Context: an optimization exercise on an open-source flow, tuned for small area and a short achievable clock period. The choices shown serve that exercise and are no tape-out recipe. In this exercise RTL edits were held to simulation tests only and were not proved equivalent to the original. Some runs may be left out. An edit can pass the tests and still lose a function that they never use.

## flow/design.v in outline (module list and top-level ports)
// module ComplexALU: 1600 lines
// module booth_mul: 1197 lines
module ComplexALU (
    input             clk,
    input             reset,
    input             recoverFlag_i,
    input             valid_i,
    input      [7:0]  opcode_i,
    input      [31:0] data1_i,
    input      [31:0] data2_i,
    input      [5:0]  logDest_i,
    input      [6:0]  phyDest_i,
    input      [6:0]  alID_i,
    output reg        wbValid_o,
    output     [7:0]  wbFlags_o,
    output reg [31:0] wbData_o,
    output reg [5:0]  wbLogDest_o,
    output reg [6:0]  wbPhyDest_o,
    output reg [6:0]  wbAlID_o,
    output reg        toggleFlag_o
);
  // ...
==> flow/run.sh <==
#!/bin/bash
# synth_recipe.tcl (not shown) runs the flow's synth.tcl, then flattens the netlist and writes it again
# the make line also repeats each setting of config.mk as NAME=value (left out here)
make -C /OpenROAD-flow-scripts/flow DESIGN_CONFIG=/design/flow/config.mk WORK_HOME=/design/flow/orfs CLKGATE_MAP_FILE= SYNTH_SCRIPT=/design/flow/synth_recipe.tcl finish
==> flow/config.mk <==
export PLATFORM = sky130hd
export DESIGN_NAME = ComplexALU
export DESIGN_NICKNAME = ComplexALU
export VERILOG_FILES = /design/flow/design.v
export SDC_FILE = /design/flow/constraint.sdc
export NUM_CORES = 4
export LEC_CHECK = 0
export ABC_AREA = 1
export CAP_MARGIN = 20
export CORE_MARGIN = 2
export CORE_UTILIZATION = 50
export PLACE_DENSITY = 0.65
export SLEW_MARGIN = 20
==> flow/constraint.sdc <==
create_clock -name core_clock -period 190.0 [get_ports {clk}]
set_input_delay 38.0000 -clock core_clock [delete_from_list [all_inputs] [get_ports {clk}]]
set_output_delay 38.0000 -clock core_clock [all_outputs]
set_load 0.01 [all_outputs]
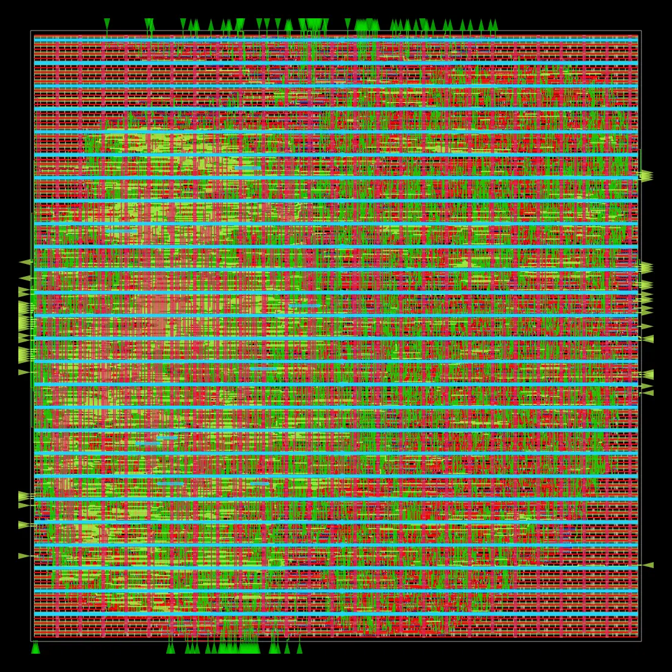
**Above:** run 1 (full-chip view from the flow's report step).
Core Util, Final: 0.543
final WL: 227000 µm

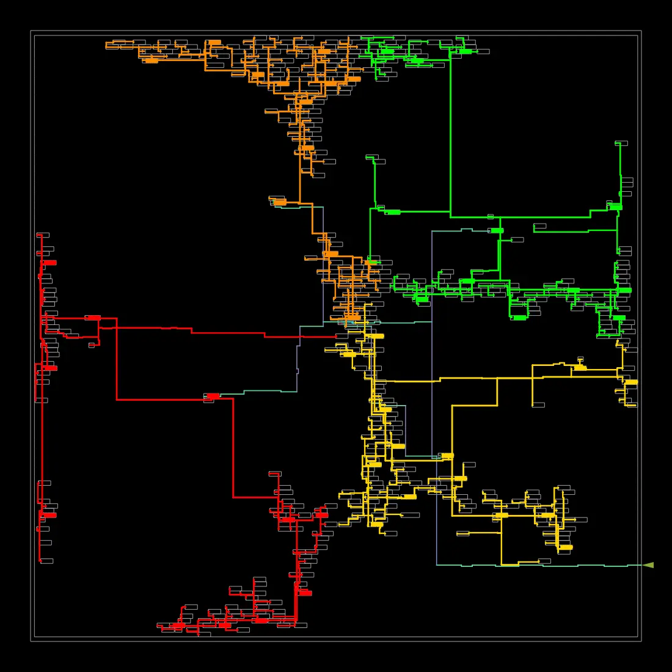
**Above:** run 1 (clock tree after CTS).
CTS Root Cell: clkbuf_16
# H-tree levels: 2
Inserted Clock Buffers: 51
FFs & Latches: 476

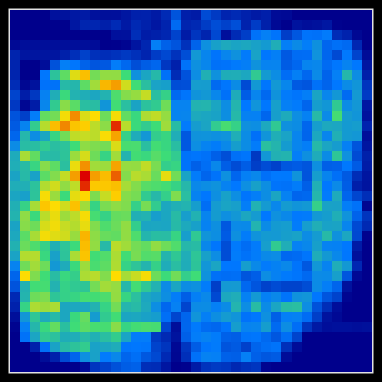
**Above:** run 1 (wiring heat map).
(1 px per µm) The die is cut into 36 by 36 equal tiles; dark blue is low, red is high, scaled to the fullest tile. Values are wire area over tile area, all layers added.
- nearly empty tiles: 9.1%
- emptiest ninth of the die: bottom right
- densest ninth of the die: left middle
- fullest tile: 0.99
- tiles over half the peak: 17%

==> flow_summary_export.csv, run 1 <==
group,metric,value,unit
clocking,cts_tree,"done",
global_route,use_met2,0.547,
flow_run,drv_cap,0,
yosys,ys_types,72,
worst_setup_path,critPathTopFamily,"buffers and inverters",
placement,dpl_worst_slack,151.06,ns
sta,grt_setup_unrepaired,"false",
clocking,cts_hold_buf,0,
finish,buf_share,0.0402,
floorplanning,core,127000,µm²
placement,gp_congestion,1.09,
yosys,yosys.area_share.simple,0.156,
yosys,async_reset_ff_frac,0,
finish,syn2layout_area_growth,7.93,%
yosys,syn_avg_cell_area,8.53,µm²
sta,drv_slew,0,
global_route,antenna_found_initial,18,
floorplanning,start_util,0.503,
placement,dp_cells,9105,
finish,num-nonclk-buffers,321,
sta,fin_crit,39.53,ns
run_status,status,"complete, no violations",
route,dr_total_vias,54200,
global_route,grt_usage,0.349,
global_route,grt_pass1_vias,55200,
yosys,netlist_area,64100,µm²
yosys,synth_compound_area_frac,0.109,
finish,diodes,3,
worst_setup_path,critical-path-max-stage-delay,0.55,ns
global_route,grt_overflow,0,
finish,final_cells,9203,
hold_path,hp-class,"flop to flop",
sta,worst_pin_slew,1.01,ns
sta,hold_viol,0,
placement,placed_area,67400,µm²
route,highest_layer,"met5",
sta,fin_crit_sh,0.208,
worst_setup_path,ff2ff_setup_slack,156.79,ns
yosys,synthTopCellsByArea,"fa_1, dfxtp_1, ha_1",
clocking,post_cts_resize_count,0,
clocking,cts_buffer_depth,3,
yosys,synth_flop_cell,"dfxtp_1",
sta,max_freq,0.0253,GHz
worst_setup_path,crit_type,"flop to primary output",
clocking,post_cts_buffers,0,
hold_path,worstHoldPathCells,0,
finish,register_area,9530,µm²
finish,clkbuf_count,64,
placement,io_buffers,149,
worst_setup_path,crit_chain,"clkdlybuf4s50_1",
yosys,yosys-mux-area-fraction,0.00133,
finish,largestClassByArea,"multi-input gates",
## run 1: cell usage after synthesis (all sizes together), types with 2 or more instances
library cell  count
o21ai           251
fa              932
mux2i             4
clkinv           27
a221oi            6
o211ai           23
and3              6
nand4            50
or2             122
o21a              9
buf             113
nand2          1265
and2             75
a211oi           25
conb              2
ha              562
dfxtp           476
a221o            13
nand3           391
a31oi            19
inv             997
nor3             29
nand3b           26
xnor2            79
clkbuf          276
nor2            258
mux2              4
a21boi            3
o22ai           540
xor2            638
a21oi           204
o21bai           52
nor4             13
a21o              7
a41oi             3
## run 1: layout by cell type (no fill, tap or decap), drive strengths merged, types with 3 or more instances in the layout
master	instances
a211oi	25
a21boi	3
a21o	7
a21oi	204
a221o	13
a221oi	6
a31oi	19
a41oi	3
and2	75
and3	6
buf	171
bufinv	4
clkbuf	65
clkdlybuf4s50	149
clkinv	49
clkinvlp	4
conb	5
dfxtp	476
diode	3
fa	932
ha	562
inv	997
mux2	4
mux2i	4
nand2	1265
nand3	391
nand3b	26
nand4	50
nor2	258
nor3	29
nor4	13
o211ai	23
o21a	9
o21ai	251
o21bai	52
o22ai	540
or2	122
xnor2	79
xor2	638
==> run 2: changes to the inputs <==
--- a/flow/design.v
+++ b/flow/design.v
@@ -1180,68 +1180,57 @@
 wire [23:0] r24 = qb23 ? d23 : t23;
 wire [24:0] t24 = {r24, a_s2[7]};
-wire [24:0] p24 = t24 ^ d_s2[24:0];
-wire [24:0] g24 = t24 & d_s2[24:0];
 wire [25:0] c24;
-wire [7:0] bc24;
-assign bc24[0] = 1'b1;
-wire gg24_0_0 = g24[0];
-wire gg24_0_1 = g24[1] | (p24[1] & gg24_0_0);
-wire gg24_0_2 = g24[2] | (p24[2] & gg24_0_1);
-wire gg24_0_3 = g24[3] | (p24[3] & gg24_0_2);
-assign bc24[1] = gg24_0_3 | ((&p24[3:0]) & bc24[0]);
-assign c24[0] = bc24[0];
-assign c24[1] = g24[0] | (p24[0] & c24[0]);
-assign c24[2] = g24[1] | (p24[1] & c24[1]);
-assign c24[3] = g24[2] | (p24[2] & c24[2]);
-wire gg24_1_4 = g24[4];
-wire gg24_1_5 = g24[5] | (p24[5] & gg24_1_4);
-wire gg24_1_6 = g24[6] | (p24[6] & gg24_1_5);
-wire gg24_1_7 = g24[7] | (p24[7] & gg24_1_6);
-assign bc24[2] = gg24_1_7 | ((&p24[7:4]) & bc24[1]);
-assign c24[4] = bc24[1];
-assign c24[5] = g24[4] | (p24[4] & c24[4]);
-assign c24[6] = g24[5] | (p24[5] & c24[5]);
-assign c24[7] = g24[6] | (p24[6] & c24[6]);
-wire gg24_2_8 = g24[8];
-wire gg24_2_9 = g24[9] | (p24[9] & gg24_2_8);
-wire gg24_2_10 = g24[10] | (p24[10] & gg24_2_9);
-wire gg24_2_11 = g24[11] | (p24[11] & gg24_2_10);
-assign bc24[3] = gg24_2_11 | ((&p24[11:8]) & bc24[2]);
-assign c24[8] = bc24[2];
-assign c24[9] = g24[8] | (p24[8] & c24[8]);
-assign c24[10] = g24[9] | (p24[9] & c24[9]);
-assign c24[11] = g24[10] | (p24[10] & c24[10]);
-wire gg24_3_12 = g24[12];
-wire gg24_3_13 = g24[13] | (p24[13] & gg24_3_12);
-wire gg24_3_14 = g24[14] | (p24[14] & gg24_3_13);
-wire gg24_3_15 = g24[15] | (p24[15] & gg24_3_14);
-assign bc24[4] = gg24_3_15 | ((&p24[15:12]) & bc24[3]);
-assign c24[12] = bc24[3];
-assign c24[13] = g24[12] | (p24[12] & c24[12]);
-assign c24[14] = g24[13] | (p24[13] & c24[13]);
-assign c24[15] = g24[14] | (p24[14] & c24[14]);
-wire gg24_4_16 = g24[16];
-wire gg24_4_17 = g24[17] | (p24[17] & gg24_4_16);
-wire gg24_4_18 = g24[18] | (p24[18] & gg24_4_17);
-wire gg24_4_19 = g24[19] | (p24[19] & gg24_4_18);
-assign bc24[5] = gg24_4_19 | ((&p24[19:16]) & bc24[4]);
-assign c24[16] = bc24[4];
-assign c24[17] = g24[16] | (p24[16] & c24[16]);
-assign c24[18] = g24[17] | (p24[17] & c24[17]);
-assign c24[19] = g24[18] | (p24[18] & c24[18]);
-wire gg24_5_20 = g24[20];
-wire gg24_5_21 = g24[21] | (p24[21] & gg24_5_20);
-wire gg24_5_22 = g24[22] | (p24[22] & gg24_5_21);
-wire gg24_5_23 = g24[23] | (p24[23] & gg24_5_22);
-assign bc24[6] = gg24_5_23 | ((&p24[23:20]) & bc24[5]);
-assign c24[20] = bc24[5];
-assign c24[21] = g24[20] | (p24[20] & c24[20]);
-assign c24[22] = g24[21] | (p24[21] & c24[21]);
-assign c24[23] = g24[22] | (p24[22] & c24[22]);
-wire gg24_6_24 = g24[24];
-assign bc24[7] = gg24_6_24 | ((&p24[24:24]) & bc24[6]);
-assign c24[24] = bc24[6];
-assign c24[25] = bc24[7];
-wire [24:0] d24 = p24 ^ c24[24:0];
+wire [24:0] d24;
+assign c24[0] = 1'b1;
+assign d24[0] = t24[0] ^ d_s2[0] ^ c24[0];
+assign c24[1] = (t24[0] & d_s2[0]) | (c24[0] & (t24[0] | d_s2[0]));
+assign d24[1] = t24[1] ^ d_s2[1] ^ c24[1];
+assign c24[2] = (t24[1] & d_s2[1]) | (c24[1] & (t24[1] | d_s2[1]));
+assign d24[2] = t24[2] ^ d_s2[2] ^ c24[2];
+assign c24[3] = (t24[2] & d_s2[2]) | (c24[2] & (t24[2] | d_s2[2]));
+assign d24[3] = t24[3] ^ d_s2[3] ^ c24[3];
+assign c24[4] = (t24[3] & d_s2[3]) | (c24[3] & (t24[3] | d_s2[3]));
+assign d24[4] = t24[4] ^ d_s2[4] ^ c24[4];
+assign c24[5] = (t24[4] & d_s2[4]) | (c24[4] & (t24[4] | d_s2[4]));
+assign d24[5] = t24[5] ^ d_s2[5] ^ c24[5];
+assign c24[6] = (t24[5] & d_s2[5]) | (c24[5] & (t24[5] | d_s2[5]));
+assign d24[6] = t24[6] ^ d_s2[6] ^ c24[6];
+assign c24[7] = (t24[6] & d_s2[6]) | (c24[6] & (t24[6] | d_s2[6]));
+assign d24[7] = t24[7] ^ d_s2[7] ^ c24[7];
+assign c24[8] = (t24[7] & d_s2[7]) | (c24[7] & (t24[7] | d_s2[7]));
+assign d24[8] = t24[8] ^ d_s2[8] ^ c24[8];
+assign c24[9] = (t24[8] & d_s2[8]) | (c24[8] & (t24[8] | d_s2[8]));
+assign d24[9] = t24[9] ^ d_s2[9] ^ c24[9];
+assign c24[10] = (t24[9] & d_s2[9]) | (c24[9] & (t24[9] | d_s2[9]));
+assign d24[10] = t24[10] ^ d_s2[10] ^ c24[10];
+assign c24[11] = (t24[10] & d_s2[10]) | (c24[10] & (t24[10] | d_s2[10]));
+assign d24[11] = t24[11] ^ d_s2[11] ^ c24[11];
+assign c24[12] = (t24[11] & d_s2[11]) | (c24[11] & (t24[11] | d_s2[11]));
+assign d24[12] = t24[12] ^ d_s2[12] ^ c24[12];
+assign c24[13] = (t24[12] & d_s2[12]) | (c24[12] & (t24[12] | d_s2[12]));
+assign d24[13] = t24[13] ^ d_s2[13] ^ c24[13];
+assign c24[14] = (t24[13] & d_s2[13]) | (c24[13] & (t24[13] | d_s2[13]));
+assign d24[14] = t24[14] ^ d_s2[14] ^ c24[14];
+assign c24[15] = (t24[14] & d_s2[14]) | (c24[14] & (t24[14] | d_s2[14]));
+assign d24[15] = t24[15] ^ d_s2[15] ^ c24[15];
+assign c24[16] = (t24[15] & d_s2[15]) | (c24[15] & (t24[15] | d_s2[15]));
+assign d24[16] = t24[16] ^ d_s2[16] ^ c24[16];
+assign c24[17] = (t24[16] & d_s2[16]) | (c24[16] & (t24[16] | d_s2[16]));
+assign d24[17] = t24[17] ^ d_s2[17] ^ c24[17];
+assign c24[18] = (t24[17] & d_s2[17]) | (c24[17] & (t24[17] | d_s2[17]));
+assign d24[18] = t24[18] ^ d_s2[18] ^ c24[18];
+assign c24[19] = (t24[18] & d_s2[18]) | (c24[18] & (t24[18] | d_s2[18]));
+assign d24[19] = t24[19] ^ d_s2[19] ^ c24[19];
+assign c24[20] = (t24[19] & d_s2[19]) | (c24[19] & (t24[19] | d_s2[19]));
+assign d24[20] = t24[20] ^ d_s2[20] ^ c24[20];
+assign c24[21] = (t24[20] & d_s2[20]) | (c24[20] & (t24[20] | d_s2[20]));
+assign d24[21] = t24[21] ^ d_s2[21] ^ c24[21];
+assign c24[22] = (t24[21] & d_s2[21]) | (c24[21] & (t24[21] | d_s2[21]));
+assign d24[22] = t24[22] ^ d_s2[22] ^ c24[22];
+assign c24[23] = (t24[22] & d_s2[22]) | (c24[22] & (t24[22] | d_s2[22]));
+assign d24[23] = t24[23] ^ d_s2[23] ^ c24[23];
+assign c24[24] = (t24[23] & d_s2[23]) | (c24[23] & (t24[23] | d_s2[23]));
+assign d24[24] = t24[24] ^ d_s2[24] ^ c24[24];
+assign c24[25] = (t24[24] & d_s2[24]) | (c24[24] & (t24[24] | d_s2[24]));
 wire nb24 = c24[25];
 wire qb24 = nb24 & (&d_s2[31:25]);
@@ -1719,83 +1708,71 @@
 wire [30:0] r31 = qb30 ? d30 : t30;
 wire [31:0] t31 = {r31, a_s3[0]};
-wire [31:0] p31 = t31 ^ d_s3[31:0];
-wire [31:0] g31 = t31 & d_s3[31:0];
 wire [32:0] c31;
-wire [8:0] bc31;
-assign bc31[0] = 1'b1;
-wire gg31_0_0 = g31[0];
-wire gg31_0_1 = g31[1] | (p31[1] & gg31_0_0);
-wire gg31_0_2 = g31[2] | (p31[2] & gg31_0_1);
-wire gg31_0_3 = g31[3] | (p31[3] & gg31_0_2);
-assign bc31[1] = gg31_0_3 | ((&p31[3:0]) & bc31[0]);
-assign c31[0] = bc31[0];
-assign c31[1] = g31[0] | (p31[0] & c31[0]);
-assign c31[2] = g31[1] | (p31[1] & c31[1]);
-assign c31[3] = g31[2] | (p31[2] & c31[2]);
-wire gg31_1_4 = g31[4];
-wire gg31_1_5 = g31[5] | (p31[5] & gg31_1_4);
-wire gg31_1_6 = g31[6] | (p31[6] & gg31_1_5);
-wire gg31_1_7 = g31[7] | (p31[7] & gg31_1_6);
-assign bc31[2] = gg31_1_7 | ((&p31[7:4]) & bc31[1]);
-assign c31[4] = bc31[1];
-assign c31[5] = g31[4] | (p31[4] & c31[4]);
-assign c31[6] = g31[5] | (p31[5] & c31[5]);
-assign c31[7] = g31[6] | (p31[6] & c31[6]);
-wire gg31_2_8 = g31[8];
-wire gg31_2_9 = g31[9] | (p31[9] & gg31_2_8);
-wire gg31_2_10 = g31[10] | (p31[10] & gg31_2_9);
-wire gg31_2_11 = g31[11] | (p31[11] & gg31_2_10);
-assign bc31[3] = gg31_2_11 | ((&p31[11:8]) & bc31[2]);
-assign c31[8] = bc31[2];
-assign c31[9] = g31[8] | (p31[8] & c31[8]);
-assign c31[10] = g31[9] | (p31[9] & c31[9]);
-assign c31[11] = g31[10] | (p31[10] & c31[10]);
-wire gg31_3_12 = g31[12];
-wire gg31_3_13 = g31[13] | (p31[13] & gg31_3_12);
-wire gg31_3_14 = g31[14] | (p31[14] & gg31_3_13);
-wire gg31_3_15 = g31[15] | (p31[15] & gg31_3_14);
-assign bc31[4] = gg31_3_15 | ((&p31[15:12]) & bc31[3]);
-assign c31[12] = bc31[3];
-assign c31[13] = g31[12] | (p31[12] & c31[12]);
-assign c31[14] = g31[13] | (p31[13] & c31[13]);
-assign c31[15] = g31[14] | (p31[14] & c31[14]);
-wire gg31_4_16 = g31[16];
-wire gg31_4_17 = g31[17] | (p31[17] & gg31_4_16);
-wire gg31_4_18 = g31[18] | (p31[18] & gg31_4_17);
-wire gg31_4_19 = g31[19] | (p31[19] & gg31_4_18);
-assign bc31[5] = gg31_4_19 | ((&p31[19:16]) & bc31[4]);
-assign c31[16] = bc31[4];
-assign c31[17] = g31[16] | (p31[16] & c31[16]);
-assign c31[18] = g31[17] | (p31[17] & c31[17]);
-assign c31[19] = g31[18] | (p31[18] & c31[18]);
-wire gg31_5_20 = g31[20];
-wire gg31_5_21 = g31[21] | (p31[21] & gg31_5_20);
-wire gg31_5_22 = g31[22] | (p31[22] & gg31_5_21);
-wire gg31_5_23 = g31[23] | (p31[23] & gg31_5_22);
-assign bc31[6] = gg31_5_23 | ((&p31[23:20]) & bc31[5]);
-assign c31[20] = bc31[5];
-assign c31[21] = g31[20] | (p31[20] & c31[20]);
-assign c31[22] = g31[21] | (p31[21] & c31[21]);
-assign c31[23] = g31[22] | (p31[22] & c31[22]);
-wire gg31_6_24 = g31[24];
-wire gg31_6_25 = g31[25] | (p31[25] & gg31_6_24);
-wire gg31_6_26 = g31[26] | (p31[26] & gg31_6_25);
-wire gg31_6_27 = g31[27] | (p31[27] & gg31_6_26);
-assign bc31[7] = gg31_6_27 | ((&p31[27:24]) & bc31[6]);
-assign c31[24] = bc31[6];
-assign c31[25] = g31[24] | (p31[24] & c31[24]);
-assign c31[26] = g31[25] | (p31[25] & c31[25]);
-assign c31[27] = g31[26] | (p31[26] & c31[26]);
-wire gg31_7_28 = g31[28];
-wire gg31_7_29 = g31[29] | (p31[29] & gg31_7_28);
-wire gg31_7_30 = g31[30] | (p31[30] & gg31_7_29);
-wire gg31_7_31 = g31[31] | (p31[31] & gg31_7_30);
-assign bc31[8] = gg31_7_31 | ((&p31[31:28]) & bc31[7]);
-assign c31[28] = bc31[7];
-assign c31[29] = g31[28] | (p31[28] & c31[28]);
-assign c31[30] = g31[29] | (p31[29] & c31[29]);
-assign c31[31] = g31[30] | (p31[30] & c31[30]);
-assign c31[32] = bc31[8];
-wire [31:0] d31 = p31 ^ c31[31:0];
+wire [31:0] d31;
+assign c31[0] = 1'b1;
+assign d31[0] = t31[0] ^ d_s3[0] ^ c31[0];
+assign c31[1] = (t31[0] & d_s3[0]) | (c31[0] & (t31[0] | d_s3[0]));
+assign d31[1] = t31[1] ^ d_s3[1] ^ c31[1];
+assign c31[2] = (t31[1] & d_s3[1]) | (c31[1] & (t31[1] | d_s3[1]));
+assign d31[2] = t31[2] ^ d_s3[2] ^ c31[2];
+assign c31[3] = (t31[2] & d_s3[2]) | (c31[2] & (t31[2] | d_s3[2]));
+assign d31[3] = t31[3] ^ d_s3[3] ^ c31[3];
+assign c31[4] = (t31[3] & d_s3[3]) | (c31[3] & (t31[3] | d_s3[3]));
+assign d31[4] = t31[4] ^ d_s3[4] ^ c31[4];
+assign c31[5] = (t31[4] & d_s3[4]) | (c31[4] & (t31[4] | d_s3[4]));
+assign d31[5] = t31[5] ^ d_s3[5] ^ c31[5];
+assign c31[6] = (t31[5] & d_s3[5]) | (c31[5] & (t31[5] | d_s3[5]));
+assign d31[6] = t31[6] ^ d_s3[6] ^ c31[6];
+assign c31[7] = (t31[6] & d_s3[6]) | (c31[6] & (t31[6] | d_s3[6]));
+assign d31[7] = t31[7] ^ d_s3[7] ^ c31[7];
+assign c31[8] = (t31[7] & d_s3[7]) | (c31[7] & (t31[7] | d_s3[7]));
+assign d31[8] = t31[8] ^ d_s3[8] ^ c31[8];
+assign c31[9] = (t31[8] & d_s3[8]) | (c31[8] & (t31[8] | d_s3[8]));
+assign d31[9] = t31[9] ^ d_s3[9] ^ c31[9];
+assign c31[10] = (t31[9] & d_s3[9]) | (c31[9] & (t31[9] | d_s3[9]));
+assign d31[10] = t31[10] ^ d_s3[10] ^ c31[10];
+assign c31[11] = (t31[10] & d_s3[10]) | (c31[10] & (t31[10] | d_s3[10]));
+assign d31[11] = t31[11] ^ d_s3[11] ^ c31[11];
+assign c31[12] = (t31[11] & d_s3[11]) | (c31[11] & (t31[11] | d_s3[11]));
+assign d31[12] = t31[12] ^ d_s3[12] ^ c31[12];
+assign c31[13] = (t31[12] & d_s3[12]) | (c31[12] & (t31[12] | d_s3[12]));
+assign d31[13] = t31[13] ^ d_s3[13] ^ c31[13];
+assign c31[14] = (t31[13] & d_s3[13]) | (c31[13] & (t31[13] | d_s3[13]));
+assign d31[14] = t31[14] ^ d_s3[14] ^ c31[14];
+assign c31[15] = (t31[14] & d_s3[14]) | (c31[14] & (t31[14] | d_s3[14]));
+assign d31[15] = t31[15] ^ d_s3[15] ^ c31[15];
+assign c31[16] = (t31[15] & d_s3[15]) | (c31[15] & (t31[15] | d_s3[15]));
+assign d31[16] = t31[16] ^ d_s3[16] ^ c31[16];
+assign c31[17] = (t31[16] & d_s3[16]) | (c31[16] & (t31[16] | d_s3[16]));
+assign d31[17] = t31[17] ^ d_s3[17] ^ c31[17];
+assign c31[18] = (t31[17] & d_s3[17]) | (c31[17] & (t31[17] | d_s3[17]));
+assign d31[18] = t31[18] ^ d_s3[18] ^ c31[18];
+assign c31[19] = (t31[18] & d_s3[18]) | (c31[18] & (t31[18] | d_s3[18]));
+assign d31[19] = t31[19] ^ d_s3[19] ^ c31[19];
+assign c31[20] = (t31[19] & d_s3[19]) | (c31[19] & (t31[19] | d_s3[19]));
+assign d31[20] = t31[20] ^ d_s3[20] ^ c31[20];
+assign c31[21] = (t31[20] & d_s3[20]) | (c31[20] & (t31[20] | d_s3[20]));
+assign d31[21] = t31[21] ^ d_s3[21] ^ c31[21];
+assign c31[22] = (t31[21] & d_s3[21]) | (c31[21] & (t31[21] | d_s3[21]));
+assign d31[22] = t31[22] ^ d_s3[22] ^ c31[22];
+assign c31[23] = (t31[22] & d_s3[22]) | (c31[22] & (t31[22] | d_s3[22]));
+assign d31[23] = t31[23] ^ d_s3[23] ^ c31[23];
+assign c31[24] = (t31[23] & d_s3[23]) | (c31[23] & (t31[23] | d_s3[23]));
+assign d31[24] = t31[24] ^ d_s3[24] ^ c31[24];
+assign c31[25] = (t31[24] & d_s3[24]) | (c31[24] & (t31[24] | d_s3[24]));
+assign d31[25] = t31[25] ^ d_s3[25] ^ c31[25];
+assign c31[26] = (t31[25] & d_s3[25]) | (c31[25] & (t31[25] | d_s3[25]));
+assign d31[26] = t31[26] ^ d_s3[26] ^ c31[26];
+assign c31[27] = (t31[26] & d_s3[26]) | (c31[26] & (t31[26] | d_s3[26]));
+assign d31[27] = t31[27] ^ d_s3[27] ^ c31[27];
+assign c31[28] = (t31[27] & d_s3[27]) | (c31[27] & (t31[27] | d_s3[27]));
+assign d31[28] = t31[28] ^ d_s3[28] ^ c31[28];
+assign c31[29] = (t31[28] & d_s3[28]) | (c31[28] & (t31[28] | d_s3[28]));
+assign d31[29] = t31[29] ^ d_s3[29] ^ c31[29];
+assign c31[30] = (t31[29] & d_s3[29]) | (c31[29] & (t31[29] | d_s3[29]));
+assign d31[30] = t31[30] ^ d_s3[30] ^ c31[30];
+assign c31[31] = (t31[30] & d_s3[30]) | (c31[30] & (t31[30] | d_s3[30]));
+assign d31[31] = t31[31] ^ d_s3[31] ^ c31[31];
+assign c31[32] = (t31[31] & d_s3[31]) | (c31[31] & (t31[31] | d_s3[31]));
 wire nb31 = c31[32];
 wire qb31 = nb31;
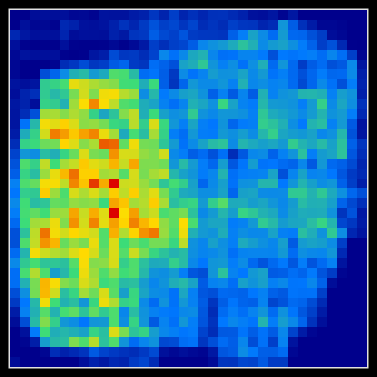
**Above:** run 2 (wiring heat map).
(1 px per µm) The die is cut into 36 by 36 equal tiles; dark blue is low, red is high, scaled to the fullest tile. Values are wire area over tile area, all layers added.
- emptiest ninth of the die: bottom right
- densest ninth of the die: left middle
- nearly empty tiles: 9.9%
- fullest tile: 0.96
- tiles over half the peak: 21%

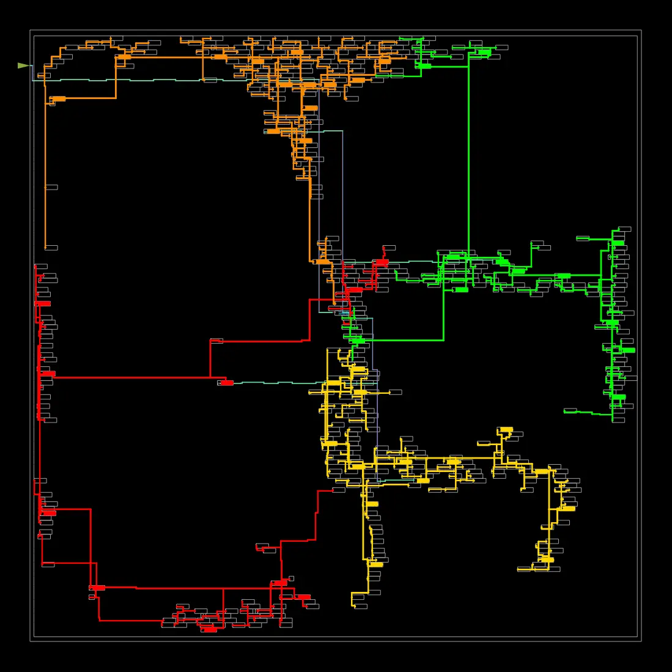
**Above:** run 2 (clock tree after CTS).
Num Clock Sinks: 476

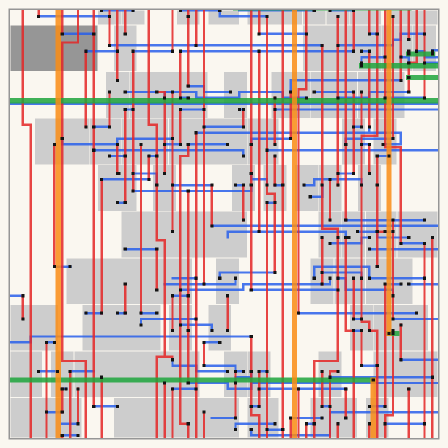
**Above:** run 2 (layout detail).
Region (166, 237) to (191, 262) µm. Cells in gray, sequential cells in the stronger gray; small squares are vias.
- red: metal 2
- blue: metal 1
- orange: metal 4
- green: metal 3
- sequential cells in the window: 1
- most frequent: nand2_1 (17)
- cells with their middle in the window: 51

==> run 2 against run 1 <==
Compared with the run above: still clean; fmax decreased by 1.5%; first-iteration DRC count decreased by 5.3%; final cell count decreased by 3.1%; flip-flop and latch count unchanged; wire length decreased by 3.6%; utilization increased by 0.12 points; sequential share of layout area increased by 0.38 points; critical path type is now flop to flop; highest routed layer unchanged.
==> flow_summary_export.csv, run 2 <==
group,metric,value,unit
run_status,status,"complete, no violations",
global_route,grt_pass1_wl,331000,µm
sta,fin_crit_sh,0.211,
sta,setup_viol,0,
floorplanning,start_util,0.504,
yosys,syn_avg_cell_area,8.59,µm²
yosys,synth-adder-area-share,0.405,
yosys,yosys-mux-area-fraction,0.00219,
floorplanning,placementRows,129,
clocking,post_cts_resize_count,0,
worst_setup_path,critPathTopFamily,"adder cells",
finish,syn2layout_area_growth,7.93,%
global_route,grt_usage,0.347,
finish,register_area,9530,µm²
sta,max_freq,0.0249,GHz
yosys,synth_top_family_by_area,"adder cells",
placement,dpl_worst_slack,150.28,ns
clocking,insertion_delay,0.71,ns
finish,multiInputGateArea,47600,µm²
yosys,synthTopCellsByCount,"nand2_1, fa_1, inv_1",
global_route,grt_overflow,0,
sta,fin_crit,40.12,ns
placement,placed_area,65500,µm²
sta,slew_headroom,0.342,
worst_setup_path,r2r.worst_path.cells,200,
sta,drv_slew,0,
worst_setup_path,timing.critical_path.buf_inv,19,
yosys,synth_flop_cell,"dfxtp_1",
clocking,numCtsBuffers,51,
yosys,synth_top_cell_by_area,"fa_1",
finish,final_cells,8921,
worst_setup_path,ff2ff_setup_slack,149.88,ns
yosys,synth_compound_area_frac,0.110,
sta,grt_setup_unrepaired,"false",
sta,worst_pin_slew,0.985,ns
route,dr_total_vias,52400,
yosys,ys_types,66,
yosys,yosys.area_share.simple,0.144,
floorplanning,dieWidth,357,µm
global_route,grt_pass1_vias,53800,
global_route,grt_max_degree,69,
yosys,synth-xor-area-share,0.101,
yosys,yosysTopAreaCellShare,0.304,
worst_setup_path,critical-path-max-stage-delay,0.86,ns
finish,final_common_cell,"nand2_1",
placement,dp_cells,8824,
finish,fin_util,0.544,
sta,finalClockSkew,0.0883,ns
route,dr.pass1.iters,9,
yosys,synth-seq-cells,476,
placement,gp_congestion,1.04,
clocking,clk_pin_slew_worst_paths,0.06,ns
worst_setup_path,slowest_stage,"dfxtp_1",
worst_setup_path,crit_type,"flop to flop",
clocking,cts_hold_buf,0,
hold_path,worstHoldPathCells,0,
hold_path,hp-class,"flop to flop",
sta,hold-worst-slack,0.259,ns
clocking,htreeDepth,2,
yosys,netlist_area,62300,µm²
global_route,antenna_found_initial,14,
placement,io_buffers,149,
placement,post-dp-hpwl,162000,µm
finish,fillers,11500,
route,final_antenna_net_count,0,
sta,hold_viol,0,
clocking,post_cts_buffers,0,
route,drt_wl_total,218000,µm
yosys,yosys_warnings,1,
yosys,synth.most_common_cell,"nand2_1",
yosys,synthTopCellsByArea,"fa_1, dfxtp_1, ha_1",
clocking,cts_tree,"done",
clocking,cts_buffer_depth,3,
worst_setup_path,crit_required,190.52,ns
yosys,ys_seq_area_frac,0.153,
clocking,cts-root-buf,"clkbuf_16",
yosys,synth_edf_count,0,
floorplanning,core,124000,µm²
flow_run,drv_cap,0,
yosys,async_reset_ff_frac,0,
finish,mostFrequentLayoutCells,"nand2_1, fa_1, inv_1",
[run 2: changes by cell type in the layout (fill, tap and decap cells not counted), sizes merged, moves of 17 or more]
cell    before   now
a21oi      204   173
nand3b      26     7
nor2       258   333
nand3      391   321
o21ai      251   268
inv        997   956
or2        122   104
ha         562   507
and2        75    55
nand2     1265  1179
[run 2: layout make-up]
class / instances / share of cell area
Antenna cell: 4 / 0.000149
Timing Repair Buffer: 307 / 0.0398
Clock inverter: 30 / 0.00521
Sequential cell: 476 / 0.142
Inverter: 988 / 0.0553
Clock buffer: 63 / 0.0204
Multi-Input combinational cell: 5416 / 0.707
Tap cell: 1637 / 0.0304
[run 2: layer usage]
layer	up-vias	wire (µm)	global-route usage
li1	23300	-	-
met1	25300	81000	0.424
met2	2840	96200	0.545
met3	918	23800	0.0968
met4	20	17300	0.214
met5	-	129	0
[run 2: cells by family (layout without fill, tap and decap cells)]
| family | after synthesis | in the layout |
|---|---|---|
| and+or+nand+nor | 2086 | 2086 |
| adders and majority gates | 1452 | 1452 |
| buffers and inverters | 1371 | 1388 |
| AOI/OAI and AO/OA | 1143 | 1143 |
| xor gates and xnor gates | 717 | 717 |
| DFF | 476 | 476 |
| muxes | 13 | 13 |
| other | 2 | 9 |
==> run 3: changes to the inputs <==
--- a/flow/design.v
+++ b/flow/design.v
@@ -1782,13 +1782,5 @@
 wire [31:0] rmag = r32;
 wire [31:0] dres = c_s3[2] ? rmag : qmag;
-wire [31:0] dx = dres ^ {32{c_s3[1]}};
-wire [32:0] nc;
-wire [31:0] dout;
-assign nc[0] = c_s3[1];
-genvar gn;
-generate for (gn = 0; gn < 32; gn = gn + 1) begin : negc
-    assign dout[gn]   = dx[gn] ^ nc[gn];
-    assign nc[gn + 1] = dx[gn] & nc[gn];
-end endgenerate
+wire [31:0] dout = c_s3[1] ? (~dres + 32'd1) : dres;
 reg [2:0] rec_cnt;    
 always @(posedge clk) begin
==> run 3 against run 2 <==
Compared with the run above: fmax increased by 1.5%; synthesized area up 1.5%; sequential share of layout area fell by 0.20 points; global-route usage is 1.4 points lower; design area increased by 1.4%; still clean on timing, DRC and antenna.
==> flow_summary_export.csv, run 3 <==
group,metric,value,unit
route,vias_per_cell,5.79,
yosys,synth-seq-cells,476,
sta,finalClockSkew,0.0376,ns
yosys,synth_top_cell_by_area,"fa_1",
yosys,synth_compound_area_frac,0.110,
placement,gp_congestion,1.01,
clocking,clk_pin_slew_worst_paths,0.07,ns
finish,final_area,68200,µm²
route,dr_total_vias,52800,
placement,placed_area,66300,µm²
yosys,ys_seq_area_frac,0.151,
clocking,cts-root-buf,"clkbuf_16",
route,dr.pass1.iters,7,
clocking,numCtsBuffers,52,
yosys,async_reset_ff_frac,0,
yosys,synth_top_family_by_area,"adder cells",
yosys,synth_flop_cell,"dfxtp_1",
clocking,post_cts_buffers,0,
yosys,yosys.area_share.simple,0.149,
floorplanning,placementRows,130,
yosys,synth-adder-area-share,0.393,
route,final_antenna_net_count,0,
yosys,syn_avg_cell_area,8.48,µm²
finish,multiInputGateArea,47700,µm²
finish,mostFrequentLayoutCells,"nand2_1, inv_1, fa_1",
clocking,cts_tree,"done",
yosys,yosys-mux-area-fraction,0.00344,
yosys,synthTopCellsByArea,"fa_1, dfxtp_1, ha_1",
clocking,cts_buffer_depth,3,
global_route,grt_pass1_vias,54300,
worst_setup_path,r2r.worst_path.cells,145,
worst_setup_path,crit_path_end_kind,"primary output",
sta,fin_crit_sh,0.208,
sta,hold-worst-slack,0.313,ns
worst_setup_path,crit_required,152.00,ns
clocking,htreeDepth,2,
run_status,status,"complete, no violations",
route,drt-initial-drc-count,4962,
yosys,synth_edf_count,0,
clocking,insertion_delay,0.66,ns
clocking,clkSinkCount,476,
finish,fillers,11700,
yosys,yosysTopAreaCellShare,0.299,
yosys,synth-xor-area-share,0.0974,
global_route,antenna_found_initial,7,
finish,fin_util,0.543,
global_route,grt_max_degree,47,
placement,io_buffers,149,
yosys,yosys_warnings,1,
sta,setup_ws,150.48,ns
yosys,netlist_instances,7462,
hold_path,hp-class,"flop to flop",
yosys,netlist_area,63300,µm²
sta,grt_setup_unrepaired,"false",
global_route,grt_pass1_wl,330000,µm
yosys,synthTopCellsByCount,"nand2_1, inv_1, fa_1",
yosys,ys_types,73,
floorplanning,core,126000,µm²
clocking,cts_hold_buf,0,
sta,drv_slew,0,
route,drc,0,
sta,fin_crit,39.52,ns
floorplanning,pin_count,158,
finish,nNetsFinal,8953,
sta,slew_headroom,0.185,
worst_setup_path,ff2ff_setup_slack,156.35,ns
worst_setup_path,path_depth,1,
worst_setup_path,cp.arrival,1.52,ns
global_route,grt_overflow,0,
yosys,synth.most_common_cell,"nand2_1",
worst_setup_path,critical-path-max-stage-delay,0.54,ns
clocking,post_cts_resize_count,0,
placement,dp_cells,9028,
sta,setup_viol,0,
global_route,grt_usage,0.334,
sta,finalSetupTns,0,ns
worst_setup_path,critPathTopFamily,"buffers and inverters",
route,drt_wl_total,216000,µm
worst_setup_path,timing.critical_path.buf_inv,1,
worst_setup_path,slowest_stage,"clkdlybuf4s50_1",
sta,hold_viol,0,
flow_run,drv_cap,0,
route,wl_per_cell,23.6,µm
finish,register_area,9530,µm²
worst_setup_path,crit_type,"flop to primary output",
floorplanning,start_util,0.504,
placement,dpl_worst_slack,151.05,ns
finish,final_cells,9131,
floorplanning,dieWidth,360,µm
sta,worst_pin_slew,1.22,ns
sta,max_freq,0.0253,GHz
finish,final_common_cell,"nand2_1",
hold_path,worstHoldPathCells,0,
placement,post-dp-hpwl,163000,µm
worst_setup_path,worst-path-max-fanout,1,
finish,syn2layout_area_growth,7.81,%
## run 3: layout make-up
| class | count | area share |
|---|---|---|
| Multi-Input combinational cell | 5435 | 0.699 |
| Sequential cell | 476 | 0.140 |
| Timing Repair Buffer | 305 | 0.0391 |
| Tap cell | 1650 | 0.0303 |
| Clock inverter | 31 | 0.00660 |
| Antenna cell | 3 | 0.000110 |
| Clock buffer | 66 | 0.0210 |
| Inverter | 1165 | 0.0643 |
## run 3: layer usage
| metal | vias to the layer above | wire length (µm) | global-route usage |
|---|---|---|---|
| li1 | 23700 | - | - |
| met1 | 25400 | 79100 | 0.393 |
| met2 | 2748 | 97500 | 0.542 |
| met3 | 924 | 20500 | 0.0814 |
| met4 | 6 | 18500 | 0.222 |
| met5 | - | 47 | 0 |
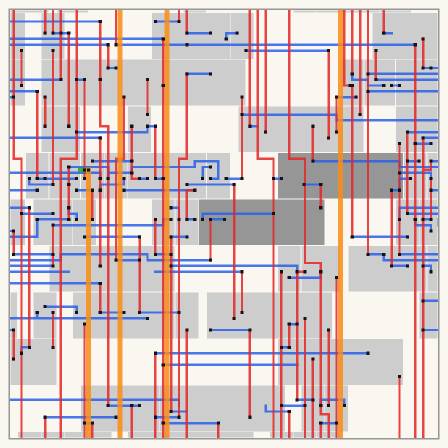
**Above:** run 3 (layout detail).
Region (167, 239) to (192, 264) µm. Cells in gray, sequential cells in the stronger gray; small squares are vias.
- blue: metal 1
- green: metal 3
- orange: metal 4
- red: metal 2
- cells with their middle in the window: 42
- sequential cells in the window: 2
- most frequent: nand2_1 (13), fa_1 (7), ha_1 (6)

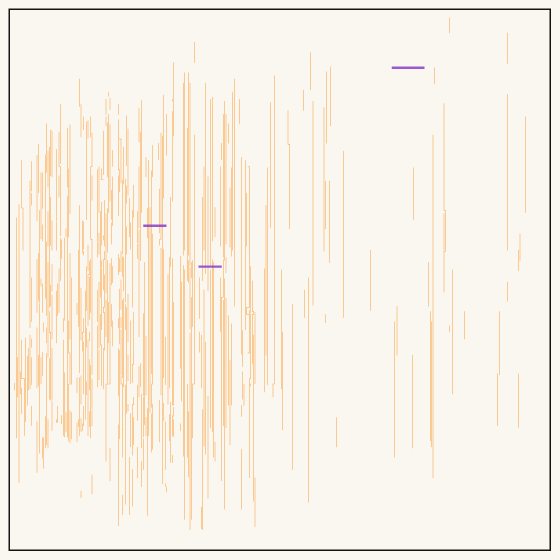
**Above:** run 3 (metal layers overlaid).
(1.5 px per µm) Only two layers are drawn.
- purple: metal 5 (wire length 47.8 µm)
- orange: metal 4 (wire length 18500 µm)

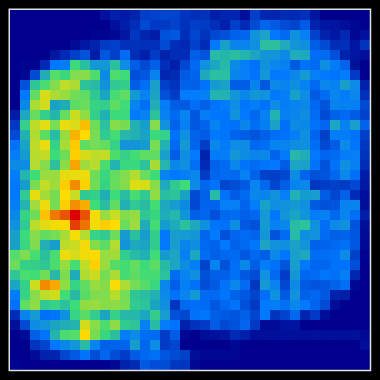
**Above:** run 3 (wiring heat map).
(1 px per µm) The die is cut into 36 by 36 equal tiles; dark blue is low, red is high, scaled to the fullest tile. Values are wire area over tile area, all layers added.
- nearly empty tiles: 12%
- emptiest ninth of the die: bottom right
- tiles over half the peak: 17%

**Run 3: clock tree after CTS**

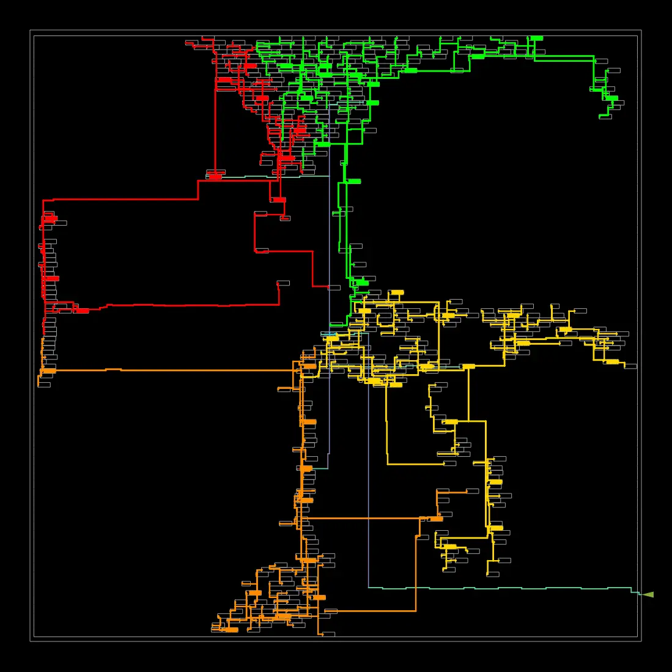

==> run 4: changes to the inputs <==
--- a/flow/design.v
+++ b/flow/design.v
@@ -463,8 +463,37 @@
 wire qb9 = nb9 & (&dn[31:10]);
 wire [9:0] r10 = qb9 ? d9 : t9;
-wire [9:0] qn1 = {qb0, qb1, qb2, qb3, qb4, qb5, qb6, qb7, qb8, qb9};
-reg [9:0] r_s1;
-reg [9:0] q_s1;
-reg [21:0] a_s1;
+wire [10:0] t10 = {r10, amag[21]};
+wire [11:0] c10;
+wire [10:0] d10;
+assign c10[0] = 1'b1;
+assign d10[0] = t10[0] ^ dn[0] ^ c10[0];
+assign c10[1] = (t10[0] & dn[0]) | (c10[0] & (t10[0] | dn[0]));
+assign d10[1] = t10[1] ^ dn[1] ^ c10[1];
+assign c10[2] = (t10[1] & dn[1]) | (c10[1] & (t10[1] | dn[1]));
+assign d10[2] = t10[2] ^ dn[2] ^ c10[2];
+assign c10[3] = (t10[2] & dn[2]) | (c10[2] & (t10[2] | dn[2]));
+assign d10[3] = t10[3] ^ dn[3] ^ c10[3];
+assign c10[4] = (t10[3] & dn[3]) | (c10[3] & (t10[3] | dn[3]));
+assign d10[4] = t10[4] ^ dn[4] ^ c10[4];
+assign c10[5] = (t10[4] & dn[4]) | (c10[4] & (t10[4] | dn[4]));
+assign d10[5] = t10[5] ^ dn[5] ^ c10[5];
+assign c10[6] = (t10[5] & dn[5]) | (c10[5] & (t10[5] | dn[5]));
+assign d10[6] = t10[6] ^ dn[6] ^ c10[6];
+assign c10[7] = (t10[6] & dn[6]) | (c10[6] & (t10[6] | dn[6]));
+assign d10[7] = t10[7] ^ dn[7] ^ c10[7];
+assign c10[8] = (t10[7] & dn[7]) | (c10[7] & (t10[7] | dn[7]));
+assign d10[8] = t10[8] ^ dn[8] ^ c10[8];
+assign c10[9] = (t10[8] & dn[8]) | (c10[8] & (t10[8] | dn[8]));
+assign d10[9] = t10[9] ^ dn[9] ^ c10[9];
+assign c10[10] = (t10[9] & dn[9]) | (c10[9] & (t10[9] | dn[9]));
+assign d10[10] = t10[10] ^ dn[10] ^ c10[10];
+assign c10[11] = (t10[10] & dn[10]) | (c10[10] & (t10[10] | dn[10]));
+wire nb10 = c10[11];
+wire qb10 = nb10 & (&dn[31:11]);
+wire [10:0] r11 = qb10 ? d10 : t10;
+wire [10:0] qn1 = {qb0, qb1, qb2, qb3, qb4, qb5, qb6, qb7, qb8, qb9, qb10};
+reg [10:0] r_s1;
+reg [10:0] q_s1;
+reg [20:0] a_s1;
 reg [31:0] d_s1;
 reg [5:0]  c_s1;
@@ -472,7 +501,7 @@
 reg [19:0] f_s1;
 always @(posedge clk) begin
-    r_s1 <= r10;
+    r_s1 <= r11;
     q_s1 <= qn1;
-    a_s1 <= amag[21:0];
+    a_s1 <= amag[20:0];
     d_s1 <= is_mul ? phalf : dn;
     t_s1 <= is_tog;
@@ -481,34 +510,5 @@
     f_s1 <= f0;
 end
-wire [10:0] t10 = {r_s1, a_s1[21]};
-wire [11:0] c10;
-wire [10:0] d10;
-assign c10[0] = 1'b1;
-assign d10[0] = t10[0] ^ d_s1[0] ^ c10[0];
-assign c10[1] = (t10[0] & d_s1[0]) | (c10[0] & (t10[0] | d_s1[0]));
-assign d10[1] = t10[1] ^ d_s1[1] ^ c10[1];
-assign c10[2] = (t10[1] & d_s1[1]) | (c10[1] & (t10[1] | d_s1[1]));
-assign d10[2] = t10[2] ^ d_s1[2] ^ c10[2];
-assign c10[3] = (t10[2] & d_s1[2]) | (c10[2] & (t10[2] | d_s1[2]));
-assign d10[3] = t10[3] ^ d_s1[3] ^ c10[3];
-assign c10[4] = (t10[3] & d_s1[3]) | (c10[3] & (t10[3] | d_s1[3]));
-assign d10[4] = t10[4] ^ d_s1[4] ^ c10[4];
-assign c10[5] = (t10[4] & d_s1[4]) | (c10[4] & (t10[4] | d_s1[4]));
-assign d10[5] = t10[5] ^ d_s1[5] ^ c10[5];
-assign c10[6] = (t10[5] & d_s1[5]) | (c10[5] & (t10[5] | d_s1[5]));
-assign d10[6] = t10[6] ^ d_s1[6] ^ c10[6];
-assign c10[7] = (t10[6] & d_s1[6]) | (c10[6] & (t10[6] | d_s1[6]));
-assign d10[7] = t10[7] ^ d_s1[7] ^ c10[7];
-assign c10[8] = (t10[7] & d_s1[7]) | (c10[7] & (t10[7] | d_s1[7]));
-assign d10[8] = t10[8] ^ d_s1[8] ^ c10[8];
-assign c10[9] = (t10[8] & d_s1[8]) | (c10[8] & (t10[8] | d_s1[8]));
-assign d10[9] = t10[9] ^ d_s1[9] ^ c10[9];
-assign c10[10] = (t10[9] & d_s1[9]) | (c10[9] & (t10[9] | d_s1[9]));
-assign d10[10] = t10[10] ^ d_s1[10] ^ c10[10];
-assign c10[11] = (t10[10] & d_s1[10]) | (c10[10] & (t10[10] | d_s1[10]));
-wire nb10 = c10[11];
-wire qb10 = nb10 & (&d_s1[31:11]);
-wire [10:0] r11 = qb10 ? d10 : t10;
-wire [11:0] t11 = {r11, a_s1[20]};
+wire [11:0] t11 = {r_s1, a_s1[20]};
 wire [12:0] c11;
 wire [11:0] d11;
@@ -610,45 +610,37 @@
 wire [13:0] r14 = qb13 ? d13 : t13;
 wire [14:0] t14 = {r14, a_s1[17]};
-wire [14:0] p14 = t14 ^ d_s1[14:0];
-wire [14:0] g14 = t14 & d_s1[14:0];
 wire [15:0] c14;
-wire [4:0] bc14;
-assign bc14[0] = 1'b1;
-wire gg14_0_0 = g14[0];
-wire gg14_0_1 = g14[1] | (p14[1] & gg14_0_0);
-wire gg14_0_2 = g14[2] | (p14[2] & gg14_0_1);
-wire gg14_0_3 = g14[3] | (p14[3] & gg14_0_2);
-assign bc14[1] = gg14_0_3 | ((&p14[3:0]) & bc14[0]);
-assign c14[0] = bc14[0];
-assign c14[1] = g14[0] | (p14[0] & c14[0]);
-assign c14[2] = g14[1] | (p14[1] & c14[1]);
-assign c14[3] = g14[2] | (p14[2] & c14[2]);
-wire gg14_1_4 = g14[4];
-wire gg14_1_5 = g14[5] | (p14[5] & gg14_1_4);
-wire gg14_1_6 = g14[6] | (p14[6] & gg14_1_5);
-wire gg14_1_7 = g14[7] | (p14[7] & gg14_1_6);
-assign bc14[2] = gg14_1_7 | ((&p14[7:4]) & bc14[1]);
-assign c14[4] = bc14[1];
-assign c14[5] = g14[4] | (p14[4] & c14[4]);
-assign c14[6] = g14[5] | (p14[5] & c14[5]);
-assign c14[7] = g14[6] | (p14[6] & c14[6]);
-wire gg14_2_8 = g14[8];
-wire gg14_2_9 = g14[9] | (p14[9] & gg14_2_8);
-wire gg14_2_10 = g14[10] | (p14[10] & gg14_2_9);
-wire gg14_2_11 = g14[11] | (p14[11] & gg14_2_10);
-assign bc14[3] = gg14_2_11 | ((&p14[11:8]) & bc14[2]);
-assign c14[8] = bc14[2];
-assign c14[9] = g14[8] | (p14[8] & c14[8]);
-assign c14[10] = g14[9] | (p14[9] & c14[9]);
-assign c14[11] = g14[10] | (p14[10] & c14[10]);
-wire gg14_3_12 = g14[12];
-wire gg14_3_13 = g14[13] | (p14[13] & gg14_3_12);
-wire gg14_3_14 = g14[14] | (p14[14] & gg14_3_13);
-assign bc14[4] = gg14_3_14 | ((&p14[14:12]) & bc14[3]);
-assign c14[12] = bc14[3];
-assign c14[13] = g14[12] | (p14[12] & c14[12]);
-assign c14[14] = g14[13] | (p14[13] & c14[13]);
-assign c14[15] = bc14[4];
-wire [14:0] d14 = p14 ^ c14[14:0];
+wire [14:0] d14;
+assign c14[0] = 1'b1;
+assign d14[0] = t14[0] ^ d_s1[0] ^ c14[0];
+assign c14[1] = (t14[0] & d_s1[0]) | (c14[0] & (t14[0] | d_s1[0]));
+assign d14[1] = t14[1] ^ d_s1[1] ^ c14[1];
+assign c14[2] = (t14[1] & d_s1[1]) | (c14[1] & (t14[1] | d_s1[1]));
+assign d14[2] = t14[2] ^ d_s1[2] ^ c14[2];
+assign c14[3] = (t14[2] & d_s1[2]) | (c14[2] & (t14[2] | d_s1[2]));
+assign d14[3] = t14[3] ^ d_s1[3] ^ c14[3];
+assign c14[4] = (t14[3] & d_s1[3]) | (c14[3] & (t14[3] | d_s1[3]));
+assign d14[4] = t14[4] ^ d_s1[4] ^ c14[4];
+assign c14[5] = (t14[4] & d_s1[4]) | (c14[4] & (t14[4] | d_s1[4]));
+assign d14[5] = t14[5] ^ d_s1[5] ^ c14[5];
+assign c14[6] = (t14[5] & d_s1[5]) | (c14[5] & (t14[5] | d_s1[5]));
+assign d14[6] = t14[6] ^ d_s1[6] ^ c14[6];
+assign c14[7] = (t14[6] & d_s1[6]) | (c14[6] & (t14[6] | d_s1[6]));
+assign d14[7] = t14[7] ^ d_s1[7] ^ c14[7];
+assign c14[8] = (t14[7] & d_s1[7]) | (c14[7] & (t14[7] | d_s1[7]));
+assign d14[8] = t14[8] ^ d_s1[8] ^ c14[8];
+assign c14[9] = (t14[8] & d_s1[8]) | (c14[8] & (t14[8] | d_s1[8]));
+assign d14[9] = t14[9] ^ d_s1[9] ^ c14[9];
+assign c14[10] = (t14[9] & d_s1[9]) | (c14[9] & (t14[9] | d_s1[9]));
+assign d14[10] = t14[10] ^ d_s1[10] ^ c14[10];
+assign c14[11] = (t14[10] & d_s1[10]) | (c14[10] & (t14[10] | d_s1[10]));
+assign d14[11] = t14[11] ^ d_s1[11] ^ c14[11];
+assign c14[12] = (t14[11] & d_s1[11]) | (c14[11] & (t14[11] | d_s1[11]));
+assign d14[12] = t14[12] ^ d_s1[12] ^ c14[12];
+assign c14[13] = (t14[12] & d_s1[12]) | (c14[12] & (t14[12] | d_s1[12]));
+assign d14[13] = t14[13] ^ d_s1[13] ^ c14[13];
+assign c14[14] = (t14[13] & d_s1[13]) | (c14[13] & (t14[13] | d_s1[13]));
+assign d14[14] = t14[14] ^ d_s1[14] ^ c14[14];
+assign c14[15] = (t14[14] & d_s1[14]) | (c14[14] & (t14[14] | d_s1[14]));
 wire nb14 = c14[15];
 wire qb14 = nb14 & (&d_s1[31:15]);
@@ -803,5 +795,5 @@
 wire qb17 = nb17 & (&d_s1[31:18]);
 wire [17:0] r18 = qb17 ? d17 : t17;
-wire [17:0] qn2 = {q_s1, qb10, qb11, qb12, qb13, qb14, qb15, qb16, qb17};
+wire [17:0] qn2 = {q_s1, qb11, qb12, qb13, qb14, qb15, qb16, qb17};
 reg [17:0] r_s2;
 reg [17:0] q_s2;
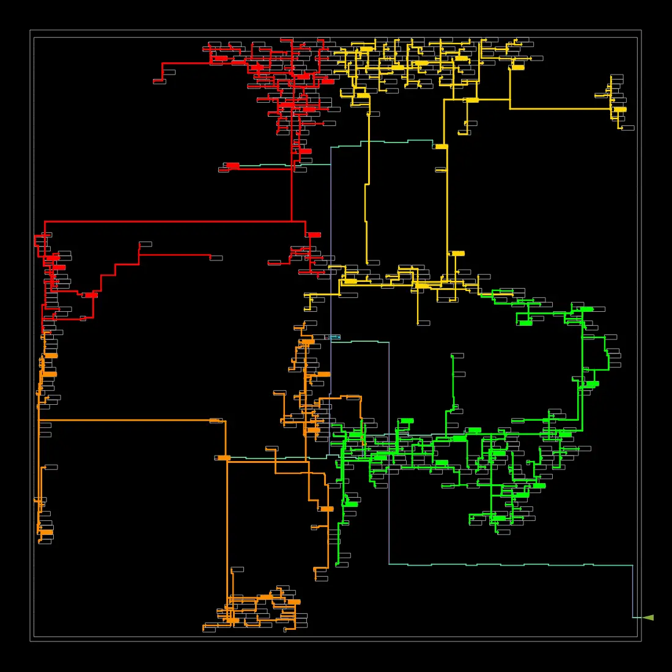
**Above:** run 4 (clock tree after CTS).
FFs & Latches: 477
Num Clock Sinks: 477

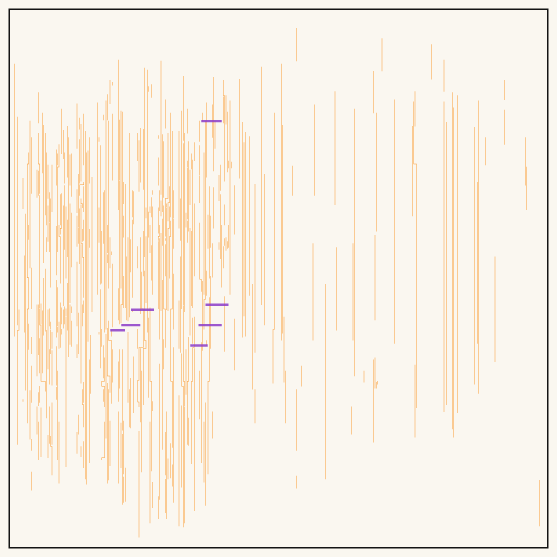
**Above:** run 4 (metal layers overlaid).
(1.5 px per µm) Only two layers are drawn.
- purple: metal 5 (wire length 82.8 µm)
- orange: metal 4 (wire length 19400 µm)

==> run 4 against run 3 <==
Compared with the run above: clock skew increased by 0.0081 ns; sequential share of layout area increased by 0.13 points; via count decreased by 0.81%; register-to-register slack gained 1.1 ns; flip-flop and latch count grew 1; critical endpoint is now wbFlags_o[3]; largest cell class unchanged; highest routed layer unchanged.
==> flow_summary_export.csv, run 4 <==
group,metric,value,unit
sta,slew_headroom,0.269,
yosys,synth_top_cell_by_area,"fa_1",
yosys,netlist_instances,7377,
yosys,synth_edf_count,0,
sta,fin_crit_sh,0.208,
route,met2_wirelength,95300,µm
clocking,htreeDepth,2,
worst_setup_path,path_depth,1,
sta,finalSetupTns,0,ns
placement,dpl_worst_slack,151.08,ns
finish,multiInputGateArea,47300,µm²
route,dr_total_vias,52400,
global_route,grt_use_met3,0.0821,
route,wl_met1,79600,µm
floorplanning,placementRows,129,
yosys,syn_avg_cell_area,8.49,µm²
finish,final_common_cell,"nand2_1",
flow_run,drv_cap,0,
worst_setup_path,ff2ff_setup_slack,157.44,ns
finish,final_area,67700,µm²
hold_path,hp-class,"flop to flop",
run_status,status,"complete, no violations",
route,drc,0,
finish,register_area,9550,µm²
global_route,use_met2,0.539,
clocking,cts-root-buf,"clkbuf_16",
route,drt_wl_total,215000,µm
finish,mostFrequentLayoutCells,"nand2_1, inv_1, fa_1",
worst_setup_path,crit_required,152.00,ns
placement,placed_area,65900,µm²
floorplanning,pin_count,158,
worst_setup_path,crit_path_end_kind,"primary output",
floorplanning,dieWidth,358,µm
clocking,cts_buffer_depth,3,
worst_setup_path,timing.critical_path.buf_inv,1,
yosys,ys_types,69,
placement,gp_congestion,1.05,
clocking,clk_pin_slew_worst_paths,0.07,ns
finish,syn2layout_area_growth,8.11,%
sta,drv_slew,0,
yosys,ys_seq_area_frac,0.152,
sta,worst_pin_slew,1.09,ns
yosys,synthTopCellsByCount,"nand2_1, inv_1, fa_1",
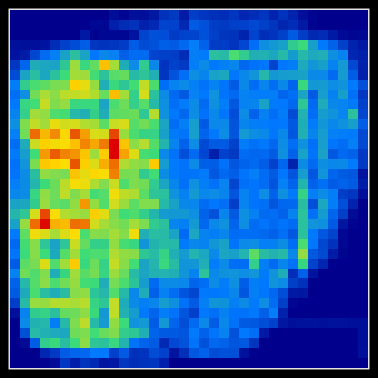
**Above:** run 4 (wiring heat map).
(1 px per µm) The die is cut into 36 by 36 equal tiles; dark blue is low, red is high, scaled to the fullest tile. Values are wire area over tile area, all layers added.
- nearly empty tiles: 12%
- densest ninth of the die: left middle
- tiles over half the peak: 20%

[run 4: logic make-up (layout without fill, tap and decap cells)]
kind of cell	Yosys count	after routing	synth area share
xor gates and xnor gates	700	700	0.0981
muxes	37	37	0.00605
DFF	477	477	0.152
buffers and inverters	1507	1529	0.0928
other	2	17	0.000120
adders and majority gates	1411	1411	0.395
and+or+nand+nor	2099	2099	0.146
AOI/OAI and AO/OA	1144	1144	0.109
[run 4: through the flow]
stage / util / std cells / hold WS, ns
floorplan: - / 7380 / 0.310
global placement: 0.531 / 8944 / 0.310
detailed placement: 0.531 / 8944 / 0.312
CTS: 0.546 / 9039 / 0.314
global route: 0.546 / 9041 / 0.329
finish: 0.546 / 9051 / 0.315
[run 4: area by class of cell]
| type | count | share of cell area |
|---|---|---|
| Timing Repair Buffer | 313 | 0.0402 |
| Sequential cell | 477 | 0.141 |
| Clock inverter | 32 | 0.00656 |
| Antenna cell | 12 | 0.000443 |
| Clock buffer | 63 | 0.0205 |
| Inverter | 1121 | 0.0624 |
| Multi-Input combinational cell | 5396 | 0.699 |
| Tap cell | 1637 | 0.0302 |
==> run 5: changes to the inputs <==
--- a/flow/config.mk
+++ b/flow/config.mk
@@ -10,4 +10,6 @@
 export CORE_MARGIN = 2
 export CORE_UTILIZATION = 50
+export CTS_CLUSTER_DIAMETER = 60
+export CTS_CLUSTER_SIZE = 24
 export PLACE_DENSITY = 0.65
 export SLEW_MARGIN = 20
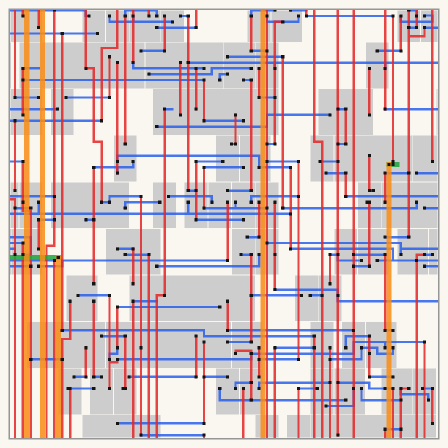
**Above:** run 5 (layout detail).
Region (166, 238) to (191, 263) µm. Cells in gray, sequential cells in the stronger gray; small squares are vias.
- orange: metal 4
- red: metal 2
- blue: metal 1
- green: metal 3
- cells with their middle in the window: 60
- most frequent: nand2_1 (19), inv_1 (14), nand3_1 (10)
- sequential cells in the window: 0

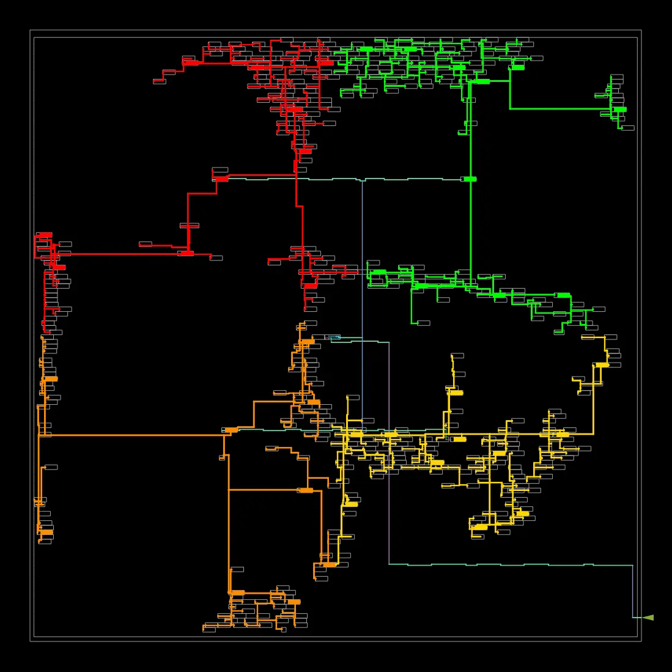
**Above:** run 5 (clock tree after CTS).
Inserted Clock Buffers: 42

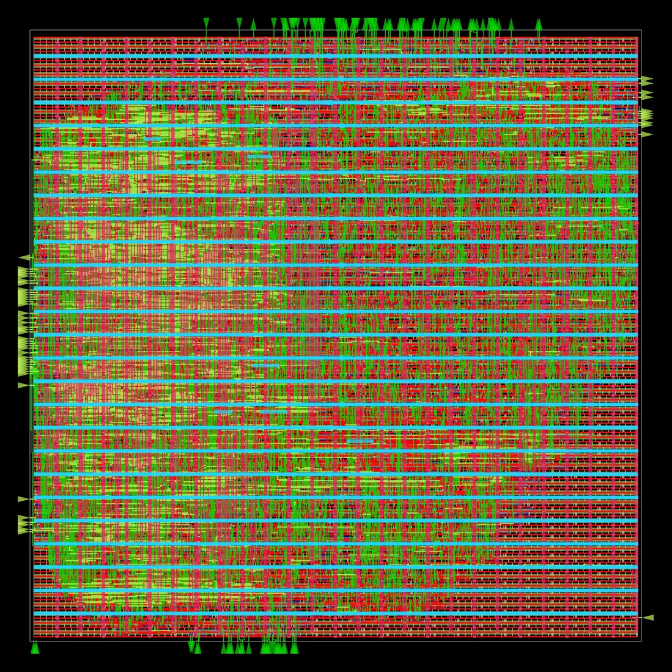
**Above:** run 5 (full-chip view from the flow's report step).
post-route insts no fill: 9026
Die Ht: 358 µm
Core Util, Final: 0.544

==> run 5 against run 4 <==
Compared with the run above: fmax hardly changed; still clean on timing, DRC and antenna; clock skew increased by 0.0080 ns.
==> flow_summary_export.csv, run 5 <==
group,metric,value,unit
run_status,status,"complete, no violations",
clocking,cts_buffer_depth,3,
sta,drv_slew,0,
route,drc,0,
floorplanning,dieWidth,358,µm
worst_setup_path,crit_type,"flop to primary output",
finish,inv_count,1121,
floorplanning,design.die.area,128000,µm²
placement,dpl_worst_slack,151.08,ns
finish,nNetsFinal,8858,
sta,hold-worst-slack,0.312,ns
worst_setup_path,timing.critical_path.buf_inv,1,
placement,gp_congestion,1.05,
clocking,htreeDepth,2,
worst_setup_path,path_depth,1,
finish,buf_share,0.0404,
sta,setup_viol,0,
sta,finalSetupTns,0,ns
yosys,ys_seq_area_frac,0.152,
route,dr_total_vias,52300,
finish,clock_area_frac,0.0236,
hold_path,worstHoldPathCells,0,
floorplanning,start_util,0.505,
yosys,netlist_area,62600,µm²
hold_path,hp-class,"flop to flop",
yosys,synth-seq-cells,477,
finish,final_area,67500,µm²
finish,syn2layout_area_growth,7.70,%
sta,setup_ws,150.48,ns
finish,multiInputCombCellCount,5396,
floorplanning,pin_count,158,
yosys,synth_top_cell_by_area,"fa_1",
floorplanning,placementRows,129,
worst_setup_path,crit_chain,"clkdlybuf4s50_1",
floorplanning,num_tap_cells,1637,
flow_run,drv_cap,0,
finish,largestClassByArea,"multi-input gates",
route,vias_per_cell,5.79,
worst_setup_path,cp.arrival,1.52,ns
finish,seq_share,0.142,
sta,max_freq,0.0253,GHz
clocking,clkSinkCount,477,
yosys,netlist_instances,7377,
sta,fin_crit_sh,0.208,
sta,hold_viol,0,
placement,placed_area,65900,µm²
worst_setup_path,crit_path_end_kind,"primary output",
clocking,insertion_delay,0.66,ns
yosys,synthTopCellsByCount,"nand2_1, inv_1, fa_1",
global_route,grt_max_degree,59,
yosys,synth_flop_cell,"dfxtp_1",
finish,multi_input_area_share,0.701,
placement,dp_cells,8944,
yosys,syn_avg_cell_area,8.49,µm²
clocking,post_cts_buffers,0,
finish,num-nonclk-buffers,313,
finish,mostFrequentLayoutCells,"nand2_1, inv_1, fa_1",
finish,seq_cells,477,
finish,multiInputGateArea,47300,µm²
yosys,synth.most_common_cell,"nand2_1",
worst_setup_path,crit_required,152.00,ns
global_route,grt_usage,0.340,
worst_setup_path,ff2ff_setup_slack,157.40,ns
sta,worst_pin_slew,1.11,ns
finish,register_area,9550,µm²
finish,diodes,8,
finish,final_common_cell,"nand2_1",
route,drt-initial-drc-count,5281,
floorplanning,core,124000,µm²
global_route,antenna_found_initial,16,
yosys,synth_edf_count,0,
finish,clkbuf_count,45,
clocking,cts_hold_buf,0,
global_route,grt_overflow,0,
worst_setup_path,slowest_stage,"clkdlybuf4s50_1",
yosys,ys_types,69,
clocking,clk_pin_slew_worst_paths,0.08,ns
route,dr.pass1.iters,6,
yosys,synthTopCellsByArea,"fa_1, dfxtp_1, ha_1",
route,drt_wl_total,215000,µm
placement,io_buffers,149,
sta,slew_headroom,0.255,
clocking,cts-root-buf,"clkbuf_16",
-- run 5: changes by cell type in the layout (fill, tap and decap cells not counted), sizes merged --
| cell | previous run | this run |
|---|---|---|
| bufinv | 7 | 2 |
| clkinv | 42 | 37 |
| diode | 12 | 8 |
| clkinvlp | 4 | 3 |
| clkbuf | 63 | 45 |
| inv | 1100 | 1108 |
-- run 5: kinds of logic after synthesis --
kind of cell,after synthesis,share of synthesized area
and+or+nand+nor,2099,0.146
buffers and inverters,1507,0.0928
adders and majority gates,1411,0.395
AOI/OAI and AO/OA,1144,0.109
xor gates and xnor gates,700,0.0981
DFF,477,0.152
muxes,37,0.00605
other,2,0.000120
-- run 5: metal layers --
layer	vias up	wire, µm	GRT usage
li1	23500	-	-
met1	25100	78900	0.406
met2	2791	95000	0.537
met3	895	21300	0.0821
met4	14	19500	0.244
met5	-	83	0
==> run 6: changes to the inputs <==
--- a/flow/design.v
+++ b/flow/design.v
@@ -1700,71 +1700,83 @@
 wire [30:0] r31 = qb30 ? d30 : t30;
 wire [31:0] t31 = {r31, a_s3[0]};
+wire [31:0] p31 = t31 ^ d_s3[31:0];
+wire [31:0] g31 = t31 & d_s3[31:0];
 wire [32:0] c31;
-wire [31:0] d31;
-assign c31[0] = 1'b1;
-assign d31[0] = t31[0] ^ d_s3[0] ^ c31[0];
-assign c31[1] = (t31[0] & d_s3[0]) | (c31[0] & (t31[0] | d_s3[0]));
-assign d31[1] = t31[1] ^ d_s3[1] ^ c31[1];
-assign c31[2] = (t31[1] & d_s3[1]) | (c31[1] & (t31[1] | d_s3[1]));
-assign d31[2] = t31[2] ^ d_s3[2] ^ c31[2];
-assign c31[3] = (t31[2] & d_s3[2]) | (c31[2] & (t31[2] | d_s3[2]));
-assign d31[3] = t31[3] ^ d_s3[3] ^ c31[3];
-assign c31[4] = (t31[3] & d_s3[3]) | (c31[3] & (t31[3] | d_s3[3]));
-assign d31[4] = t31[4] ^ d_s3[4] ^ c31[4];
-assign c31[5] = (t31[4] & d_s3[4]) | (c31[4] & (t31[4] | d_s3[4]));
-assign d31[5] = t31[5] ^ d_s3[5] ^ c31[5];
-assign c31[6] = (t31[5] & d_s3[5]) | (c31[5] & (t31[5] | d_s3[5]));
-assign d31[6] = t31[6] ^ d_s3[6] ^ c31[6];
-assign c31[7] = (t31[6] & d_s3[6]) | (c31[6] & (t31[6] | d_s3[6]));
-assign d31[7] = t31[7] ^ d_s3[7] ^ c31[7];
-assign c31[8] = (t31[7] & d_s3[7]) | (c31[7] & (t31[7] | d_s3[7]));
-assign d31[8] = t31[8] ^ d_s3[8] ^ c31[8];
-assign c31[9] = (t31[8] & d_s3[8]) | (c31[8] & (t31[8] | d_s3[8]));
-assign d31[9] = t31[9] ^ d_s3[9] ^ c31[9];
-assign c31[10] = (t31[9] & d_s3[9]) | (c31[9] & (t31[9] | d_s3[9]));
-assign d31[10] = t31[10] ^ d_s3[10] ^ c31[10];
-assign c31[11] = (t31[10] & d_s3[10]) | (c31[10] & (t31[10] | d_s3[10]));
-assign d31[11] = t31[11] ^ d_s3[11] ^ c31[11];
-assign c31[12] = (t31[11] & d_s3[11]) | (c31[11] & (t31[11] | d_s3[11]));
-assign d31[12] = t31[12] ^ d_s3[12] ^ c31[12];
-assign c31[13] = (t31[12] & d_s3[12]) | (c31[12] & (t31[12] | d_s3[12]));
-assign d31[13] = t31[13] ^ d_s3[13] ^ c31[13];
-assign c31[14] = (t31[13] & d_s3[13]) | (c31[13] & (t31[13] | d_s3[13]));
-assign d31[14] = t31[14] ^ d_s3[14] ^ c31[14];
-assign c31[15] = (t31[14] & d_s3[14]) | (c31[14] & (t31[14] | d_s3[14]));
-assign d31[15] = t31[15] ^ d_s3[15] ^ c31[15];
-assign c31[16] = (t31[15] & d_s3[15]) | (c31[15] & (t31[15] | d_s3[15]));
-assign d31[16] = t31[16] ^ d_s3[16] ^ c31[16];
-assign c31[17] = (t31[16] & d_s3[16]) | (c31[16] & (t31[16] | d_s3[16]));
-assign d31[17] = t31[17] ^ d_s3[17] ^ c31[17];
-assign c31[18] = (t31[17] & d_s3[17]) | (c31[17] & (t31[17] | d_s3[17]));
-assign d31[18] = t31[18] ^ d_s3[18] ^ c31[18];
-assign c31[19] = (t31[18] & d_s3[18]) | (c31[18] & (t31[18] | d_s3[18]));
-assign d31[19] = t31[19] ^ d_s3[19] ^ c31[19];
-assign c31[20] = (t31[19] & d_s3[19]) | (c31[19] & (t31[19] | d_s3[19]));
-assign d31[20] = t31[20] ^ d_s3[20] ^ c31[20];
-assign c31[21] = (t31[20] & d_s3[20]) | (c31[20] & (t31[20] | d_s3[20]));
-assign d31[21] = t31[21] ^ d_s3[21] ^ c31[21];
-assign c31[22] = (t31[21] & d_s3[21]) | (c31[21] & (t31[21] | d_s3[21]));
-assign d31[22] = t31[22] ^ d_s3[22] ^ c31[22];
-assign c31[23] = (t31[22] & d_s3[22]) | (c31[22] & (t31[22] | d_s3[22]));
-assign d31[23] = t31[23] ^ d_s3[23] ^ c31[23];
-assign c31[24] = (t31[23] & d_s3[23]) | (c31[23] & (t31[23] | d_s3[23]));
-assign d31[24] = t31[24] ^ d_s3[24] ^ c31[24];
-assign c31[25] = (t31[24] & d_s3[24]) | (c31[24] & (t31[24] | d_s3[24]));
-assign d31[25] = t31[25] ^ d_s3[25] ^ c31[25];
-assign c31[26] = (t31[25] & d_s3[25]) | (c31[25] & (t31[25] | d_s3[25]));
-assign d31[26] = t31[26] ^ d_s3[26] ^ c31[26];
-assign c31[27] = (t31[26] & d_s3[26]) | (c31[26] & (t31[26] | d_s3[26]));
-assign d31[27] = t31[27] ^ d_s3[27] ^ c31[27];
-assign c31[28] = (t31[27] & d_s3[27]) | (c31[27] & (t31[27] | d_s3[27]));
-assign d31[28] = t31[28] ^ d_s3[28] ^ c31[28];
-assign c31[29] = (t31[28] & d_s3[28]) | (c31[28] & (t31[28] | d_s3[28]));
-assign d31[29] = t31[29] ^ d_s3[29] ^ c31[29];
-assign c31[30] = (t31[29] & d_s3[29]) | (c31[29] & (t31[29] | d_s3[29]));
-assign d31[30] = t31[30] ^ d_s3[30] ^ c31[30];
-assign c31[31] = (t31[30] & d_s3[30]) | (c31[30] & (t31[30] | d_s3[30]));
-assign d31[31] = t31[31] ^ d_s3[31] ^ c31[31];
-assign c31[32] = (t31[31] & d_s3[31]) | (c31[31] & (t31[31] | d_s3[31]));
+wire [8:0] bc31;
+assign bc31[0] = 1'b1;
+wire gg31_0_0 = g31[0];
+wire gg31_0_1 = g31[1] | (p31[1] & gg31_0_0);
+wire gg31_0_2 = g31[2] | (p31[2] & gg31_0_1);
+wire gg31_0_3 = g31[3] | (p31[3] & gg31_0_2);
+assign bc31[1] = gg31_0_3 | ((&p31[3:0]) & bc31[0]);
+assign c31[0] = bc31[0];
+assign c31[1] = g31[0] | (p31[0] & c31[0]);
+assign c31[2] = g31[1] | (p31[1] & c31[1]);
+assign c31[3] = g31[2] | (p31[2] & c31[2]);
+wire gg31_1_4 = g31[4];
+wire gg31_1_5 = g31[5] | (p31[5] & gg31_1_4);
+wire gg31_1_6 = g31[6] | (p31[6] & gg31_1_5);
+wire gg31_1_7 = g31[7] | (p31[7] & gg31_1_6);
+assign bc31[2] = gg31_1_7 | ((&p31[7:4]) & bc31[1]);
+assign c31[4] = bc31[1];
+assign c31[5] = g31[4] | (p31[4] & c31[4]);
+assign c31[6] = g31[5] | (p31[5] & c31[5]);
+assign c31[7] = g31[6] | (p31[6] & c31[6]);
+wire gg31_2_8 = g31[8];
+wire gg31_2_9 = g31[9] | (p31[9] & gg31_2_8);
+wire gg31_2_10 = g31[10] | (p31[10] & gg31_2_9);
+wire gg31_2_11 = g31[11] | (p31[11] & gg31_2_10);
+assign bc31[3] = gg31_2_11 | ((&p31[11:8]) & bc31[2]);
+assign c31[8] = bc31[2];
+assign c31[9] = g31[8] | (p31[8] & c31[8]);
+assign c31[10] = g31[9] | (p31[9] & c31[9]);
+assign c31[11] = g31[10] | (p31[10] & c31[10]);
+wire gg31_3_12 = g31[12];
+wire gg31_3_13 = g31[13] | (p31[13] & gg31_3_12);
+wire gg31_3_14 = g31[14] | (p31[14] & gg31_3_13);
+wire gg31_3_15 = g31[15] | (p31[15] & gg31_3_14);
+assign bc31[4] = gg31_3_15 | ((&p31[15:12]) & bc31[3]);
+assign c31[12] = bc31[3];
+assign c31[13] = g31[12] | (p31[12] & c31[12]);
+assign c31[14] = g31[13] | (p31[13] & c31[13]);
+assign c31[15] = g31[14] | (p31[14] & c31[14]);
+wire gg31_4_16 = g31[16];
+wire gg31_4_17 = g31[17] | (p31[17] & gg31_4_16);
+wire gg31_4_18 = g31[18] | (p31[18] & gg31_4_17);
+wire gg31_4_19 = g31[19] | (p31[19] & gg31_4_18);
+assign bc31[5] = gg31_4_19 | ((&p31[19:16]) & bc31[4]);
+assign c31[16] = bc31[4];
+assign c31[17] = g31[16] | (p31[16] & c31[16]);
+assign c31[18] = g31[17] | (p31[17] & c31[17]);
+assign c31[19] = g31[18] | (p31[18] & c31[18]);
+wire gg31_5_20 = g31[20];
+wire gg31_5_21 = g31[21] | (p31[21] & gg31_5_20);
+wire gg31_5_22 = g31[22] | (p31[22] & gg31_5_21);
+wire gg31_5_23 = g31[23] | (p31[23] & gg31_5_22);
+assign bc31[6] = gg31_5_23 | ((&p31[23:20]) & bc31[5]);
+assign c31[20] = bc31[5];
+assign c31[21] = g31[20] | (p31[20] & c31[20]);
+assign c31[22] = g31[21] | (p31[21] & c31[21]);
+assign c31[23] = g31[22] | (p31[22] & c31[22]);
+wire gg31_6_24 = g31[24];
+wire gg31_6_25 = g31[25] | (p31[25] & gg31_6_24);
+wire gg31_6_26 = g31[26] | (p31[26] & gg31_6_25);
+wire gg31_6_27 = g31[27] | (p31[27] & gg31_6_26);
+assign bc31[7] = gg31_6_27 | ((&p31[27:24]) & bc31[6]);
+assign c31[24] = bc31[6];
+assign c31[25] = g31[24] | (p31[24] & c31[24]);
+assign c31[26] = g31[25] | (p31[25] & c31[25]);
+assign c31[27] = g31[26] | (p31[26] & c31[26]);
+wire gg31_7_28 = g31[28];
+wire gg31_7_29 = g31[29] | (p31[29] & gg31_7_28);
+wire gg31_7_30 = g31[30] | (p31[30] & gg31_7_29);
+wire gg31_7_31 = g31[31] | (p31[31] & gg31_7_30);
+assign bc31[8] = gg31_7_31 | ((&p31[31:28]) & bc31[7]);
+assign c31[28] = bc31[7];
+assign c31[29] = g31[28] | (p31[28] & c31[28]);
+assign c31[30] = g31[29] | (p31[29] & c31[29]);
+assign c31[31] = g31[30] | (p31[30] & c31[30]);
+assign c31[32] = bc31[8];
+wire [31:0] d31 = p31 ^ c31[31:0];
 wire nb31 = c31[32];
 wire qb31 = nb31;
@@ -1774,5 +1786,13 @@
 wire [31:0] rmag = r32;
 wire [31:0] dres = c_s3[2] ? rmag : qmag;
-wire [31:0] dout = c_s3[1] ? (~dres + 32'd1) : dres;
+wire [31:0] dx = dres ^ {32{c_s3[1]}};
+wire [32:0] nc;
+wire [31:0] dout;
+assign nc[0] = c_s3[1];
+genvar gn;
+generate for (gn = 0; gn < 32; gn = gn + 1) begin : negc
+    assign dout[gn]   = dx[gn] ^ nc[gn];
+    assign nc[gn + 1] = dx[gn] & nc[gn];
+end endgenerate
 reg [2:0] rec_cnt;    
 always @(posedge clk) begin
--- a/flow/config.mk
+++ b/flow/config.mk
@@ -10,6 +10,4 @@
 export CORE_MARGIN = 2
 export CORE_UTILIZATION = 50
-export CTS_CLUSTER_DIAMETER = 60
-export CTS_CLUSTER_SIZE = 24
 export PLACE_DENSITY = 0.65
 export SLEW_MARGIN = 20
==> run 6 against run 5 <==
Compared with the run above: final cell count is 1.2% higher; fmax hardly changed; clock skew is 0.025 ns higher; non-clock buffer count is 11 higher; wire length is 5.9% higher.
==> flow_summary_export.csv, run 6 <==
group,metric,value,unit
global_route,grt_usage,0.353,
run_status,status,"complete, no violations",
yosys,synth.most_common_cell,"nand2_1",
placement,gp_congestion,1.06,
yosys,syn_avg_cell_area,8.48,µm²
worst_setup_path,crit_path_end_kind,"primary output",
worst_setup_path,path_depth,1,
worst_setup_path,timing.critical_path.buf_inv,1,
clocking,cts-root-buf,"clkbuf_16",
yosys,synth_flop_cell,"dfxtp_1",
clocking,clkSinkCount,477,
yosys,yosysTopAreaCellShare,0.299,
finish,nNetsFinal,8996,
sta,finalSetupTns,0,ns
route,dr_total_vias,53900,
sta,hold_viol,0,
hold_path,worstHoldPathCells,0,
route,wl_met1,83900,µm
worst_setup_path,crit_chain,"clkdlybuf4s50_1",
route,wl_per_cell,24.9,µm
placement,post-dp-hpwl,170000,µm
worst_setup_path,critPathTopFamily,"buffers and inverters",
clocking,cts_buffer_depth,3,
worst_setup_path,worst-path-max-fanout,1,
floorplanning,dieWidth,359,µm
yosys,synthTopCellsByArea,"fa_1, dfxtp_1, ha_1",
yosys,ys_types,68,
sta,setup_ws,150.47,ns
yosys,netlist_instances,7446,
clocking,htreeDepth,2,
sta,setup_viol,0,
worst_setup_path,critPathLaunchType,"flop",
yosys,synthTopCellsByCount,"nand2_1, inv_1, fa_1",
placement,dpl_worst_slack,151.08,ns
yosys,ys_seq_area_frac,0.151,
clocking,post_cts_buffers,0,
sta,grt_setup_unrepaired,"false",
floorplanning,design.die.area,129000,µm²
finish,mostFrequentLayoutCells,"nand2_1, fa_1, inv_1",
yosys,synth_top_cell_by_area,"fa_1",
yosys,synth_edf_count,0,
global_route,grt_pass1_vias,54600,
global_route,busiest_layer,"met2",
sta,fin_crit_sh,0.208,
finish,syn2layout_area_growth,8.20,%
global_route,antenna_found_initial,11,
route,met3_wirelength,24100,µm
floorplanning,core,125000,µm²
worst_setup_path,crit_type,"flop to primary output",
global_route,grt_overflow,0,
finish,final_common_cell,"nand2_1",
worst_setup_path,r2r.worst_path.cells,128,
clocking,post_cts_resize_count,0,
yosys,synth-seq-cells,477,
global_route,use_met2,0.556,
finish,final_cells,9138,
route,highest_layer,"met5",
sta,worst_pin_slew,1.16,ns
clocking,insertion_delay,0.70,ns
floorplanning,dieHeight,359,µm
route,vias_per_cell,5.90,
route,drt-initial-drc-count,5155,
sta,max_freq,0.0253,GHz
yosys,netlist_area,63200,µm²
global_route,grt_pass1_wl,342000,µm
clocking,cts_hold_buf,0,
global_route,gr-usage-met1,0.427,
global_route,grt_max_degree,56,
yosys,async_reset_ff_frac,0,
finish,final_area,68300,µm²
placement,io_buffers,149,
placement,placed_area,66500,µm²
global_route,grt_use_met3,0.0949,
yosys,yosys_warnings,1,
worst_setup_path,ff2ff_setup_slack,157.07,ns
worst_setup_path,slowest_stage,"clkdlybuf4s50_1",
worst_setup_path,cp.arrival,1.53,ns
finish,drive_gt1_frac,0.0611,
flow_run,drv_cap,0,
sta,drv_slew,0,
clocking,clk_pin_slew_worst_paths,0.06,ns
sta,hold-worst-slack,0.283,ns
hold_path,hp-class,"flop to flop",
worst_setup_path,crit_required,152.00,ns
clocking,cts_tree,"done",
route,met2_wirelength,101000,µm
sta,slew_headroom,0.221,
floorplanning,start_util,0.504,
route,drc,0,
floorplanning,placementRows,130,
route,dr.pass1.iters,6,
route,final_antenna_net_count,0,
placement,dp_cells,9032,
run 6: cell count changes after synthesis, moves of 20 or more:
cell,previous run,this run
nand2_2,30,8
inv_1,1072,943
o21ai_0,254,212
a211oi_1,0,20
nand2_1,1086,1307
mux2i_1,30,6
nor2_1,437,301
ha_1,463,523
or2_2,54,117
and2_1,24,65
nand3_1,305,393
run 6: logic make-up (layout without fill, tap and decap cells):
kind of cell,after synthesis,in the layout,synth area share
multiplexers,11,11,0.00184
XOR/XNOR,698,698,0.0970
adder cells (fa/ha/maj),1465,1465,0.402
AO/OA/AOI/OAI,1101,1101,0.105
buffers and inverters,1376,1402,0.0834
AND/OR/NAND/NOR,2316,2316,0.160
other,2,18,0.000119
flip-flops,477,477,0.151
run 6: area by class of cell:
class | instances | area [µm²]
diodes | 13 | 32.5
clock buffers | 57 | 1330
repair buffers | 324 | 2810
clock inverters | 36 | 480
well taps | 1650 | 2060
fillers | 11500 | 57100
inverters | 985 | 3710
flip-flops and latches | 477 | 9550
multi-input cells | 5596 | 48400
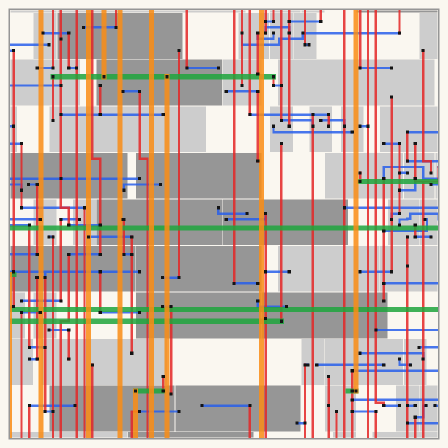
**Above:** run 6 (layout detail).
Region (167, 239) to (192, 264) µm. Cells in gray, sequential cells in the stronger gray; small squares are vias.
- green: metal 3
- red: metal 2
- orange: metal 4
- blue: metal 1
- cells with their middle in the window: 39
- most frequent: dfxtp_1 (12), inv_1 (8)
- sequential cells in the window: 12

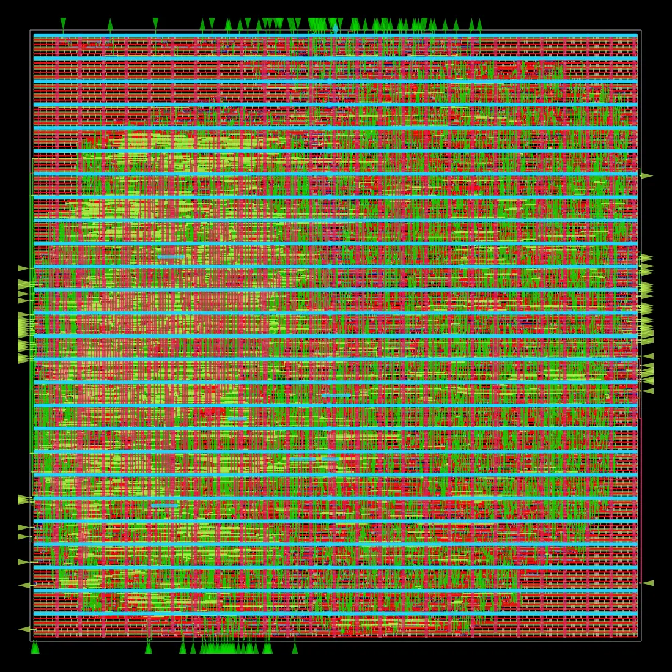
**Above:** run 6 (full-chip view from the flow's report step).
io pins: 158
final WL: 227000 µm
Core Util, Final: 0.545

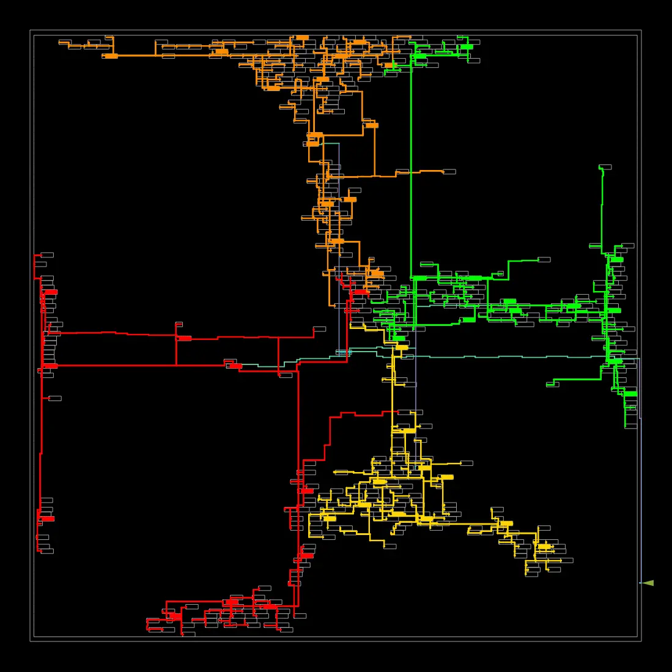
**Above:** run 6 (clock tree after CTS).
Inserted Clock Buffers: 51

-- what the ideal ports hide --
No port has a modelled driver above. Below, the same layouts with a new extraction and two added sets of constraints. Step 1 sets driving cells, clkbuf_16 on the clock port and buf_2 on the other inputs (assumed; they add their load-dependent delay and slew). Step 2, shift: input delay + t, output delay - t, t = (earliest + latest rising clock arrival at the registers) / 2. This alone moves slack from input paths to output paths. Slacks: ideal / step 1 / step 2; pairs: ideal / step 1.
| run | shift t [ns] | setup WS [ns] | worst setup path after step 2 |
|---|---|---|---|
| run 1 | 0.735 | 150.473 / 150.396 / 150.979 | input to register |
| run 2 | 0.740 | 149.877 / 149.877 / 149.877 | register to register |
| run 3 | 0.719 | 150.484 / 150.410 / 151.060 | input to register |
| run 4 | 0.744 | 150.464 / 150.385 / 151.024 | input to register |
| run 5 | 0.711 | 150.476 / 150.397 / 151.042 | input to register |
| run 6 | 0.733 | 150.473 / 150.400 / 151.021 | input to register |
After both steps every run listed still meets setup and hold.
